Background: an optimization exercise with open tools, aiming at small area and a short achievable clock period. Do not read the settings as production practice.
Only simulation tests tie the RTL to the original design; equivalence was not proved.
Not every run is shown, and edits may drop behaviour that the tests do not exercise.
Power and IR drop assume default switching activity.

[run.sh]
#!/bin/bash
# synth_recipe.tcl (not shown) runs the flow's synth.tcl, then flattens the netlist and writes it again
# the make line also repeats each setting of config.mk as NAME=value (left out here)
make -C /OpenROAD-flow-scripts/flow DESIGN_CONFIG=/design/flow/config.mk WORK_HOME=/design/flow/orfs CLKGATE_MAP_FILE= SYNTH_SCRIPT=/design/flow/synth_recipe.tcl finish
[config.mk]
export PLATFORM = sky130hd
export DESIGN_NAME = B_regFile
export DESIGN_NICKNAME = B_regFile
export VERILOG_FILES = /design/flow/design.v
export SDC_FILE = /design/flow/constraint.sdc
export NUM_CORES = 4
export LEC_CHECK = 0
export CAP_MARGIN = 20
export CORE_MARGIN = 2
export CORE_UTILIZATION = 40
export SLEW_MARGIN = 20
[constraint.sdc]
create_clock -name core_clock -period 11.0 [get_ports {Clk}]
set_input_delay 2.2000 -clock core_clock [delete_from_list [all_inputs] [get_ports {Clk}]]
set_output_delay 2.2000 -clock core_clock [all_outputs]
set_load 0.01 [all_outputs]
[design.v]
   module B_regFile(Clk, SrcRegA, SrcRegB, DestReg, WriteData, WE, DataA, DataB);
   input Clk;
   input [5-1:0] SrcRegA, SrcRegB;
   input [5-1:0] DestReg;
   input [32-1:0] WriteData;
   input WE;
   output [32-1:0] DataA, DataB;
   reg [32-1:0]    REG_FILE [0:32-1];   
   integer 			i,j;
always @(negedge Clk)
       begin 
	if (WE) 
    	  REG_FILE[DestReg] <=  WriteData;
        end
   assign   DataA = REG_FILE[SrcRegA];
   assign   DataB = REG_FILE[SrcRegB];
endmodule
==> qor.yml, run 1 <==
yosys.cell_types.count: 24
worstPathRequired_ns: 8.80
synth_nets: 3436
finalNetCount: 4526
fill_cells: 10840
hold_viol: 0
synth_edf_count: 1024
rsz0062_at_grt: "no"
coreArea_mm2: 0.1214
numCtsBuffers: 112
clkPwrFrac_pct: 51.2
antenna_cells: 4
met2_usage_pct: 38.07
yosysTopAreaCellShare_pct: 63.06
final_area_mm2: 0.05956
dieArea_mm2: 0.1247
antenna_found_initial: 10
top_register: "REG_FILE"
p_int_uw: 7576
area_dominant_class: "flip-flops and latches"
hpwl_mm: 79.68
rows: 128
path_buf_inv: 1
setup_viol: 0
gr-total-overflow: 0
critical-path-top-delay-family: "compound AO/OA/AOI/OAI gates"
ff_latch_area_mm2: 0.03075
async_flop_share_pct: 0
min_path_cells: 6
hp-start: "SrcRegA[1]"
place_congestion: 0.7652
final-instance-count-excl-fill: 6204
hold_path.class: "in2out"
cts-root-buf: "clkbuf_16"
irDropWorstVdd_uv: 129.7
whs_ns: 5.806
grt_max_degree: 114
timing.final.ws_setup_ns: 0.4835
endpoint: "DataA[7]"
drv_slew: 0
multi_input_area_share_pct: 28.17
synth_fa_ha_area_share_pct: 0
drive_gt1_share_pct: 7.694
initial_core_util_pct: 40.17
synthSimpleGateAreaFrac_pct: 4.716
grt_pass1_wl_mm: 222.2
place_ws_ns: 0.7867
status: "finished clean"
port_buffers: 112
powerComb_uw: 819
synthXorXnorAreaFrac_pct: 0
wl_met2_mm: 73.58
clock_sinks: 1024
vias_per_cell: 5.652
cap_viol_max_count: 0
final_cell_mix: "inv_1, edfxtp_1, mux2i_1"
top_regs: "REG_FILE (1024)"
multiInputCombCellCount: 2109
clk-power_uw: 5470
crit_type: "reg2out"
combPwrFrac_pct: 7.7
power_density_mw_per_mm2: 179.4
ant_nets: 0
crit_chain: "mux2i_1 -> a22o_1 -> nor3_1 -> a31oi_1 -> nand3_1 -> clkdlybuf4s50_1"
use_met3_pct: 6.770
yosys_warnings: 1
placed_area_mm2: 0.05184
syn_to_final_growth_pct: 22.15
drt-met1-wl_mm: 63.03
use_met1_pct: 29.86
netlist_area_mm2: 0.04876
top_layer: "met5"
utilization_pct: 49.07
ctsResizeCount: 0
top_power_group: "the clock network"
fp.dieW_um: 353.2
synth_top_family_by_area: "multiplexers"
nClkBuffers: 114
synth_commonest_cells: "edfxtp_1, mux2i_1, nand2_1"
cts_tree: "yes"
Run 1, signal wires on met1:
Drawn at 1.5 px/µm. Supply wires on this layer in gray.
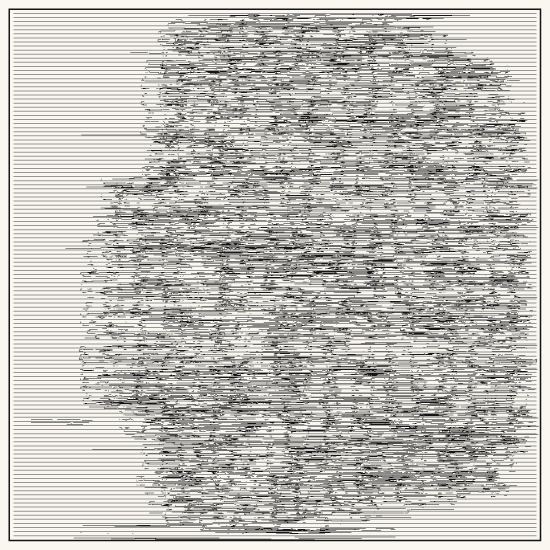
main direction: horizontal
nets with wire on the layer: 4369
wire length on this layer: 63.0 mm
share of all routed wire: 41%

Run 1, metal 2:
Drawn at 1 px/µm.
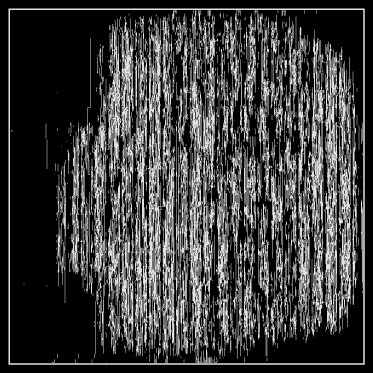
share of all routed wire: 48%
nets with wire on the layer: 3948
main direction: vertical
longest straight run: 129 µm
wire length on this layer: 73.6 mm

Run 1, signal wires on met3:
Drawn at 1.5 px/µm.
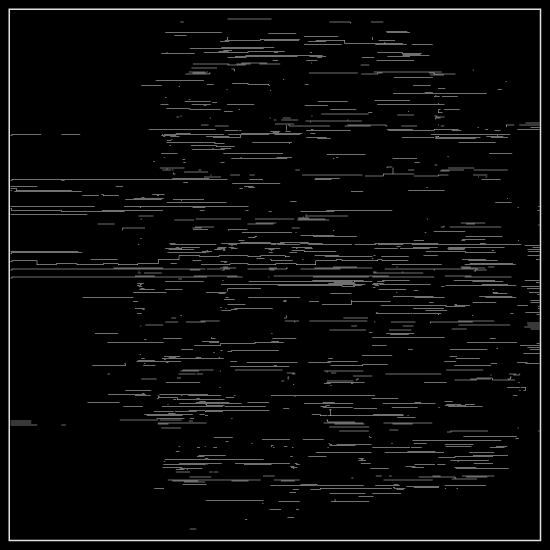
wire length on this layer: 12100 µm
nets with wire on the layer: 343
longest straight run: 144 µm
main direction: horizontal
share of all routed wire: 7.8%
final WL: 154.0 mm
via count: 35070

Run 1, metal 4:
Drawn at 1.5 px/µm. Supply wires on this layer in gray.
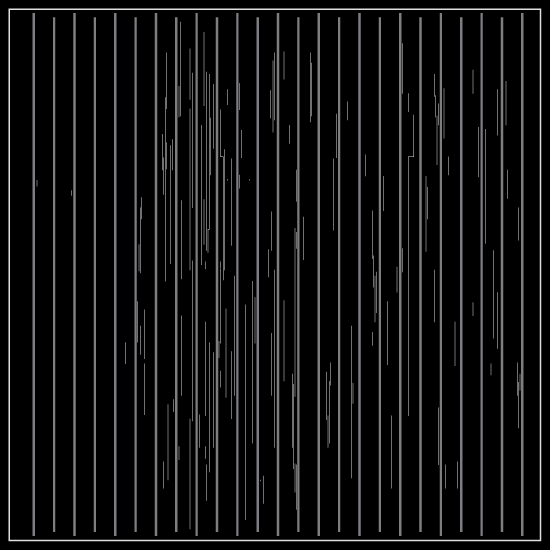

==> run 2, diff against run 1 <==
==> design.v (replaced) <==
module B_aoi222(a1, a2, b1, b2, c1, c2, y);
   input a1, a2, b1, b2, c1, c2;
   output y;
   assign y = ~((a1 & a2) | (b1 & b2) | (c1 & c2));
endmodule
module B_rdbit(sel, d, y);
   input [32:0] sel;
   input [32:0] d;
   output y;
   wire [10:0] n;
   genvar g;
   generate
      for (g = 0; g < 11; g = g + 1) begin : g_aoi
         B_aoi222 u (.a1(sel[3*g]), .a2(d[3*g]), .b1(sel[3*g+1]), .b2(d[3*g+1]),
                     .c1(sel[3*g+2]), .c2(d[3*g+2]), .y(n[g]));
      end
   endgenerate
   assign y = ~(&n);
endmodule
module B_regFile(Clk, SrcRegA, SrcRegB, DestReg, WriteData, WE, DataA, DataB);
   input Clk;
   input [4:0] SrcRegA, SrcRegB;
   input [4:0] DestReg;
   input [31:0] WriteData;
   input WE;
   output [31:0] DataA, DataB;
   reg [31:0] REG_FILE [0:31];
   wire [31:0] wen = WE ? (32'd1 << DestReg) : 32'd0;
   always @(posedge Clk)
      if (WE) REG_FILE[DestReg] <= WriteData;
   genvar k, b;
   wire [31:0] decA = 32'd1 << SrcRegA;
   wire [31:0] decB = 32'd1 << SrcRegB;
   wire [32:0] selA = {WE & (SrcRegA == DestReg), decA & ~wen};
   wire [32:0] selB = {WE & (SrcRegB == DestReg), decB & ~wen};
   generate
      for (b = 0; b < 32; b = b + 1) begin : g_bit
         wire [32:0] col;
         for (k = 0; k < 32; k = k + 1) begin : g_col
            wire [31:0] word = REG_FILE[k];
            assign col[k] = word[b];
         end
         assign col[32] = WriteData[b];
         B_rdbit ua (.sel(selA), .d(col), .y(DataA[b]));
         B_rdbit ub (.sel(selB), .d(col), .y(DataB[b]));
      end
   endgenerate
endmodule
--- a/config.mk
+++ b/config.mk
@@ -8,4 +8,6 @@
 export CAP_MARGIN = 20
 export CORE_MARGIN = 2
 export CORE_UTILIZATION = 40
+export SETUP_SLACK_MARGIN = 5
 export SLEW_MARGIN = 20
+export SYNTH_HIERARCHICAL = 1
Run 2, metal 4:
Drawn at 2 px/µm. Supply wires on this layer in gray.
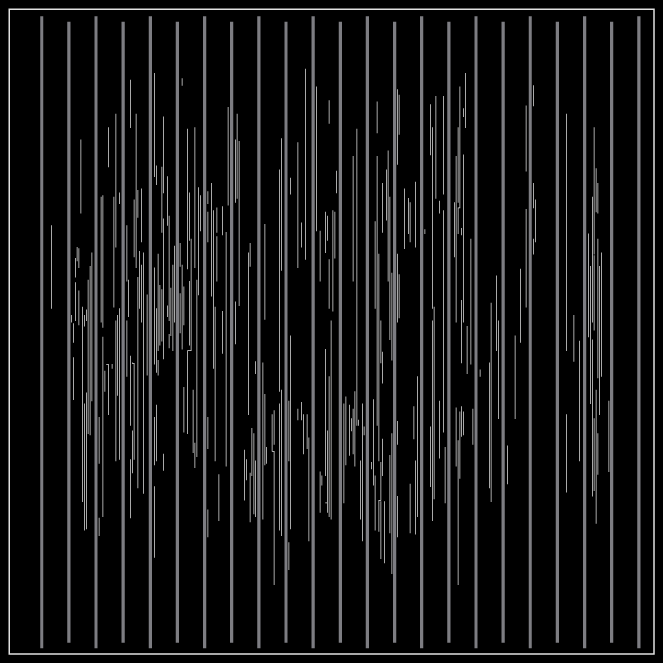
wire length on this layer: 10300 µm
longest straight run: 148 µm
nets with wire on the layer: 203
main direction: vertical
final WL: 165.6 mm
via count: 31620

Run 2, track usage over the die:
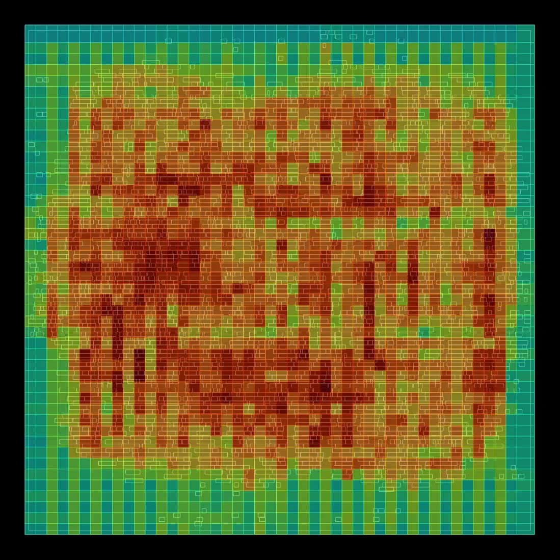
met2 usage: 45.01%
final core occ: 51.39%

==> run 2 against run 1 <==
Critical path depth up 6. Final area down 14%. Wire length up 7.5%. Flip-flop and latch count unchanged. Still clean on timing, DRC and antenna. Final cell count down 34%. Utilization up 2.3 points. Clock-buffer cell count up 10. Largest cell class unchanged. Sequential power down 0.9%. First-iteration DRC count rose to 2.8 times the previous value. Sequential share of layout area up 8.2 points.
==> qor.yml, run 2 <==
gr-total-overflow: 0  # unchanged
multi_input_area_share_pct: 20.83  # was 28.17%
synth_fa_ha_area_share_pct: 0  # unchanged
synth_commonest_cells: "edfxtp_1, a222oi_1, nand4_1"  # was edfxtp_1, mux2i_1, nand2_1
final_area_mm2: 0.05139  # was 0.05956 mm²
ctsResizeCount: 574  # was 0
power_density_mw_per_mm2: 161.9  # was 179.4 mW/mm²
syn_to_final_growth_pct: 27.34  # was 22.15%
cts-root-buf: "clkbuf_16"  # unchanged
dieArea_mm2: 0.1034  # was 0.1247 mm²
rsz0062_at_grt: "yes"  # was no
grt_max_degree: 35  # was 114
synthXorXnorAreaFrac_pct: 0.2170  # was 0%
use_met1_pct: 41.25  # was 29.86%
status: "finished clean"  # unchanged
path_buf_inv: 6  # was 1
crit_chain: "buf_16 -> or4b_4 -> buf_6 -> nor2_4 -> buf_12 -> buf_12 -> nor3_4 -> clkbuf_16 -> a222oi_1 -> nand4_1 -> or3_4 -> buf_6"  # was mux2i_1 -> a22o_1 -> nor3_1 -> a31oi_1 -> nand3_1 -> clkdlybuf4s50_1
top_layer: "met5"  # unchanged
wl_met2_mm: 70.85  # was 73.58 mm
vias_per_cell: 7.775  # was 5.652
yosys_warnings: 7  # was 1
netlist_area_mm2: 0.04036  # was 0.04876 mm²
synth_edf_count: 1024  # unchanged
crit_type: "in2out"  # was reg2out
p_int_uw: 6427  # was 7576 µW
endpoint: "DataA[14]"  # was DataA[7]
whs_ns: 2.230  # was 5.806 ns
coreArea_mm2: 0.1000  # was 0.1214 mm²
drt-met1-wl_mm: 55.69  # was 63.03 mm
hp-start: "DestReg[1]"  # was SrcRegA[1]
port_buffers: 112  # unchanged
fp.dieW_um: 321.6  # was 353.2 µm
rows: 116  # was 128
place_congestion: 0.9089  # was 0.7652
nClkBuffers: 124  # was 114
min_path_cells: 4  # was 6
finalNetCount: 2740  # was 4526
grt_pass1_wl_mm: 224.6  # was 222.2 mm
yosys.cell_types.count: 27  # was 24
hpwl_mm: 85.10  # was 79.68 mm
synth_nets: 2204  # was 3436
clk-power_uw: 3320  # was 5470 µW
clock_sinks: 1024  # unchanged
use_met3_pct: 8.803  # was 6.770%
ff_latch_area_mm2: 0.03075  # unchanged
antenna_found_initial: 1  # was 10
irDropWorstVdd_uv: 115.1  # was 129.7 µV
Run 2, signal wires on met1:
Drawn at 2 px/µm. Supply wires on this layer in gray.
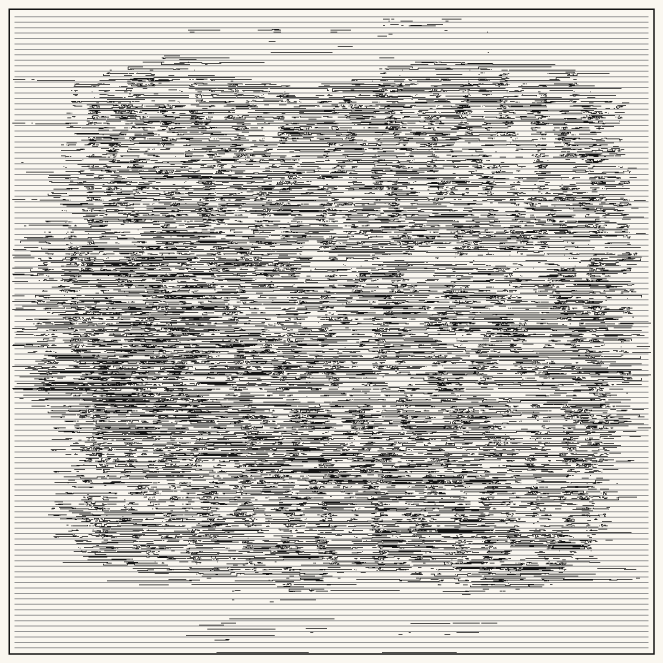

==> run 3, diff against run 2 <==
--- a/config.mk
+++ b/config.mk
@@ -8,6 +8,5 @@
 export CAP_MARGIN = 20
 export CORE_MARGIN = 2
 export CORE_UTILIZATION = 40
-export SETUP_SLACK_MARGIN = 5
 export SLEW_MARGIN = 20
 export SYNTH_HIERARCHICAL = 1
Run 3, signal wires on met1:
Drawn at 2 px/µm. Supply wires on this layer in gray.
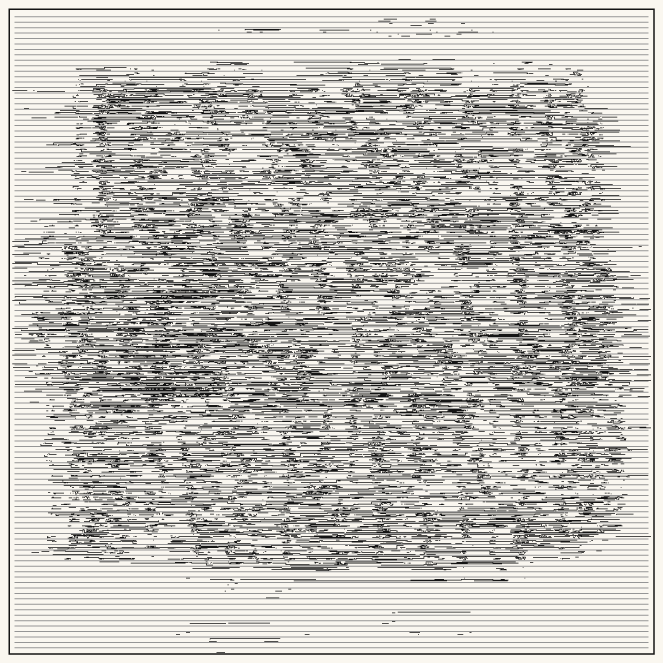
longest straight run: 76.6 µm
main direction: horizontal
nets with wire on the layer: 2398
met1 Usage GRT: 37.08%
final WL: 148.4 mm

Run 3, metal 2:
Drawn at 1 px/µm.
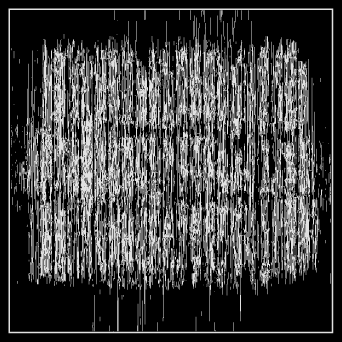
main direction: vertical
nets with wire on the layer: 2381
wire length on this layer: 66.0 mm
share of all routed wire: 44%
longest straight run: 150 µm
met2 usage: 42.30%
via count: 29740

==> run 3 against run 2 <==
Global-route usage decreased by 2.7 points. First-iteration DRC count decreased by 8.9%. Sequential power barely moved. Via count down 6.0%. Final area fell by 6.9%. Setup slack lost 1.6 ns. Hold slack got worse by 0.14 ns. Clock-buffer cell count grew 5. Sequential share of layout area increased by 4.4 points. Highest routed layer unchanged.
==> qor.yml, run 3 <==
cts_tree: "yes"  # unchanged
utilization_pct: 47.87  # was 51.39%
dieArea_mm2: 0.1034  # unchanged
top_layer: "met5"  # unchanged
whs_ns: 2.090  # was 2.230 ns
yosysTopAreaCellShare_pct: 76.19  # unchanged
synth_top_family_by_area: "compound AO/OA/AOI/OAI gates"  # unchanged
critical-path-top-delay-family: "simple AND/OR/NAND/NOR gates"  # unchanged
timing.final.ws_setup_ns: 1.945  # was 3.595 ns
gr-total-overflow: 0  # unchanged
grt_pass1_vias: 29320  # was 30230
rsz0062_at_grt: "no"  # was yes
area_dominant_class: "flip-flops and latches"  # unchanged
synth_fa_ha_area_share_pct: 0  # unchanged
drv_slew: 0  # unchanged
power_density_mw_per_mm2: 174.1  # was 161.9 mW/mm²
slew-limit-headroom_pct: 20.41  # was 31.94%
status: "finished clean"  # unchanged
fill_cells: 8195  # was 7853
ff_latch_area_mm2: 0.03075  # unchanged
clkPwrFrac_pct: 41.1  # was 39.9%
hp-start: "WriteData[28]"  # was DestReg[1]
numCtsBuffers: 100  # unchanged
synth_commonest_cells: "edfxtp_1, a222oi_1, nand4_1"  # unchanged
final_cell_mix: "edfxtp_1, a222oi_1, buf_4"  # unchanged
ctsResizeCount: 0  # was 574
final_area_mm2: 0.04787  # was 0.05139 mm²
port_buffers: 112  # unchanged
path_buf_inv: 3  # was 6
multiInputCombCellCount: 1114  # was 1115
grt_max_degree: 35  # unchanged
crit_type: "in2out"  # unchanged
clock_sinks: 1024  # unchanged
synth_nets: 2204  # unchanged
synth_edf_count: 1024  # unchanged
wl_met2_mm: 66.02  # was 70.85 mm
min_path_cells: 1  # was 4
signal_buffers: 247  # was 450
nClkBuffers: 129  # was 124
synthXorXnorAreaFrac_pct: 0.2170  # unchanged
yosys.cell_types.count: 27  # unchanged
coreArea_mm2: 0.1000  # unchanged
multi_input_area_share_pct: 21.12  # was 20.83%
hold_path.class: "in2reg"  # unchanged
powerComb_uw: 542  # was 636 µW
synthSimpleGateAreaFrac_pct: 5.897  # unchanged
hpwl_mm: 85.03  # was 85.10 mm
setup_viol: 0  # unchanged
drive_gt1_share_pct: 14.88  # was 26.40%
grt_pass1_wl_mm: 207.6  # was 224.6 mm
place_ws_ns: 2.011  # was 1.850 ns
leakagePower_uw: 0.01448  # was 0.01613 µW
vias_per_cell: 7.692  # was 7.775
top_regs: "REG_FILE (1024)"  # unchanged
netlist_area_mm2: 0.04036  # unchanged
final-instance-count-excl-fill: 3866  # was 4067
initial_core_util_pct: 40.36  # unchanged
irDropWorstVdd_uv: 111.7  # was 115.1 µV
p_int_uw: 6518  # was 6427 µW
antenna_cells: 0  # unchanged
whs_endpoint: "REG_FILE[21][28]"  # was REG_FILE[26][1]
use_met3_pct: 7.275  # was 8.803%
syn_to_final_growth_pct: 18.61  # was 27.34%
worstPathRequired_ns: 8.80  # about the same
top_register: "REG_FILE"  # unchanged
cap_viol_max_count: 0  # unchanged
fp.dieW_um: 321.6  # unchanged
hold_viol: 0  # unchanged
placed_area_mm2: 0.04460  # was 0.04492 mm²
yosys_warnings: 7  # unchanged
die_height_um: 321.6  # unchanged
finalNetCount: 2536  # was 2740
post-cts-setup-buffers: 0  # was 124
antenna_found_initial: 7  # was 1
clk-power_uw: 3430  # was 3320 µW
fin_crit_ns: 9.055  # was 7.405 ns
crit_chain: "clkdlybuf4s50_1 -> nand4b_1 -> nor2_4 -> nor4_2 -> buf_4 -> a222oi_1 -> nand4_1 -> or3_1 -> clkdlybuf4s50_1"  # was buf_16 -> or4b_4 -> buf_6 -> nor2_4 -> buf_12 -> buf_12 -> nor3_4 -> clkbuf_16 -> a222oi_1 -> nand4_1 -> or3_4 -> buf_6
Run 3, track usage over the die:
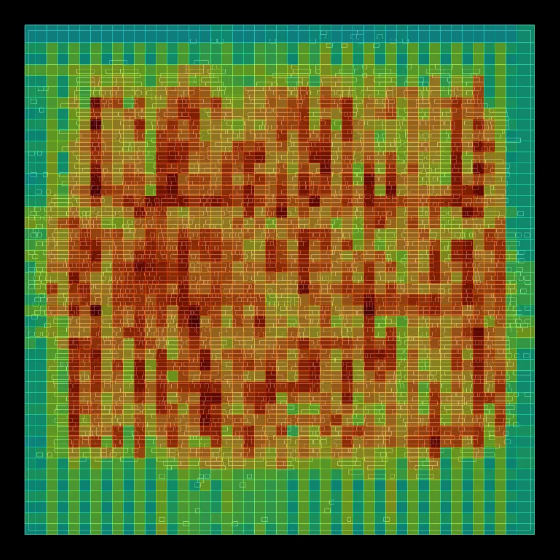

==> run 4, diff against run 3 <==
==> design.v (replaced) <==
module B_aoi222(a1, a2, b1, b2, c1, c2, y);
   input a1, a2, b1, b2, c1, c2;
   output y;
   assign y = ~((a1 & a2) | (b1 & b2) | (c1 & c2));
endmodule
module B_rdbit(sel, d, hit, hitn, wd, y);
   input [31:0] sel;
   input [31:0] d;
   input hit, hitn, wd;
   output y;
   wire [10:0] n;
   genvar g;
   generate
      for (g = 0; g < 10; g = g + 1) begin : g_aoi
         B_aoi222 u (.a1(sel[3*g]), .a2(d[3*g]), .b1(sel[3*g+1]), .b2(d[3*g+1]),
                     .c1(sel[3*g+2]), .c2(d[3*g+2]), .y(n[g]));
      end
   endgenerate
   B_aoi222 u10 (.a1(sel[30]), .a2(d[30]), .b1(sel[31]), .b2(d[31]),
                 .c1(hit), .c2(wd), .y(n[10]));
   wire p0 = ~(&n[3:0]);
   wire p1 = ~(&n[7:4]);
   wire p2 = ~(&n[10:8]);
   assign y = (p0 | p1 | p2) & (hitn | wd);
endmodule
module B_regFile(Clk, SrcRegA, SrcRegB, DestReg, WriteData, WE, DataA, DataB);
   input Clk;
   input [4:0] SrcRegA, SrcRegB;
   input [4:0] DestReg;
   input [31:0] WriteData;
   input WE;
   output [31:0] DataA, DataB;
   reg [31:0] REG_FILE [0:31];
   always @(posedge Clk)
      if (WE) REG_FILE[DestReg] <= WriteData;
   wire [31:0] selA = 32'd1 << SrcRegA;
   wire [31:0] selB = 32'd1 << SrcRegB;
   wire hitA = WE & (SrcRegA == DestReg);
   wire hitB = WE & (SrcRegB == DestReg);
   genvar k, b;
   generate
      for (b = 0; b < 32; b = b + 1) begin : g_bit
         wire [31:0] col;
         for (k = 0; k < 32; k = k + 1) begin : g_col
            wire [31:0] word = REG_FILE[k];
            assign col[k] = word[b];
         end
         B_rdbit ua (.sel(selA), .d(col), .hit(hitA), .hitn(~hitA), .wd(WriteData[b]), .y(DataA[b]));
         B_rdbit ub (.sel(selB), .d(col), .hit(hitB), .hitn(~hitB), .wd(WriteData[b]), .y(DataB[b]));
      end
   endgenerate
endmodule
--- a/config.mk
+++ b/config.mk
@@ -8,5 +8,7 @@
 export CAP_MARGIN = 20
 export CORE_MARGIN = 2
 export CORE_UTILIZATION = 40
+export CTS_BUF_LIST = sky130_fd_sc_hd__clkbuf_4 sky130_fd_sc_hd__clkbuf_8
+export SETUP_SLACK_MARGIN = 5
 export SLEW_MARGIN = 20
 export SYNTH_HIERARCHICAL = 1
Run 4, track usage over the die:
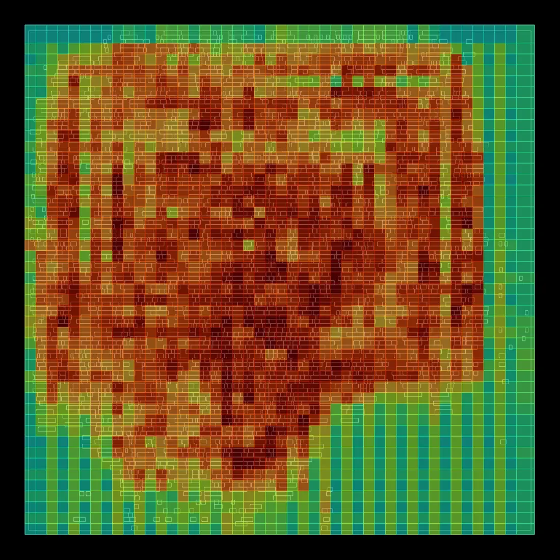
final core occ: 52.51%
wire length per cell: 45.59 µm
gr busiest metal: met2

==> run 4 against run 3 <==
Critical endpoint is now DataB[28]. Flip-flop and latch count unchanged. Sequential share of layout area down 5.8 points. Final cell count is 9.9% higher. Non-clock buffer count is 271 higher. Final area up 9.9%. Via count increased by 15%. Highest routed layer unchanged. Clock power is 6.4% lower. Still clean on timing, DRC and antenna.
==> qor.yml, run 4 <==
irDropWorstVdd_uv: 110.3  # was 111.7 µV
port_buffers: 112  # unchanged
clkPwrFrac_pct: 39.0  # was 41.1%
status: "finished clean"  # unchanged
place_ws_ns: 2.752  # was 2.011 ns
clk-power_uw: 3210  # was 3430 µW
synthXorXnorAreaFrac_pct: 0.2167  # was 0.2170%
dieArea_mm2: 0.1036  # was 0.1034 mm²
power_density_mw_per_mm2: 156.7  # was 174.1 mW/mm²
hold_path.class: "in2reg"  # unchanged
numCtsBuffers: 163  # was 100
syn_to_final_growth_pct: 30.09  # was 18.61%
endpoint: "DataB[28]"  # was DataA[4]
post-cts-setup-buffers: 152  # was 0
leakagePower_uw: 0.01669  # was 0.01448 µW
vias_per_cell: 8.080  # was 7.692
timing.final.ws_setup_ns: 4.251  # was 1.945 ns
p_int_uw: 6238  # was 6518 µW
synth_top_family_by_area: "compound AO/OA/AOI/OAI gates"  # unchanged
ant_nets: 0  # unchanged
finalNetCount: 2870  # was 2536
fill_cells: 7781  # was 8195
hp-start: "WriteData[25]"  # was WriteData[28]
hpwl_mm: 93.26  # was 85.03 mm
top_register: "REG_FILE"  # unchanged
grt_pass1_vias: 32450  # was 29320
synth_commonest_cells: "edfxtp_1, a222oi_1, nand4_1"  # unchanged
drive_gt1_share_pct: 29.90  # was 14.88%
ctsResizeCount: 641  # was 0
powerComb_uw: 659  # was 542 µW
ff_latch_area_mm2: 0.03075  # unchanged
yosys.cell_types.count: 21  # was 27
synth_fa_ha_area_share_pct: 0  # unchanged
grt_max_degree: 37  # was 35
rsz0062_at_grt: "yes"  # was no
combPwrFrac_pct: 8.0  # was 6.5%
yosys_warnings: 7  # unchanged
initial_core_util_pct: 40.36  # about the same
setup_viol: 0  # unchanged
coreArea_mm2: 0.1001  # was 0.1000 mm²
min_path_cells: 1  # unchanged
yosysTopAreaCellShare_pct: 76.07  # was 76.19%
whs_endpoint: "REG_FILE[23][25]"  # was REG_FILE[21][28]
final-instance-count-excl-fill: 4249  # was 3866
drv_slew: 0  # unchanged
synth_nets: 2203  # was 2204
whs_ns: 1.895  # was 2.090 ns
async_flop_share_pct: 0  # unchanged
hold_viol: 0  # unchanged
synth_edf_count: 1024  # unchanged
path_buf_inv: 5  # was 3
multi_input_area_share_pct: 20.19  # was 21.12%
signal_buffers: 518  # was 247
netlist_area_mm2: 0.04042  # was 0.04036 mm²
grt_pass1_wl_mm: 251.0  # was 207.6 mm
nClkBuffers: 218  # was 129
placed_area_mm2: 0.04469  # was 0.04460 mm²
cts-root-buf: "clkbuf_8"  # was clkbuf_16
top_power_group: "sequential cells"  # unchanged
area_dominant_class: "flip-flops and latches"  # unchanged
final_area_mm2: 0.05258  # was 0.04787 mm²
gr-total-overflow: 0  # unchanged
Run 4, metal 2:
Drawn at 1 px/µm.
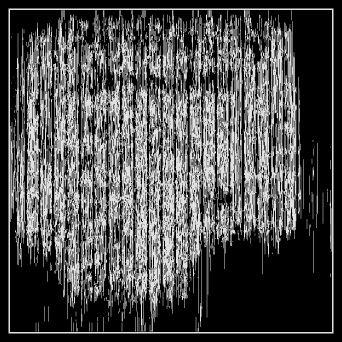
wire length on this layer: 79.4 mm
share of all routed wire: 41%
nets with wire on the layer: 2732
longest straight run: 114 µm
main direction: vertical
via count: 34330
met2 usage: 50.24%

Run 4, signal wires on met1:
Drawn at 2 px/µm. Supply wires on this layer in gray.
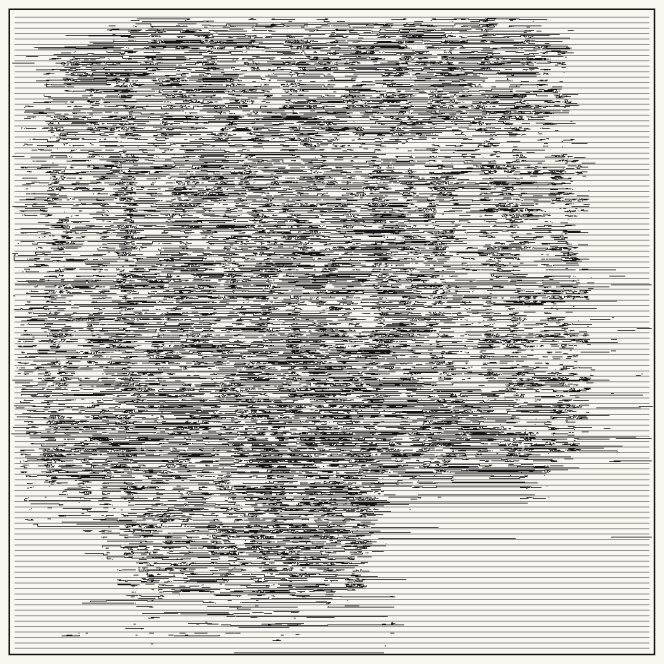

==> run 5, diff against run 4 <==
==> flow/run.sh (new file) <==
#!/bin/bash
# Own layout flow: the standard ORFS flow (standard.sh, unchanged
# synthesis, floorplan, power grid and routing) with three changes:
#  - ports are buffered with buf_2 rather than the resizer's default pick
#  - CTS inserts no dummy loads
#  - CTS uses the buffers from CTS_BUF_LIST in config.mk
set -euo pipefail
cd "$(dirname "$0")/.."
export BUFFER_PORTS_ARGS="-buffer_cell sky130_fd_sc_hd__buf_2"
export CTS_ARGS="-sink_clustering_enable -repair_clock_nets -dont_use_dummy_load -buf_list {sky130_fd_sc_hd__clkbuf_4 sky130_fd_sc_hd__clkbuf_8}"
bash standard.sh finish > flow_make.log 2>&1
==> standard.sh (new file) <==
#!/bin/bash
# synth_recipe.tcl (not shown) runs the flow's synth.tcl, then flattens the netlist and writes it again
# the make line also repeats each setting of config.mk as NAME=value (left out here)
make -C /OpenROAD-flow-scripts/flow DESIGN_CONFIG=/design/flow/config.mk WORK_HOME=/design/flow/orfs CLKGATE_MAP_FILE= SYNTH_SCRIPT=/design/flow/synth_recipe.tcl "${@:-finish}"
removed: run.sh
Run 5, signal wires on met1:
Drawn at 2 px/µm. Supply wires on this layer in gray.
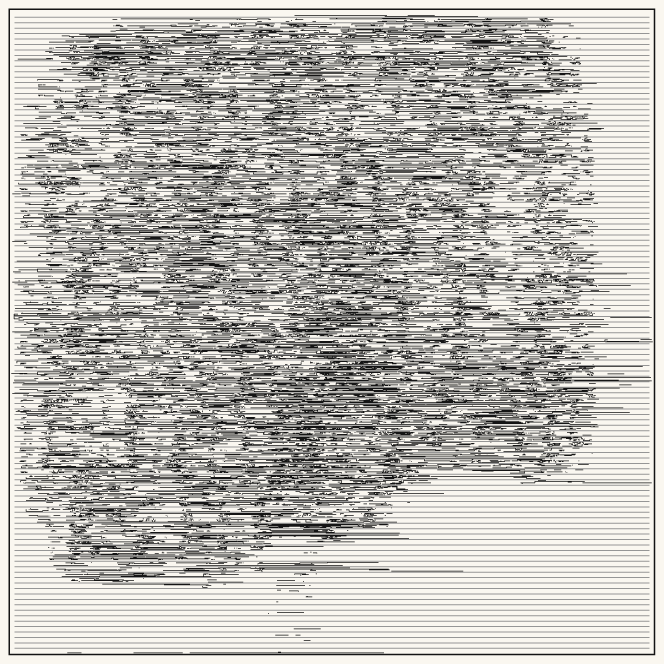
nets with wire on the layer: 2750
longest straight run: 97.1 µm
wire length on this layer: 58.5 mm
via count: 33260
met1 Usage GRT: 42.67%

Run 5, metal 2:
Drawn at 1 px/µm.
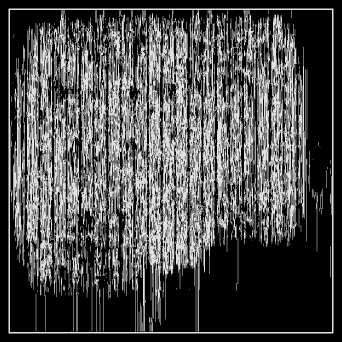
longest straight run: 151 µm
share of all routed wire: 42%
wire length on this layer: 77.8 mm

==> run 5 against run 4 <==
Via count down 3.1%. Largest cell class unchanged. Final area is 3.0% lower. Combinational power is 5.8% lower. First-iteration DRC count down 1.4%. Hold slack worse by 0.012 ns. Critical path depth is 1 lower. Fmax about the same. Sequential share of layout area is 1.8 points higher. Setup slack got worse by 0.0040 ns. Wire length is 3.7% lower.
==> qor.yml, run 5 <==
status: "finished clean"  # unchanged
numCtsBuffers: 163  # unchanged
rows: 116  # unchanged
hpwl_mm: 96.70  # was 93.26 mm
timing.final.ws_setup_ns: 4.247  # was 4.251 ns
area_dominant_class: "flip-flops and latches"  # unchanged
use_met3_pct: 12.95  # was 15.81%
cts-root-buf: "clkbuf_8"  # unchanged
async_flop_share_pct: 0  # unchanged
wl_met2_mm: 77.80  # was 79.36 mm
drive_gt1_share_pct: 28.20  # was 29.90%
antenna_found_initial: 12  # was 10
top_register: "REG_FILE"  # unchanged
coreArea_mm2: 0.1001  # unchanged
top_regs: "REG_FILE (1024)"  # unchanged
cts_tree: "yes"  # unchanged
min_path_cells: 1  # unchanged
grt_max_degree: 37  # unchanged
endpoint: "DataA[3]"  # was DataB[28]
whs_endpoint: "REG_FILE[21][1]"  # was REG_FILE[23][25]
hold_path.class: "in2reg"  # unchanged
wl_mm: 186.6  # was 193.7 mm
tns_ns: 0  # unchanged
critical-path-top-delay-family: "compound AO/OA/AOI/OAI gates"  # unchanged
final_area_mm2: 0.05101  # was 0.05258 mm²
final-instance-count-excl-fill: 4103  # was 4249
die_height_um: 321.9  # unchanged
power_density_mw_per_mm2: 150.1  # was 156.7 mW/mm²
ff_latch_area_mm2: 0.03075  # unchanged
cts_buffer_depth: 3  # unchanged
hp-start: "WriteData[1]"  # was WriteData[25]
port_buffers: 112  # unchanged
place_ws_ns: 3.562  # was 2.752 ns
yosys_warnings: 7  # unchanged
syn_to_final_growth_pct: 26.20  # was 30.09%
clk-power_uw: 2670  # was 3210 µW
fin_crit_ns: 6.753  # was 6.749 ns
yosys.cell_types.count: 21  # unchanged
nClkBuffers: 163  # was 218
top_power_group: "sequential cells"  # unchanged
cap_viol_max_count: 0  # unchanged
synth_edf_count: 1024  # unchanged
synth_compound_area_share_pct: 19.02  # unchanged
leakagePower_uw: 0.01597  # was 0.01669 µW
slew-limit-headroom_pct: 30.53  # was 27.38%
drt-met1-wl_mm: 58.53  # was 59.96 mm
syn_area_per_cell_um2: 18.77  # unchanged
fill_cells: 7862  # was 7781
synth_commonest_cells: "edfxtp_1, a222oi_1, nand4_1"  # unchanged
setup_viol: 0  # unchanged
hold_viol: 0  # unchanged
combPwrFrac_pct: 8.1  # was 8.0%
ys_ff_latch: 1024  # unchanged
initial_core_util_pct: 40.36  # unchanged
met3_length_mm: 34.16  # was 35.63 mm
whs_ns: 1.883  # was 1.895 ns
ctsResizeCount: 269  # was 641
critPathMaxStageDelay_ns: 0.64  # was 0.53 ns
placed_area_mm2: 0.04405  # was 0.04469 mm²
netlist_area_mm2: 0.04042  # unchanged
wire_per_inst_um: 45.48  # was 45.59 µm
clkPwrFrac_pct: 34.8  # was 39.0%
met2_usage_pct: 49.57  # was 50.24%
ant_nets: 0  # unchanged
crit_type: "in2out"  # unchanged
dieArea_mm2: 0.1036  # unchanged
fp.dieW_um: 321.9  # unchanged
top_layer: "met5"  # unchanged
synth_nets: 2203  # unchanged
drv_slew: 0  # unchanged
post-cts-setup-buffers: 177  # was 152
path_buf_inv: 4  # was 5
p_int_uw: 5872  # was 6238 µW
synthXorXnorAreaFrac_pct: 0.2167  # unchanged
utilization_pct: 50.94  # was 52.51%
synth_top_family_by_area: "compound AO/OA/AOI/OAI gates"  # unchanged
vias_per_cell: 8.107  # was 8.080
synthSimpleGateAreaFrac_pct: 4.408  # unchanged
antenna_cells: 11  # was 8
grt.busiest_layer: "met2"  # unchanged
place_congestion: 0.9135  # was 0.9101
worstPathRequired_ns: 8.80  # about the same
p_switching_uw: 1786  # was 2002 µW
gr-total-overflow: 0  # unchanged
final_cell_mix: "edfxtp_1, a222oi_1, buf_4"  # unchanged
finalCritPeriodShare_pct: 61.39  # was 61.36%
powerComb_uw: 621  # was 659 µW
clock_sinks: 1024  # unchanged
synth_fa_ha_area_share_pct: 0  # unchanged
crit_chain: "buf_12 -> nand3b_1 -> buf_6 -> nor2_4 -> buf_12 -> a222oi_1 -> nand4_1 -> o32a_1 -> buf_2"  # was buf_12 -> buf_4 -> nand2b_4 -> buf_4 -> nor2_4 -> buf_8 -> a222oi_1 -> nand4_1 -> o32a_1 -> buf_2
grt_pass1_wl_mm: 243.7  # was 251.0 mm
multi_input_area_share_pct: 20.69  # was 20.19%
yosysTopAreaCellShare_pct: 76.07  # unchanged
finalNetCount: 2845  # was 2870
largest_register_ff_count: 1024  # unchanged
rsz0062_at_grt: "yes"  # unchanged
signal_buffers: 495  # was 518
irDropWorstVdd_uv: 131.9  # was 110.3 µV
grt_pass1_vias: 31290  # was 32450
Run 5, track usage over the die:
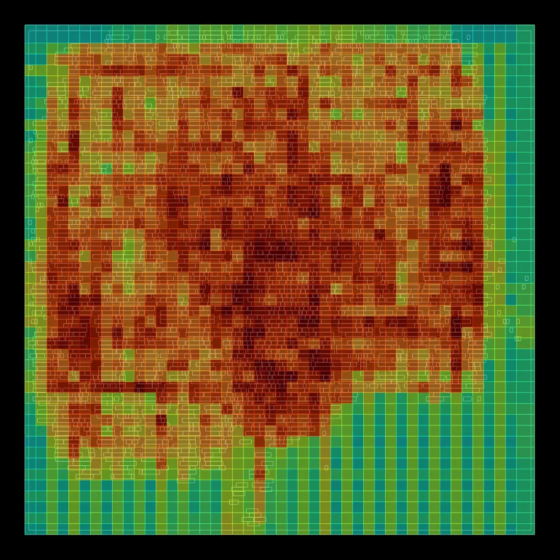

==> run 6, diff against run 5 <==
--- a/config.mk
+++ b/config.mk
@@ -6,9 +6,10 @@
 export NUM_CORES = 4
 export LEC_CHECK = 0
 export CAP_MARGIN = 20
+export CELL_PAD_IN_SITES_DETAIL_PLACEMENT = 1
 export CORE_MARGIN = 2
 export CORE_UTILIZATION = 40
 export CTS_BUF_LIST = sky130_fd_sc_hd__clkbuf_4 sky130_fd_sc_hd__clkbuf_8
-export SETUP_SLACK_MARGIN = 5
+export SETUP_SLACK_MARGIN = 4.45
 export SLEW_MARGIN = 20
 export SYNTH_HIERARCHICAL = 1
Run 6, track usage over the die:
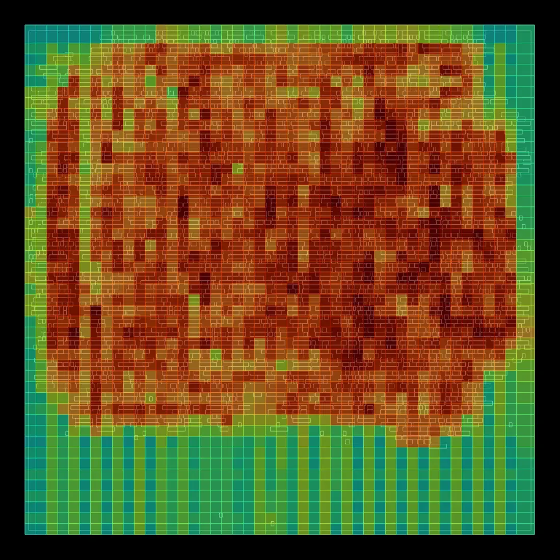
final core occ: 49.47%
GRT met3 Usage: 13.00%
met2 usage: 50.65%

Run 6, signal wires on met3:
Drawn at 1.5 px/µm.
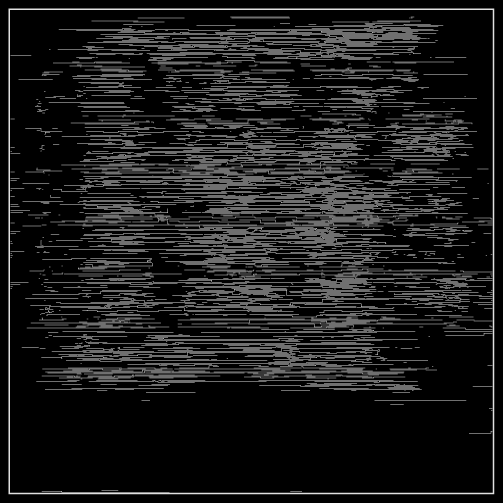
final WL: 202.2 mm
via count: 33750

==> run 6 against run 5 <==
Area after synthesis unchanged. Synthesized cell count unchanged. Wire length increased by 8.4%. Final area decreased by 2.9%. Power increased by 0.28%. Hold slack got worse by 0.0084 ns. Utilization decreased by 1.5 points. Sequential share of layout area increased by 1.8 points. First-iteration DRC count increased by 5.5%. Combinational power decreased by 2%. Final cell count decreased by 2.5%. Sequential power about the same. Highest routed layer unchanged.
==> qor.yml, run 6 <==
grt.busiest_layer: "met2"  # unchanged
syn_to_final_growth_pct: 22.56  # was 26.20%
signal_buffers: 397  # was 495
cts_buffer_depth: 3  # unchanged
wire_per_inst_um: 50.53  # was 45.48 µm
grt_max_degree: 37  # unchanged
initial_core_util_pct: 40.36  # unchanged
hold_viol: 0  # unchanged
top_power_group: "sequential cells"  # unchanged
synth_compound_area_share_pct: 19.02  # unchanged
syn_area_per_cell_um2: 18.77  # unchanged
rsz0062_at_grt: "yes"  # unchanged
endpoint: "DataA[24]"  # was DataA[3]
final_cell_mix: "edfxtp_1, a222oi_1, clkbuf_8"  # was edfxtp_1, a222oi_1, buf_4
antenna_found_initial: 17  # was 12
p_int_uw: 5815  # was 5872 µW
finalCritPeriodShare_pct: 61.35  # was 61.39%
final_area_mm2: 0.04954  # was 0.05101 mm²
fin_crit_ns: 6.748  # was 6.753 ns
yosys_warnings: 7  # unchanged
worstPathRequired_ns: 8.80  # about the same
area_dominant_class: "flip-flops and latches"  # unchanged
clkPwrFrac_pct: 35.2  # was 34.8%
dieArea_mm2: 0.1036  # unchanged
drive_gt1_share_pct: 25.37  # was 28.20%
irDropWorstVdd_uv: 107.7  # was 131.9 µV
synthSimpleGateAreaFrac_pct: 4.408  # unchanged
clk-power_uw: 2700  # was 2670 µW
finalNetCount: 2743  # was 2845
timing.final.ws_setup_ns: 4.252  # was 4.247 ns
synth_commonest_cells: "edfxtp_1, a222oi_1, nand4_1"  # unchanged
fill_cells: 9284  # was 7862
hold_path.class: "in2reg"  # unchanged
grt_pass1_vias: 32760  # was 31290
fp.dieW_um: 321.9  # unchanged
port_buffers: 112  # unchanged
cts-root-buf: "clkbuf_8"  # unchanged
power_density_mw_per_mm2: 155.0  # was 150.1 mW/mm²
top_regs: "REG_FILE (1024)"  # unchanged
antenna_cells: 11  # unchanged
ys_ff_latch: 1024  # unchanged
vias_per_cell: 8.435  # was 8.107
yosys.cell_types.count: 21  # unchanged
drv_slew: 0  # unchanged
synth_edf_count: 1024  # unchanged
crit_chain: "clkbuf_16 -> or3b_4 -> buf_4 -> nor2_4 -> buf_6 -> a222oi_1 -> nand3_1 -> o32a_1 -> buf_2"  # was buf_12 -> nand3b_1 -> buf_6 -> nor2_4 -> buf_12 -> a222oi_1 -> nand4_1 -> o32a_1 -> buf_2
synth_top_family_by_area: "compound AO/OA/AOI/OAI gates"  # unchanged
multi_input_area_share_pct: 21.10  # was 20.69%
numCtsBuffers: 159  # was 163
netlist_area_mm2: 0.04042  # unchanged
path_buf_inv: 4  # unchanged
coreArea_mm2: 0.1001  # unchanged
place_congestion: 0.8821  # was 0.9135
synthXorXnorAreaFrac_pct: 0.2167  # unchanged
top_layer: "met5"  # unchanged
place_ws_ns: 3.748  # was 3.562 ns
ant_nets: 0  # unchanged
hpwl_mm: 97.54  # was 96.70 mm
hp-start: "WriteData[16]"  # was WriteData[1]
synth_nets: 2203  # unchanged
powerComb_uw: 608  # was 621 µW
slew-limit-headroom_pct: 28.49  # was 30.53%
leakagePower_uw: 0.01526  # was 0.01597 µW
status: "finished clean"  # unchanged
async_flop_share_pct: 0  # unchanged
whs_ns: 1.875  # was 1.883 ns
grt_pass1_wl_mm: 248.9  # was 243.7 mm
nClkBuffers: 159  # was 163
cts_tree: "yes"  # unchanged
tns_ns: 0  # unchanged
drt-met1-wl_mm: 61.98  # was 58.53 mm
post-cts-setup-buffers: 50  # was 177
placed_area_mm2: 0.04404  # was 0.04405 mm²
die_height_um: 321.9  # unchanged
min_path_cells: 1  # unchanged
gr-total-overflow: 0  # unchanged
p_switching_uw: 1864  # was 1786 µW
critPathMaxStageDelay_ns: 0.45  # was 0.64 ns
yosysTopAreaCellShare_pct: 76.07  # unchanged
Run 6, signal wires on met1:
Drawn at 2 px/µm. Supply wires on this layer in gray.
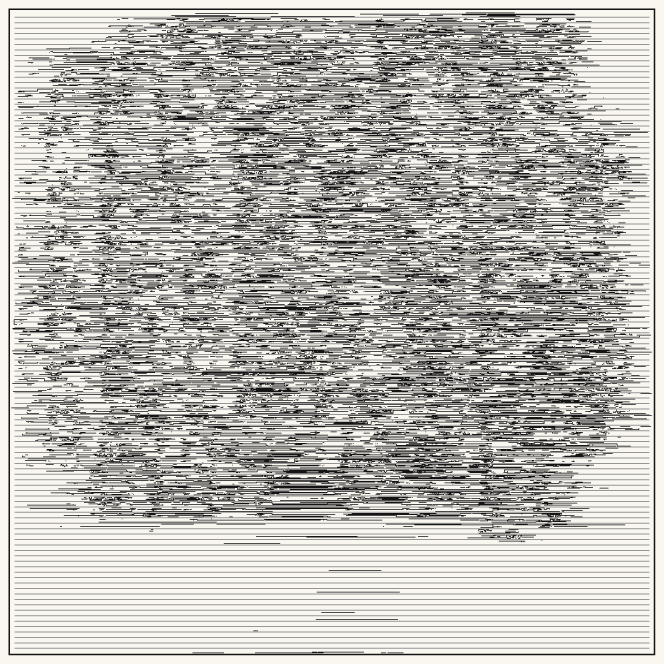

==> run 7, diff against run 6 <==
==> flow/run.sh (replaced) <==
#!/bin/bash
# Own layout flow: the standard ORFS flow (standard.sh, unchanged
# synthesis, floorplan, power grid and routing) with three changes:
#  - ports are buffered with buf_2 rather than the resizer's default pick
#  - CTS inserts no dummy loads
#  - CTS uses clkbuf_8/clkbuf_16 and clusters up to 24 flip-flops per leaf buffer
set -euo pipefail
cd "$(dirname "$0")/.."
export BUFFER_PORTS_ARGS="-buffer_cell sky130_fd_sc_hd__buf_2"
export CTS_ARGS="-sink_clustering_enable -repair_clock_nets -dont_use_dummy_load -buf_list {sky130_fd_sc_hd__clkbuf_8 sky130_fd_sc_hd__clkbuf_16} -sink_clustering_size 24 -sink_clustering_max_diameter 60"
bash standard.sh finish > flow_make.log 2>&1
--- a/config.mk
+++ b/config.mk
@@ -9,7 +9,7 @@
 export CELL_PAD_IN_SITES_DETAIL_PLACEMENT = 1
 export CORE_MARGIN = 2
 export CORE_UTILIZATION = 40
-export CTS_BUF_LIST = sky130_fd_sc_hd__clkbuf_4 sky130_fd_sc_hd__clkbuf_8
+export CTS_BUF_LIST = sky130_fd_sc_hd__clkbuf_8 sky130_fd_sc_hd__clkbuf_16
 export SETUP_SLACK_MARGIN = 4.45
 export SLEW_MARGIN = 20
 export SYNTH_HIERARCHICAL = 1
Run 7, signal wires on met1:
Drawn at 2 px/µm. Supply wires on this layer in gray.
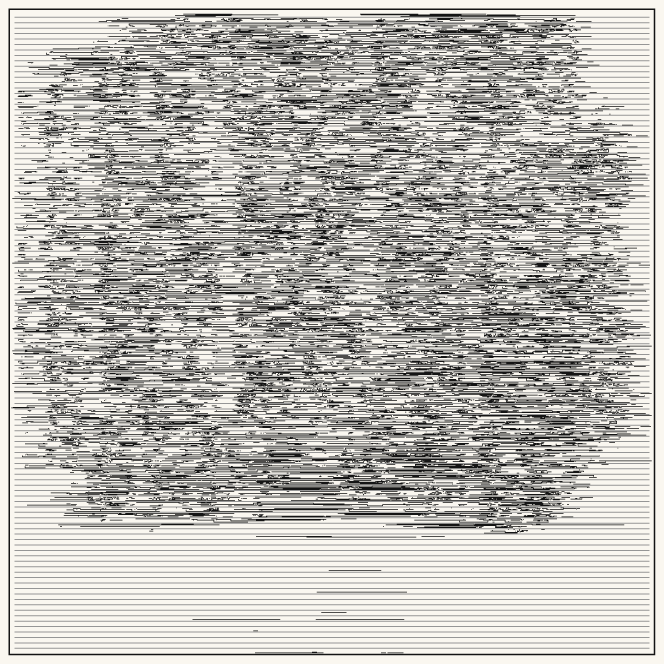
longest straight run: 98.4 µm
share of all routed wire: 31%
nets with wire on the layer: 2494
wire length on this layer: 60.2 mm
met1 Usage GRT: 42.16%
final WL: 193.2 mm
via count: 32780

Run 7, metal 4:
Drawn at 2 px/µm. Supply wires on this layer in gray.
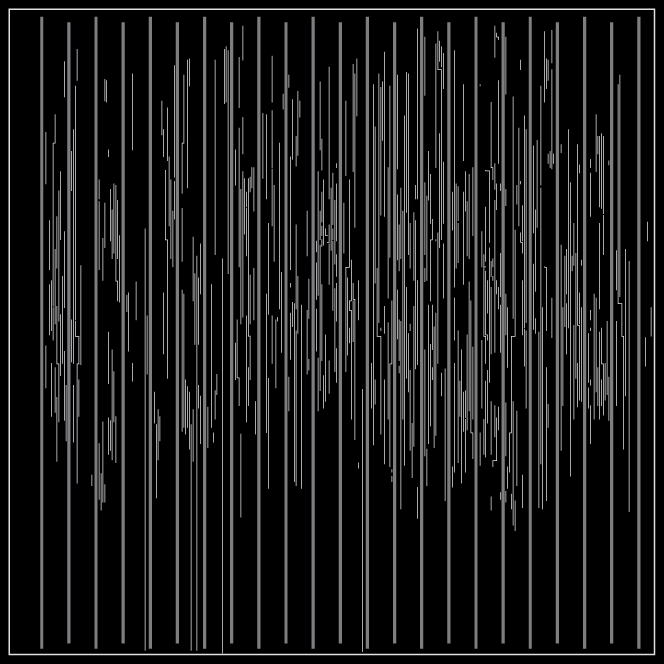
share of all routed wire: 8.4%
longest straight run: 211 µm
wire length on this layer: 16100 µm

==> run 7 against run 6 <==
Largest cell class unchanged. Still clean. Clock power fell by 18%. Combinational power fell by 2%. Critical endpoint is now DataA[2]. Critical path depth rose by 1. Synthesized cell count did not move. Non-clock buffer count fell by 53. Global-route usage fell by 0.55 points. Final area fell by 2.4%. Hold slack improved by 0.16 ns.
==> qor.yml, run 7 <==
drive_gt1_share_pct: 20.95  # was 25.37%
cap_viol_max_count: 0  # unchanged
placed_area_mm2: 0.04404  # unchanged
crit_chain: "buf_6 -> or2_4 -> buf_12 -> nor2_4 -> buf_12 -> buf_8 -> a222oi_1 -> nand4_1 -> o32a_1 -> buf_2"  # was clkbuf_16 -> or3b_4 -> buf_4 -> nor2_4 -> buf_6 -> a222oi_1 -> nand3_1 -> o32a_1 -> buf_2
area_dominant_class: "flip-flops and latches"  # unchanged
final_area_mm2: 0.04835  # was 0.04954 mm²
irDropWorstVdd_uv: 146.0  # was 107.7 µV
post-cts-setup-buffers: 44  # was 50
combPwrFrac_pct: 8.3  # was 7.9%
critPathMaxStageDelay_ns: 0.47  # was 0.45 ns
drt-met1-wl_mm: 60.20  # was 61.98 mm
grt.busiest_layer: "met2"  # unchanged
synth_top_family_by_area: "compound AO/OA/AOI/OAI gates"  # unchanged
cts_tree: "yes"  # unchanged
numCtsBuffers: 60  # was 159
power_density_mw_per_mm2: 148.4  # was 155.0 mW/mm²
min_path_cells: 2  # was 1
ff_latch_area_mm2: 0.03075  # unchanged
clkPwrFrac_pct: 30.9  # was 35.2%
multi_input_area_share_pct: 21.82  # was 21.10%
fin_crit_ns: 6.716  # was 6.748 ns
fp.dieW_um: 321.9  # unchanged
syn_to_final_growth_pct: 19.61  # was 22.56%
wl_met2_mm: 82.52  # was 84.11 mm
place_ws_ns: 3.748  # unchanged
grt_pass1_vias: 31670  # was 32760
nClkBuffers: 60  # was 159
leakagePower_uw: 0.01452  # was 0.01526 µW
worstPathRequired_ns: 8.80  # about the same
cts_buffer_depth: 3  # unchanged
whs_ns: 2.039  # was 1.875 ns
synth_fa_ha_area_share_pct: 0  # unchanged
hold_path.class: "in2reg"  # unchanged
use_met3_pct: 11.26  # was 13.00%
synth_edf_count: 1024  # unchanged
status: "finished clean"  # unchanged
finalNetCount: 2590  # was 2743
multiInputCombCellCount: 1111  # was 1112
p_int_uw: 5493  # was 5815 µW
synth_compound_area_share_pct: 19.02  # unchanged
syn_area_per_cell_um2: 18.77  # unchanged
signal_buffers: 344  # was 397
async_flop_share_pct: 0  # unchanged
final_cell_mix: "edfxtp_1, a222oi_1, nand4_1"  # was edfxtp_1, a222oi_1, clkbuf_8
finalCritPeriodShare_pct: 61.05  # was 61.35%
grt_pass1_wl_mm: 246.1  # was 248.9 mm
rsz0062_at_grt: "yes"  # unchanged
yosysTopAreaCellShare_pct: 76.07  # unchanged
yosys_warnings: 7  # unchanged
powerComb_uw: 598  # was 608 µW
initial_core_util_pct: 40.36  # unchanged
top_register: "REG_FILE"  # unchanged
met3_length_mm: 34.21  # was 37.36 mm
antenna_found_initial: 23  # was 17
hp-start: "WriteData[17]"  # was WriteData[16]
hold_viol: 0  # unchanged
port_buffers: 112  # unchanged
gr-total-overflow: 0  # unchanged
utilization_pct: 48.28  # was 49.47%
top_layer: "met5"  # unchanged
synth_nets: 2203  # unchanged
wire_per_inst_um: 50.17  # was 50.53 µm
top_power_group: "sequential cells"  # unchanged
dieArea_mm2: 0.1036  # unchanged
ys_ff_latch: 1024  # unchanged
path_buf_inv: 5  # was 4
cts-root-buf: "clkbuf_16"  # was clkbuf_8
ctsResizeCount: 120  # was 128
synthXorXnorAreaFrac_pct: 0.2167  # unchanged
top_regs: "REG_FILE (1024)"  # unchanged
slew-limit-headroom_pct: 28.01  # was 28.49%
critical-path-top-delay-family: "compound AO/OA/AOI/OAI gates"  # was buffers and inverters
die_height_um: 321.9  # unchanged
p_switching_uw: 1682  # was 1864 µW
clk-power_uw: 2220  # was 2700 µW
timing.final.ws_setup_ns: 4.284  # was 4.252 ns
vias_per_cell: 8.512  # was 8.435
hpwl_mm: 97.54  # unchanged
synth_commonest_cells: "edfxtp_1, a222oi_1, nand4_1"  # unchanged
place_congestion: 0.8821  # unchanged
tns_ns: 0  # unchanged
drv_slew: 0  # unchanged
final-instance-count-excl-fill: 3851  # was 4001
netlist_area_mm2: 0.04042  # unchanged
Run 7, metal 2:
Drawn at 1 px/µm.
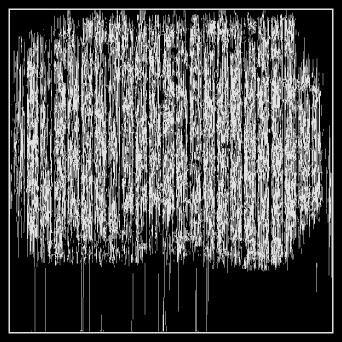

==> run 8, diff against run 7 <==
--- a/config.mk
+++ b/config.mk
@@ -10,6 +10,6 @@
 export CORE_MARGIN = 2
 export CORE_UTILIZATION = 40
 export CTS_BUF_LIST = sky130_fd_sc_hd__clkbuf_8 sky130_fd_sc_hd__clkbuf_16
-export SETUP_SLACK_MARGIN = 4.45
+export SETUP_SLACK_MARGIN = 4.2
 export SLEW_MARGIN = 20
 export SYNTH_HIERARCHICAL = 1
Run 8, metal 2:
Drawn at 1 px/µm.
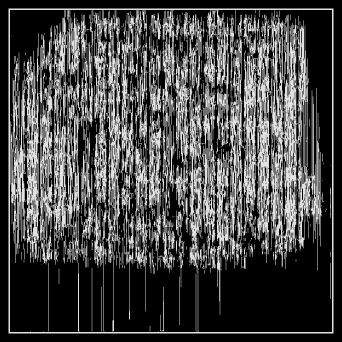
met2 usage: 46.24%
via count: 30840

==> run 8 against run 7 <==
Still clean. Global-route usage shrank 2.3 points. First-iteration DRC count shrank 13%. Final cell count shrank 3.1%. Combinational power shrank 14%. Area after synthesis is the same. Hold slack gained 0.015 ns. Wire length shrank 13%. Die area is the same. Largest cell class unchanged.
==> qor.yml, run 8 <==
setup_viol: 0  # unchanged
antenna_found_initial: 14  # was 23
synth_commonest_cells: "edfxtp_1, a222oi_1, nand4_1"  # unchanged
place_congestion: 0.8714  # was 0.8821
die_height_um: 321.9  # unchanged
top_power_group: "sequential cells"  # unchanged
placed_area_mm2: 0.04398  # was 0.04404 mm²
p_switching_uw: 1611  # was 1682 µW
worstPathRequired_ns: 8.80  # about the same
dieArea_mm2: 0.1036  # unchanged
use_met3_pct: 10.18  # was 11.26%
cts_tree: "yes"  # unchanged
power_density_mw_per_mm2: 153.8  # was 148.4 mW/mm²
synth_nets: 2203  # unchanged
initial_core_util_pct: 40.36  # unchanged
cap_viol_max_count: 0  # unchanged
yosys_warnings: 7  # unchanged
drive_gt1_share_pct: 17.00  # was 20.95%
ys_ff_latch: 1024  # unchanged
clkPwrFrac_pct: 30.8  # was 30.9%
yosys.cell_types.count: 21  # unchanged
nClkBuffers: 59  # was 60
final_area_mm2: 0.04581  # was 0.04835 mm²
grt_max_degree: 37  # unchanged
fin_crit_ns: 6.889  # was 6.716 ns
fp.dieW_um: 321.9  # unchanged
cts_buffer_depth: 3  # unchanged
combPwrFrac_pct: 7.3  # was 8.3%
critical-path-top-delay-family: "buffers and inverters"  # was compound AO/OA/AOI/OAI gates
drv_slew: 0  # unchanged
largest_register_ff_count: 1024  # unchanged
synth_top_family_by_area: "compound AO/OA/AOI/OAI gates"  # unchanged
final_cell_mix: "edfxtp_1, a222oi_1, nand4_1"  # unchanged
slew-limit-headroom_pct: 27.69  # was 28.01%
yosysTopAreaCellShare_pct: 76.07  # unchanged
clk-power_uw: 2170  # was 2220 µW
cts-root-buf: "clkbuf_16"  # unchanged
p_int_uw: 5434  # was 5493 µW
ff_latch_area_mm2: 0.03075  # unchanged
whs_ns: 2.055  # was 2.039 ns
multiInputCombCellCount: 1111  # unchanged
coreArea_mm2: 0.1001  # unchanged
synth_compound_area_share_pct: 19.02  # unchanged
crit_chain: "buf_2 -> or3b_4 -> nor2_4 -> buf_4 -> a222oi_1 -> nand3_1 -> o32a_1 -> buf_2"  # was buf_6 -> or2_4 -> buf_12 -> nor2_4 -> buf_12 -> buf_8 -> a222oi_1 -> nand4_1 -> o32a_1 -> buf_2
ant_nets: 0  # unchanged
synthSimpleGateAreaFrac_pct: 4.408  # unchanged
vias_per_cell: 8.262  # was 8.512
crit_type: "in2out"  # unchanged
grt.busiest_layer: "met2"  # unchanged
rows: 116  # unchanged
gr-total-overflow: 0  # unchanged
wl_mm: 168.8  # was 193.2 mm
hp-start: "WriteData[2]"  # was WriteData[17]
status: "finished clean"  # unchanged
top_register: "REG_FILE"  # unchanged
hold_viol: 0  # unchanged
grt_pass1_vias: 30800  # was 31670
area_dominant_class: "flip-flops and latches"  # unchanged
hold_path.class: "in2reg"  # unchanged
final-instance-count-excl-fill: 3733  # was 3851
critPathMaxStageDelay_ns: 0.63  # was 0.47 ns
whs_endpoint: "REG_FILE[13][2]"  # was REG_FILE[27][17]
timing.final.ws_setup_ns: 4.111  # was 4.284 ns
ctsResizeCount: 14  # was 120
clock_sinks: 1024  # unchanged
use_met1_pct: 41.74  # was 42.16%
antenna_cells: 6  # was 14
powerComb_uw: 514  # was 598 µW
Run 8, signal wires on met3:
Drawn at 1.5 px/µm.
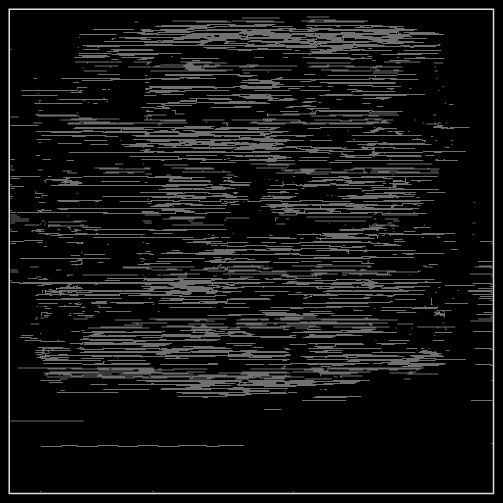
longest straight run: 141 µm
share of all routed wire: 17%

Run 8, metal 4:
Drawn at 2 px/µm. Supply wires on this layer in gray.
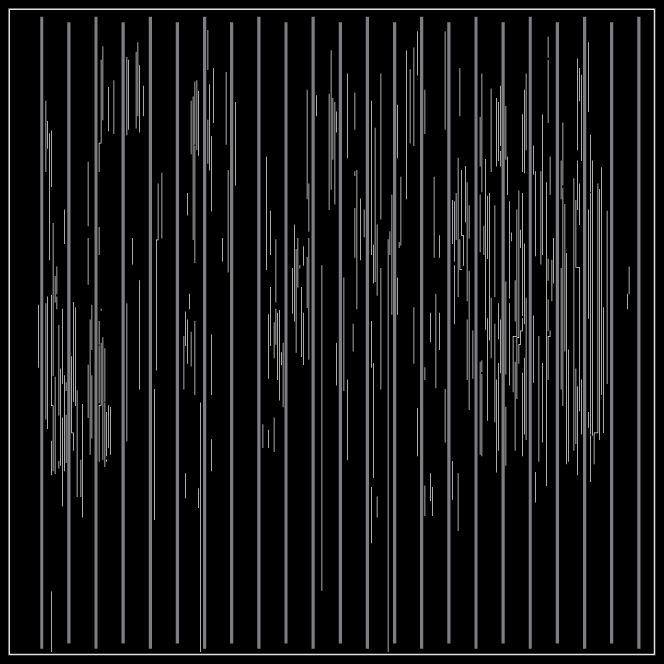

==> run 9, diff against run 8 <==
--- a/config.mk
+++ b/config.mk
@@ -10,6 +10,6 @@
 export CORE_MARGIN = 2
 export CORE_UTILIZATION = 40
 export CTS_BUF_LIST = sky130_fd_sc_hd__clkbuf_8 sky130_fd_sc_hd__clkbuf_16
-export SETUP_SLACK_MARGIN = 4.2
+export SETUP_SLACK_MARGIN = 3.8
 export SLEW_MARGIN = 20
 export SYNTH_HIERARCHICAL = 1
Run 9, metal 4:
Drawn at 2 px/µm. Supply wires on this layer in gray.
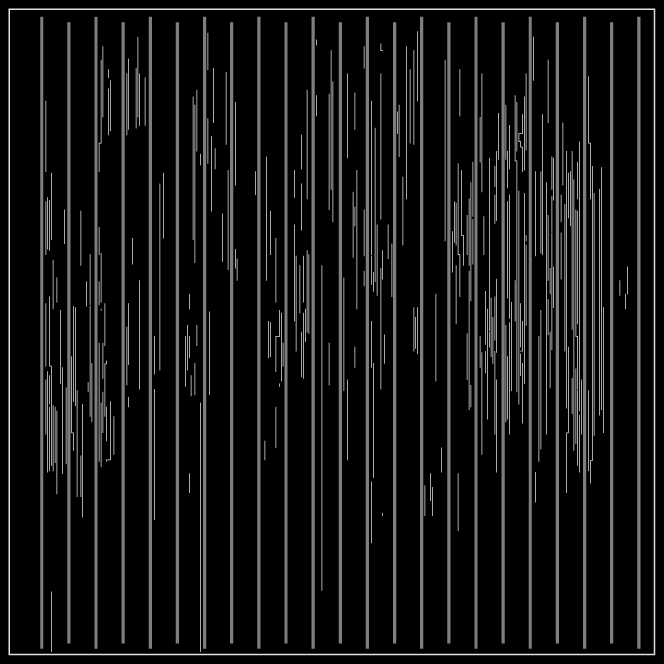
main direction: vertical
nets with wire on the layer: 139

==> run 9 against run 8 <==
Critical endpoint is now DataB[28]. Flip-flop and latch count unchanged. Utilization fell by 0.34 points. First-iteration DRC count barely moved. Still clean on timing, DRC and antenna. Critical path type unchanged. Global-route usage about the same. Clock-buffer cell count unchanged. Sequential share of layout area is 0.51 points higher.
==> qor.yml, run 9 <==
p_int_uw: 5426  # was 5434 µW
synth_fa_ha_area_share_pct: 0  # unchanged
nonClkBufAreaFrac_pct: 2.900  # was 3.452%
timing.final.ws_setup_ns: 3.847  # was 4.111 ns
synth_edf_count: 1024  # unchanged
synthXorXnorAreaFrac_pct: 0.2167  # unchanged
area_dominant_class: "flip-flops and latches"  # unchanged
ant_nets: 0  # unchanged
irDropWorstVdd_uv: 132.2  # was 132.6 µV
hold_viol: 0  # unchanged
met3_length_mm: 28.78  # was 28.64 mm
use_met1_pct: 41.63  # was 41.74%
hp-start: "WriteData[2]"  # unchanged
combPwrFrac_pct: 7.1  # was 7.3%
met2_usage_pct: 46.39  # was 46.24%
top_regs: "REG_FILE (1024)"  # unchanged
synth_commonest_cells: "edfxtp_1, a222oi_1, nand4_1"  # unchanged
hold_path.class: "in2reg"  # unchanged
ff_latch_area_mm2: 0.03075  # unchanged
placed_area_mm2: 0.04398  # unchanged
endpoint: "DataB[28]"  # was DataA[7]
drc_errors: 0  # unchanged
die_height_um: 321.9  # unchanged
synth_compound_area_share_pct: 19.02  # unchanged
drt-met1-wl_mm: 57.09  # was 57.24 mm
fin_crit_ns: 7.153  # was 6.889 ns
nClkBuffers: 59  # unchanged
vias_per_cell: 8.278  # was 8.262
synth_most_common_cell: "edfxtp_1"  # unchanged
numCtsBuffers: 59  # unchanged
signal_buffers: 213  # was 235
netlist_area_mm2: 0.04042  # unchanged
clkPwrFrac_pct: 30.8  # about the same
crit_type: "in2out"  # unchanged
largest_register_ff_count: 1024  # unchanged
final_area_mm2: 0.04547  # was 0.04581 mm²
async_flop_share_pct: 0  # unchanged
rsz0062_at_grt: "no"  # was yes
top_power_group: "sequential cells"  # unchanged
ctsResizeCount: 0  # was 14
post-cts-setup-buffers: 0  # was 7
grt_pass1_vias: 30710  # was 30800
drive_gt1_share_pct: 15.70  # was 17.00%
crit_chain: "buf_2 -> nand2b_1 -> nor2_4 -> buf_4 -> a222oi_1 -> nand4_1 -> o32a_1 -> buf_2"  # was buf_2 -> or3b_4 -> nor2_4 -> buf_4 -> a222oi_1 -> nand3_1 -> o32a_1 -> buf_2
finalNetCount: 2458  # was 2480
multi_input_area_share_pct: 22.64  # was 22.63%
inverters: 0  # unchanged
rows: 116  # unchanged
postSynthCellCount: 2154  # unchanged
dieArea_mm2: 0.1036  # unchanged
ys_ff_latch: 1024  # unchanged
coreArea_mm2: 0.1001  # unchanged
syn_to_final_growth_pct: 12.49  # was 13.34%
min_path_cells: 1  # unchanged
fp.dieW_um: 321.9  # unchanged
clk-power_uw: 2170  # about the same
leakagePower_uw: 0.01332  # was 0.01348 µW
yosys_warnings: 7  # unchanged
status: "finished clean"  # unchanged
fill_cells: 9495  # was 9485
top_layer: "met5"  # unchanged
antenna_found_initial: 14  # unchanged
slew-limit-headroom_pct: 27.70  # was 27.69%
final_cell_mix: "edfxtp_1, a222oi_1, nand4_1"  # unchanged
cts-root-buf: "clkbuf_16"  # unchanged
multiInputCombCellCount: 1111  # unchanged
finalCritPeriodShare_pct: 65.03  # was 62.63%
cts_tree: "yes"  # unchanged
worstPathRequired_ns: 8.80  # about the same
power_density_mw_per_mm2: 154.6  # was 153.8 mW/mm²
grt_max_degree: 37  # unchanged
wire_per_inst_um: 45.35  # was 45.22 µm
synth_nets: 2203  # unchanged
port_buffers: 112  # unchanged
yosysTopAreaCellShare_pct: 76.07  # unchanged
antenna_cells: 4  # was 6
use_met3_pct: 10.38  # was 10.18%
cap_viol_max_count: 0  # unchanged
grt.busiest_layer: "met2"  # unchanged
critical-path-top-delay-family: "simple AND/OR/NAND/NOR gates"  # was buffers and inverters
wl_met2_mm: 72.42  # was 72.15 mm
powerComb_uw: 502  # was 514 µW
syn_area_per_cell_um2: 18.77  # unchanged
seq_cell_count: 1024  # unchanged
synthSimpleGateAreaFrac_pct: 4.408  # unchanged
cts_buffer_depth: 3  # unchanged
p_switching_uw: 1605  # was 1611 µW
yosys.cell_types.count: 21  # unchanged
top_register: "REG_FILE"  # unchanged
hpwl_mm: 91.63  # unchanged
drv_slew: 0  # unchanged
utilization_pct: 45.40  # was 45.75%
path_buf_inv: 3  # unchanged
whs_endpoint: "REG_FILE[13][2]"  # unchanged
whs_ns: 2.040  # was 2.055 ns
setup_viol: 0  # unchanged
initial_core_util_pct: 40.36  # unchanged
Run 9, metal 2:
Drawn at 1 px/µm.
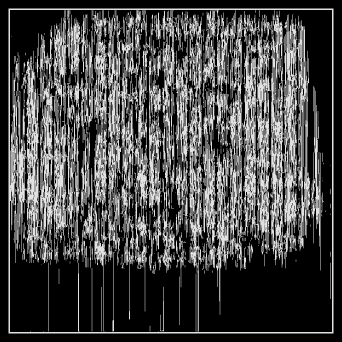
wire length on this layer: 72.4 mm
nets with wire on the layer: 2350
main direction: vertical
share of all routed wire: 43%
longest straight run: 158 µm

Run 9, track usage over the die:
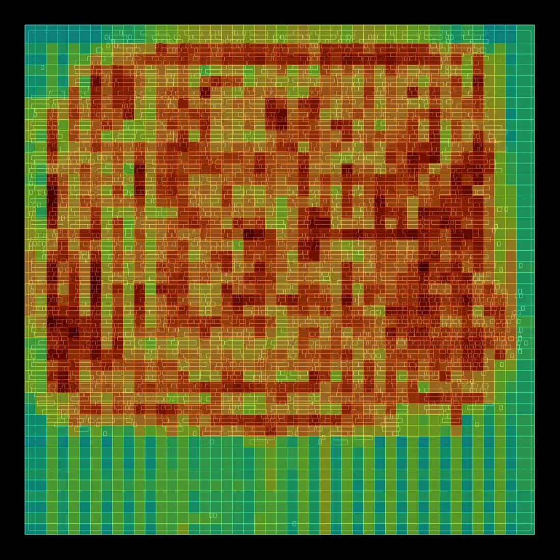

==> run 10, diff against run 9 <==
--- a/config.mk
+++ b/config.mk
@@ -6,10 +6,9 @@
 export NUM_CORES = 4
 export LEC_CHECK = 0
 export CAP_MARGIN = 20
-export CELL_PAD_IN_SITES_DETAIL_PLACEMENT = 1
 export CORE_MARGIN = 2
 export CORE_UTILIZATION = 40
 export CTS_BUF_LIST = sky130_fd_sc_hd__clkbuf_8 sky130_fd_sc_hd__clkbuf_16
-export SETUP_SLACK_MARGIN = 3.8
+export SETUP_SLACK_MARGIN = 4.2
 export SLEW_MARGIN = 20
 export SYNTH_HIERARCHICAL = 1
Run 10, track usage over the die:
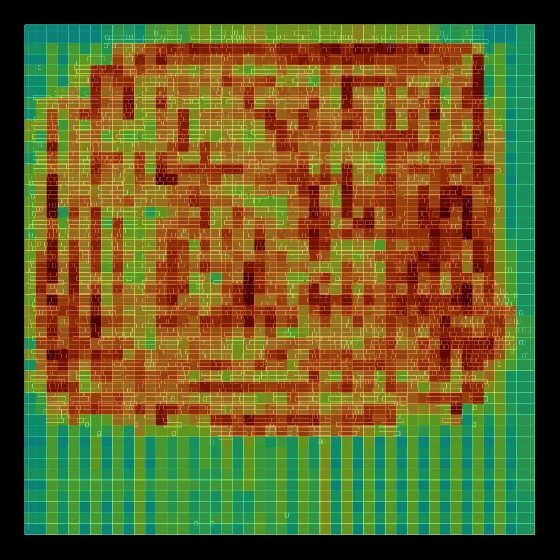
wire length per cell: 43.14 µm
GRT met3 Usage: 10.44%
final core occ: 45.56%
Total Routing Usage GR: 30.05%

Run 10, metal 4:
Drawn at 2 px/µm. Supply wires on this layer in gray.
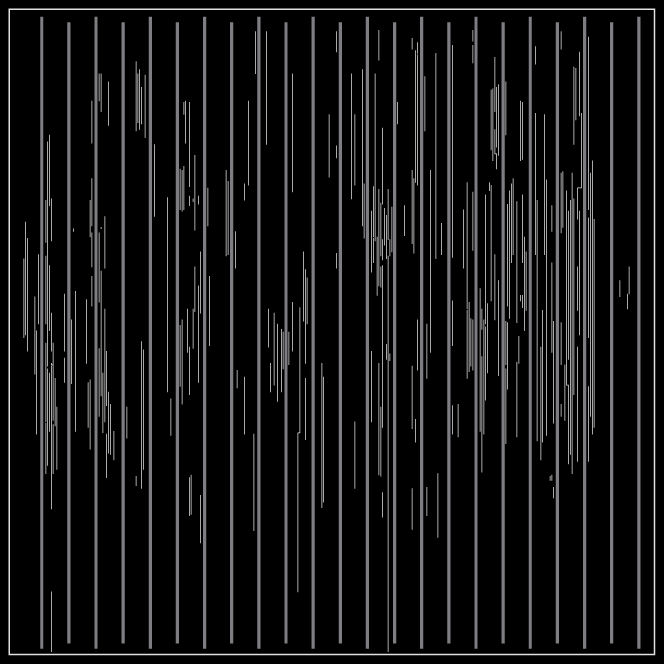
via count: 30330
final WL: 160.3 mm

==> run 10 against run 9 <==
Area after synthesis is the same. Non-clock buffer count rose by 9. Sequential share of layout area is 0.24 points lower. Critical endpoint unchanged. Flip-flop and latch count stayed put. Combinational power about the same. Synthesized cell count is the same. Final area is 0.35% higher.
==> qor.yml, run 10 <==
status: "finished clean"  # unchanged
final_area_mm2: 0.04563  # was 0.04547 mm²
endpoint: "DataB[28]"  # unchanged
largest_register_ff_count: 1024  # unchanged
finalCritPeriodShare_pct: 62.21  # was 65.03%
cap_viol_max_count: 0  # unchanged
rows: 116  # unchanged
leakagePower_uw: 0.01339  # was 0.01332 µW
whs_ns: 2.063  # was 2.040 ns
async_flop_share_pct: 0  # unchanged
cts_tree: "yes"  # unchanged
top_register: "REG_FILE"  # unchanged
seq_cell_count: 1024  # unchanged
drv_slew: 0  # unchanged
met2_usage_pct: 43.72  # was 46.39%
ff_latch_area_mm2: 0.03075  # unchanged
clk-power_uw: 2110  # was 2170 µW
hp-start: "WriteData[11]"  # was WriteData[2]
nClkBuffers: 57  # was 59
top_power_group: "sequential cells"  # unchanged
synth_nets: 2203  # unchanged
syn_area_per_cell_um2: 18.77  # unchanged
fill_cells: 8578  # was 9495
synthSimpleGateAreaFrac_pct: 4.408  # unchanged
critPathMaxStageDelay_ns: 0.49  # was 0.72 ns
numCtsBuffers: 57  # was 59
multiInputCombCellCount: 1111  # unchanged
rsz0062_at_grt: "yes"  # was no
hold_path.class: "in2reg"  # unchanged
final-instance-count-excl-fill: 3715  # was 3709
signal_buffers: 222  # was 213
yosys_warnings: 7  # unchanged
clkPwrFrac_pct: 30.2  # was 30.8%
yosys.cell_types.count: 21  # unchanged
initial_core_util_pct: 40.36  # unchanged
synth_compound_area_share_pct: 19.02  # unchanged
ant_nets: 0  # unchanged
place_congestion: 0.8714  # unchanged
cts_buffer_depth: 3  # unchanged
post-cts-setup-buffers: 1  # was 0
grt_pass1_vias: 29320  # was 30710
area_dominant_class: "flip-flops and latches"  # unchanged
gr-total-overflow: 0  # unchanged
drc_errors: 0  # unchanged
nonClkBufAreaFrac_pct: 3.222  # was 2.900%
setup_viol: 0  # unchanged
placed_area_mm2: 0.04398  # unchanged
die_height_um: 321.9  # unchanged
vias_per_cell: 8.165  # was 8.278
slew-limit-headroom_pct: 27.18  # was 27.70%
netlist_area_mm2: 0.04042  # unchanged
path_buf_inv: 3  # unchanged
fin_crit_ns: 6.843  # was 7.153 ns
clock_sinks: 1024  # unchanged
combPwrFrac_pct: 7.2  # was 7.1%
inverters: 0  # unchanged
min_path_cells: 1  # unchanged
cts-root-buf: "clkbuf_16"  # unchanged
synth_edf_count: 1024  # unchanged
grt_pass1_wl_mm: 219.6  # was 232.1 mm
irDropWorstVdd_uv: 123.4  # was 132.2 µV
synth_commonest_cells: "edfxtp_1, a222oi_1, nand4_1"  # unchanged
postSynthCellCount: 2154  # unchanged
crit_type: "in2out"  # unchanged
met3_length_mm: 29.07  # was 28.78 mm
coreArea_mm2: 0.1001  # unchanged
drive_gt1_share_pct: 16.36  # was 15.70%
finalNetCount: 2465  # was 2458
hold_viol: 0  # unchanged
grt.busiest_layer: "met2"  # unchanged
Run 10, signal wires on met1:
Drawn at 2 px/µm. Supply wires on this layer in gray.
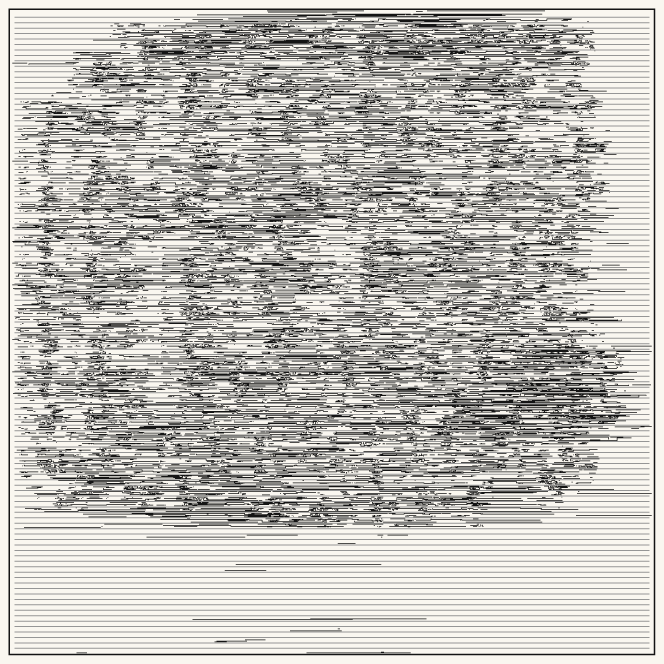

==> run 11, diff against run 10 <==
==> flow/run.sh (replaced) <==
#!/bin/bash
# Own layout flow: the standard ORFS flow (standard.sh, unchanged
# synthesis, floorplan, power grid and routing) with three changes:
#  - ports are buffered with buf_2 rather than the resizer's default pick
#  - CTS inserts no dummy loads
#  - CTS uses clkbuf_8/clkbuf_16 and clusters up to 28 flip-flops per leaf buffer
set -euo pipefail
cd "$(dirname "$0")/.."
export BUFFER_PORTS_ARGS="-buffer_cell sky130_fd_sc_hd__buf_2"
export CTS_ARGS="-sink_clustering_enable -repair_clock_nets -dont_use_dummy_load -buf_list {sky130_fd_sc_hd__clkbuf_8 sky130_fd_sc_hd__clkbuf_16} -sink_clustering_size 28 -sink_clustering_max_diameter 60"
bash standard.sh finish > flow_make.log 2>&1
--- a/config.mk
+++ b/config.mk
@@ -6,6 +6,7 @@
 export NUM_CORES = 4
 export LEC_CHECK = 0
 export CAP_MARGIN = 20
+export CELL_PAD_IN_SITES_DETAIL_PLACEMENT = 1
 export CORE_MARGIN = 2
 export CORE_UTILIZATION = 40
 export CTS_BUF_LIST = sky130_fd_sc_hd__clkbuf_8 sky130_fd_sc_hd__clkbuf_16
Run 11, signal wires on met1:
Drawn at 2 px/µm. Supply wires on this layer in gray.
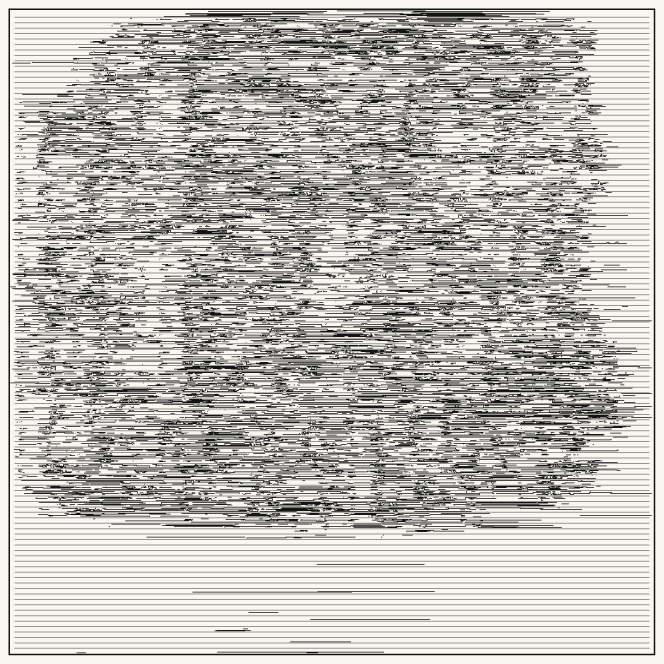
share of all routed wire: 34%
longest straight run: 88.8 µm
wire length on this layer: 57.0 mm
nets with wire on the layer: 2394
main direction: horizontal
final WL: 168.7 mm
via count: 30870
met1 Usage GRT: 41.88%

==> run 11 against run 10 <==
Still clean. Sequential share of layout area down 0.38 points. Area after synthesis is the same. Hold slack worse by 0.026 ns. Wire length is 5.3% higher. First-iteration DRC count up 7.1%. Synthesized cell count is the same. Setup slack gained 0.0031 ns. Critical path depth is the same. Clock-buffer cell count up 2. Critical endpoint is now DataA[7]. Largest power group unchanged. Highest routed layer unchanged.
==> qor.yml, run 11 <==
fill_cells: 9470  # was 8578
p_int_uw: 5436  # was 5399 µW
top_register: "REG_FILE"  # unchanged
status: "finished clean"  # unchanged
wl_met2_mm: 72.54  # was 67.40 mm
area_dominant_class: "flip-flops and latches"  # unchanged
timing.final.ws_setup_ns: 4.160  # was 4.157 ns
ff_latch_area_mm2: 0.03075  # unchanged
final_area_mm2: 0.04589  # was 0.04563 mm²
p_switching_uw: 1610  # was 1569 µW
whs_endpoint: "REG_FILE[1][2]"  # was REG_FILE[26][11]
synth_nets: 2203  # unchanged
fin_crit_ns: 6.840  # was 6.843 ns
ant_nets: 0  # unchanged
combPwrFrac_pct: 7.4  # was 7.2%
die_height_um: 321.9  # unchanged
synthSimpleGateAreaFrac_pct: 4.408  # unchanged
coreArea_mm2: 0.1001  # unchanged
synth_fa_ha_area_share_pct: 0  # unchanged
setup_viol: 0  # unchanged
finalCritPeriodShare_pct: 62.18  # was 62.21%
slew-limit-headroom_pct: 28.28  # was 27.18%
port_buffers: 112  # unchanged
async_flop_share_pct: 0  # unchanged
hp-start: "WriteData[2]"  # was WriteData[11]
critical-path-top-delay-family: "buffers and inverters"  # was compound AO/OA/AOI/OAI gates
yosys.cell_types.count: 21  # unchanged
place_ws_ns: 3.936  # was 3.906 ns
seq_cell_count: 1024  # unchanged
synth_top_family_by_area: "compound AO/OA/AOI/OAI gates"  # unchanged
cts-root-buf: "clkbuf_16"  # unchanged
drc_errors: 0  # unchanged
critPathMaxStageDelay_ns: 0.60  # was 0.49 ns
top_power_group: "sequential cells"  # unchanged
nClkBuffers: 59  # was 57
clkPwrFrac_pct: 30.8  # was 30.2%
post-cts-setup-buffers: 5  # was 1
hpwl_mm: 91.63  # was 86.36 mm
yosysTopAreaCellShare_pct: 76.07  # unchanged
placed_area_mm2: 0.04398  # unchanged
antenna_found_initial: 15  # was 11
multiInputCombCellCount: 1111  # unchanged
place_congestion: 0.8714  # unchanged
largest_register_ff_count: 1024  # unchanged
hold_path.class: "in2reg"  # unchanged
ctsResizeCount: 14  # was 9
yosys_warnings: 7  # unchanged
final_cell_mix: "edfxtp_1, a222oi_1, nand4_1"  # unchanged
synth_most_common_cell: "edfxtp_1"  # unchanged
drv_slew: 0  # unchanged
endpoint: "DataA[7]"  # was DataB[28]
syn_area_per_cell_um2: 18.77  # unchanged
synth_compound_area_share_pct: 19.02  # unchanged
power_density_mw_per_mm2: 153.5  # was 152.7 mW/mm²
antenna_cells: 4  # was 3
Run 11, track usage over the die:
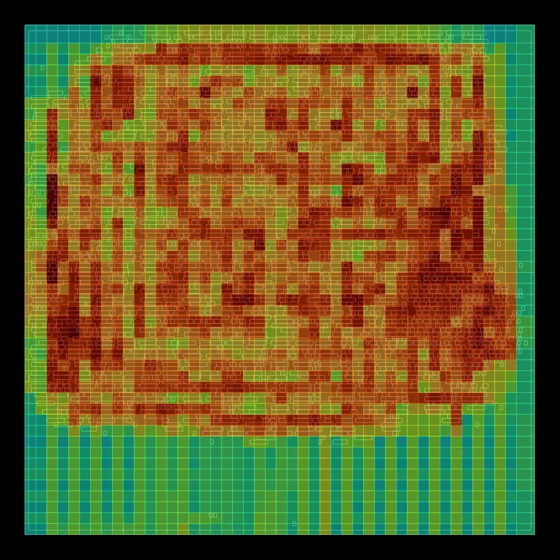
GRT met3 Usage: 9.997%
wire length per cell: 45.11 µm
met2 usage: 46.53%
final core occ: 45.82%
Total Routing Usage GR: 31.61%

==> separate check: timing with driven ports <==
The results above use ideal ports. As a check the final layouts listed here were re-extracted and re-timed, cells and wires unchanged. Step 1 (the two cells are an assumption about what drives the block):
set clk [get_ports {Clk}]
set_driving_cell -lib_cell sky130_fd_sc_hd__clkbuf_16 $clk
set_driving_cell -lib_cell sky130_fd_sc_hd__buf_2 [delete_from_list [all_inputs] $clk]
Step 2 also shifts input and output timing later by t, the mid clock arrival at the registers, as if the neighbouring blocks saw the same clock. Slacks: ideal / step 1 / step 2; pairs: ideal / step 1.
run | shift t [ns] | slack for setup (ns) | hold WS [ns] | latest minus earliest clock arrival (ns)
run 2 | 0.736 | 3.595 / 3.534 / 3.534 | 2.230 / 2.196 / 2.885 | 0.035 / 0.035
run 3 | 0.724 | 1.945 / 1.917 / 1.917 | 2.090 / 2.043 / 2.766 | 0.023 / 0.023
run 4 | 0.910 | 4.251 / 4.000 / 4.000 | 1.895 / 1.856 / 2.766 | 0.054 / 0.054
run 5 | 0.885 | 4.247 / 4.038 / 4.038 | 1.883 / 1.866 / 2.751 | 0.065 / 0.065
run 6 | 0.917 | 4.252 / 4.113 / 4.113 | 1.875 / 1.835 / 2.752 | 0.105 / 0.105
run 7 | 0.758 | 4.284 / 4.149 / 4.149 | 2.039 / 1.991 / 2.749 | 0.055 / 0.056
run 8 | 0.729 | 4.111 / 4.078 / 4.078 | 2.055 / 2.000 / 2.729 | 0.086 / 0.086
run 9 | 0.730 | 3.847 / 3.729 / 3.729 | 2.040 / 1.985 / 2.715 | 0.084 / 0.084
run 10 | 0.708 | 4.157 / 4.128 / 4.128 | 2.063 / 2.015 / 2.723 | 0.077 / 0.077
run 11 | 0.738 | 4.160 / 4.095 / 4.095 | 2.037 / 1.985 / 2.723 | 0.082 / 0.082
After both steps every run listed still meets setup and hold. The setup slack of run 4, which loses most, moves by -0.251 ns with the drivers and by -0.251 ns with both steps.
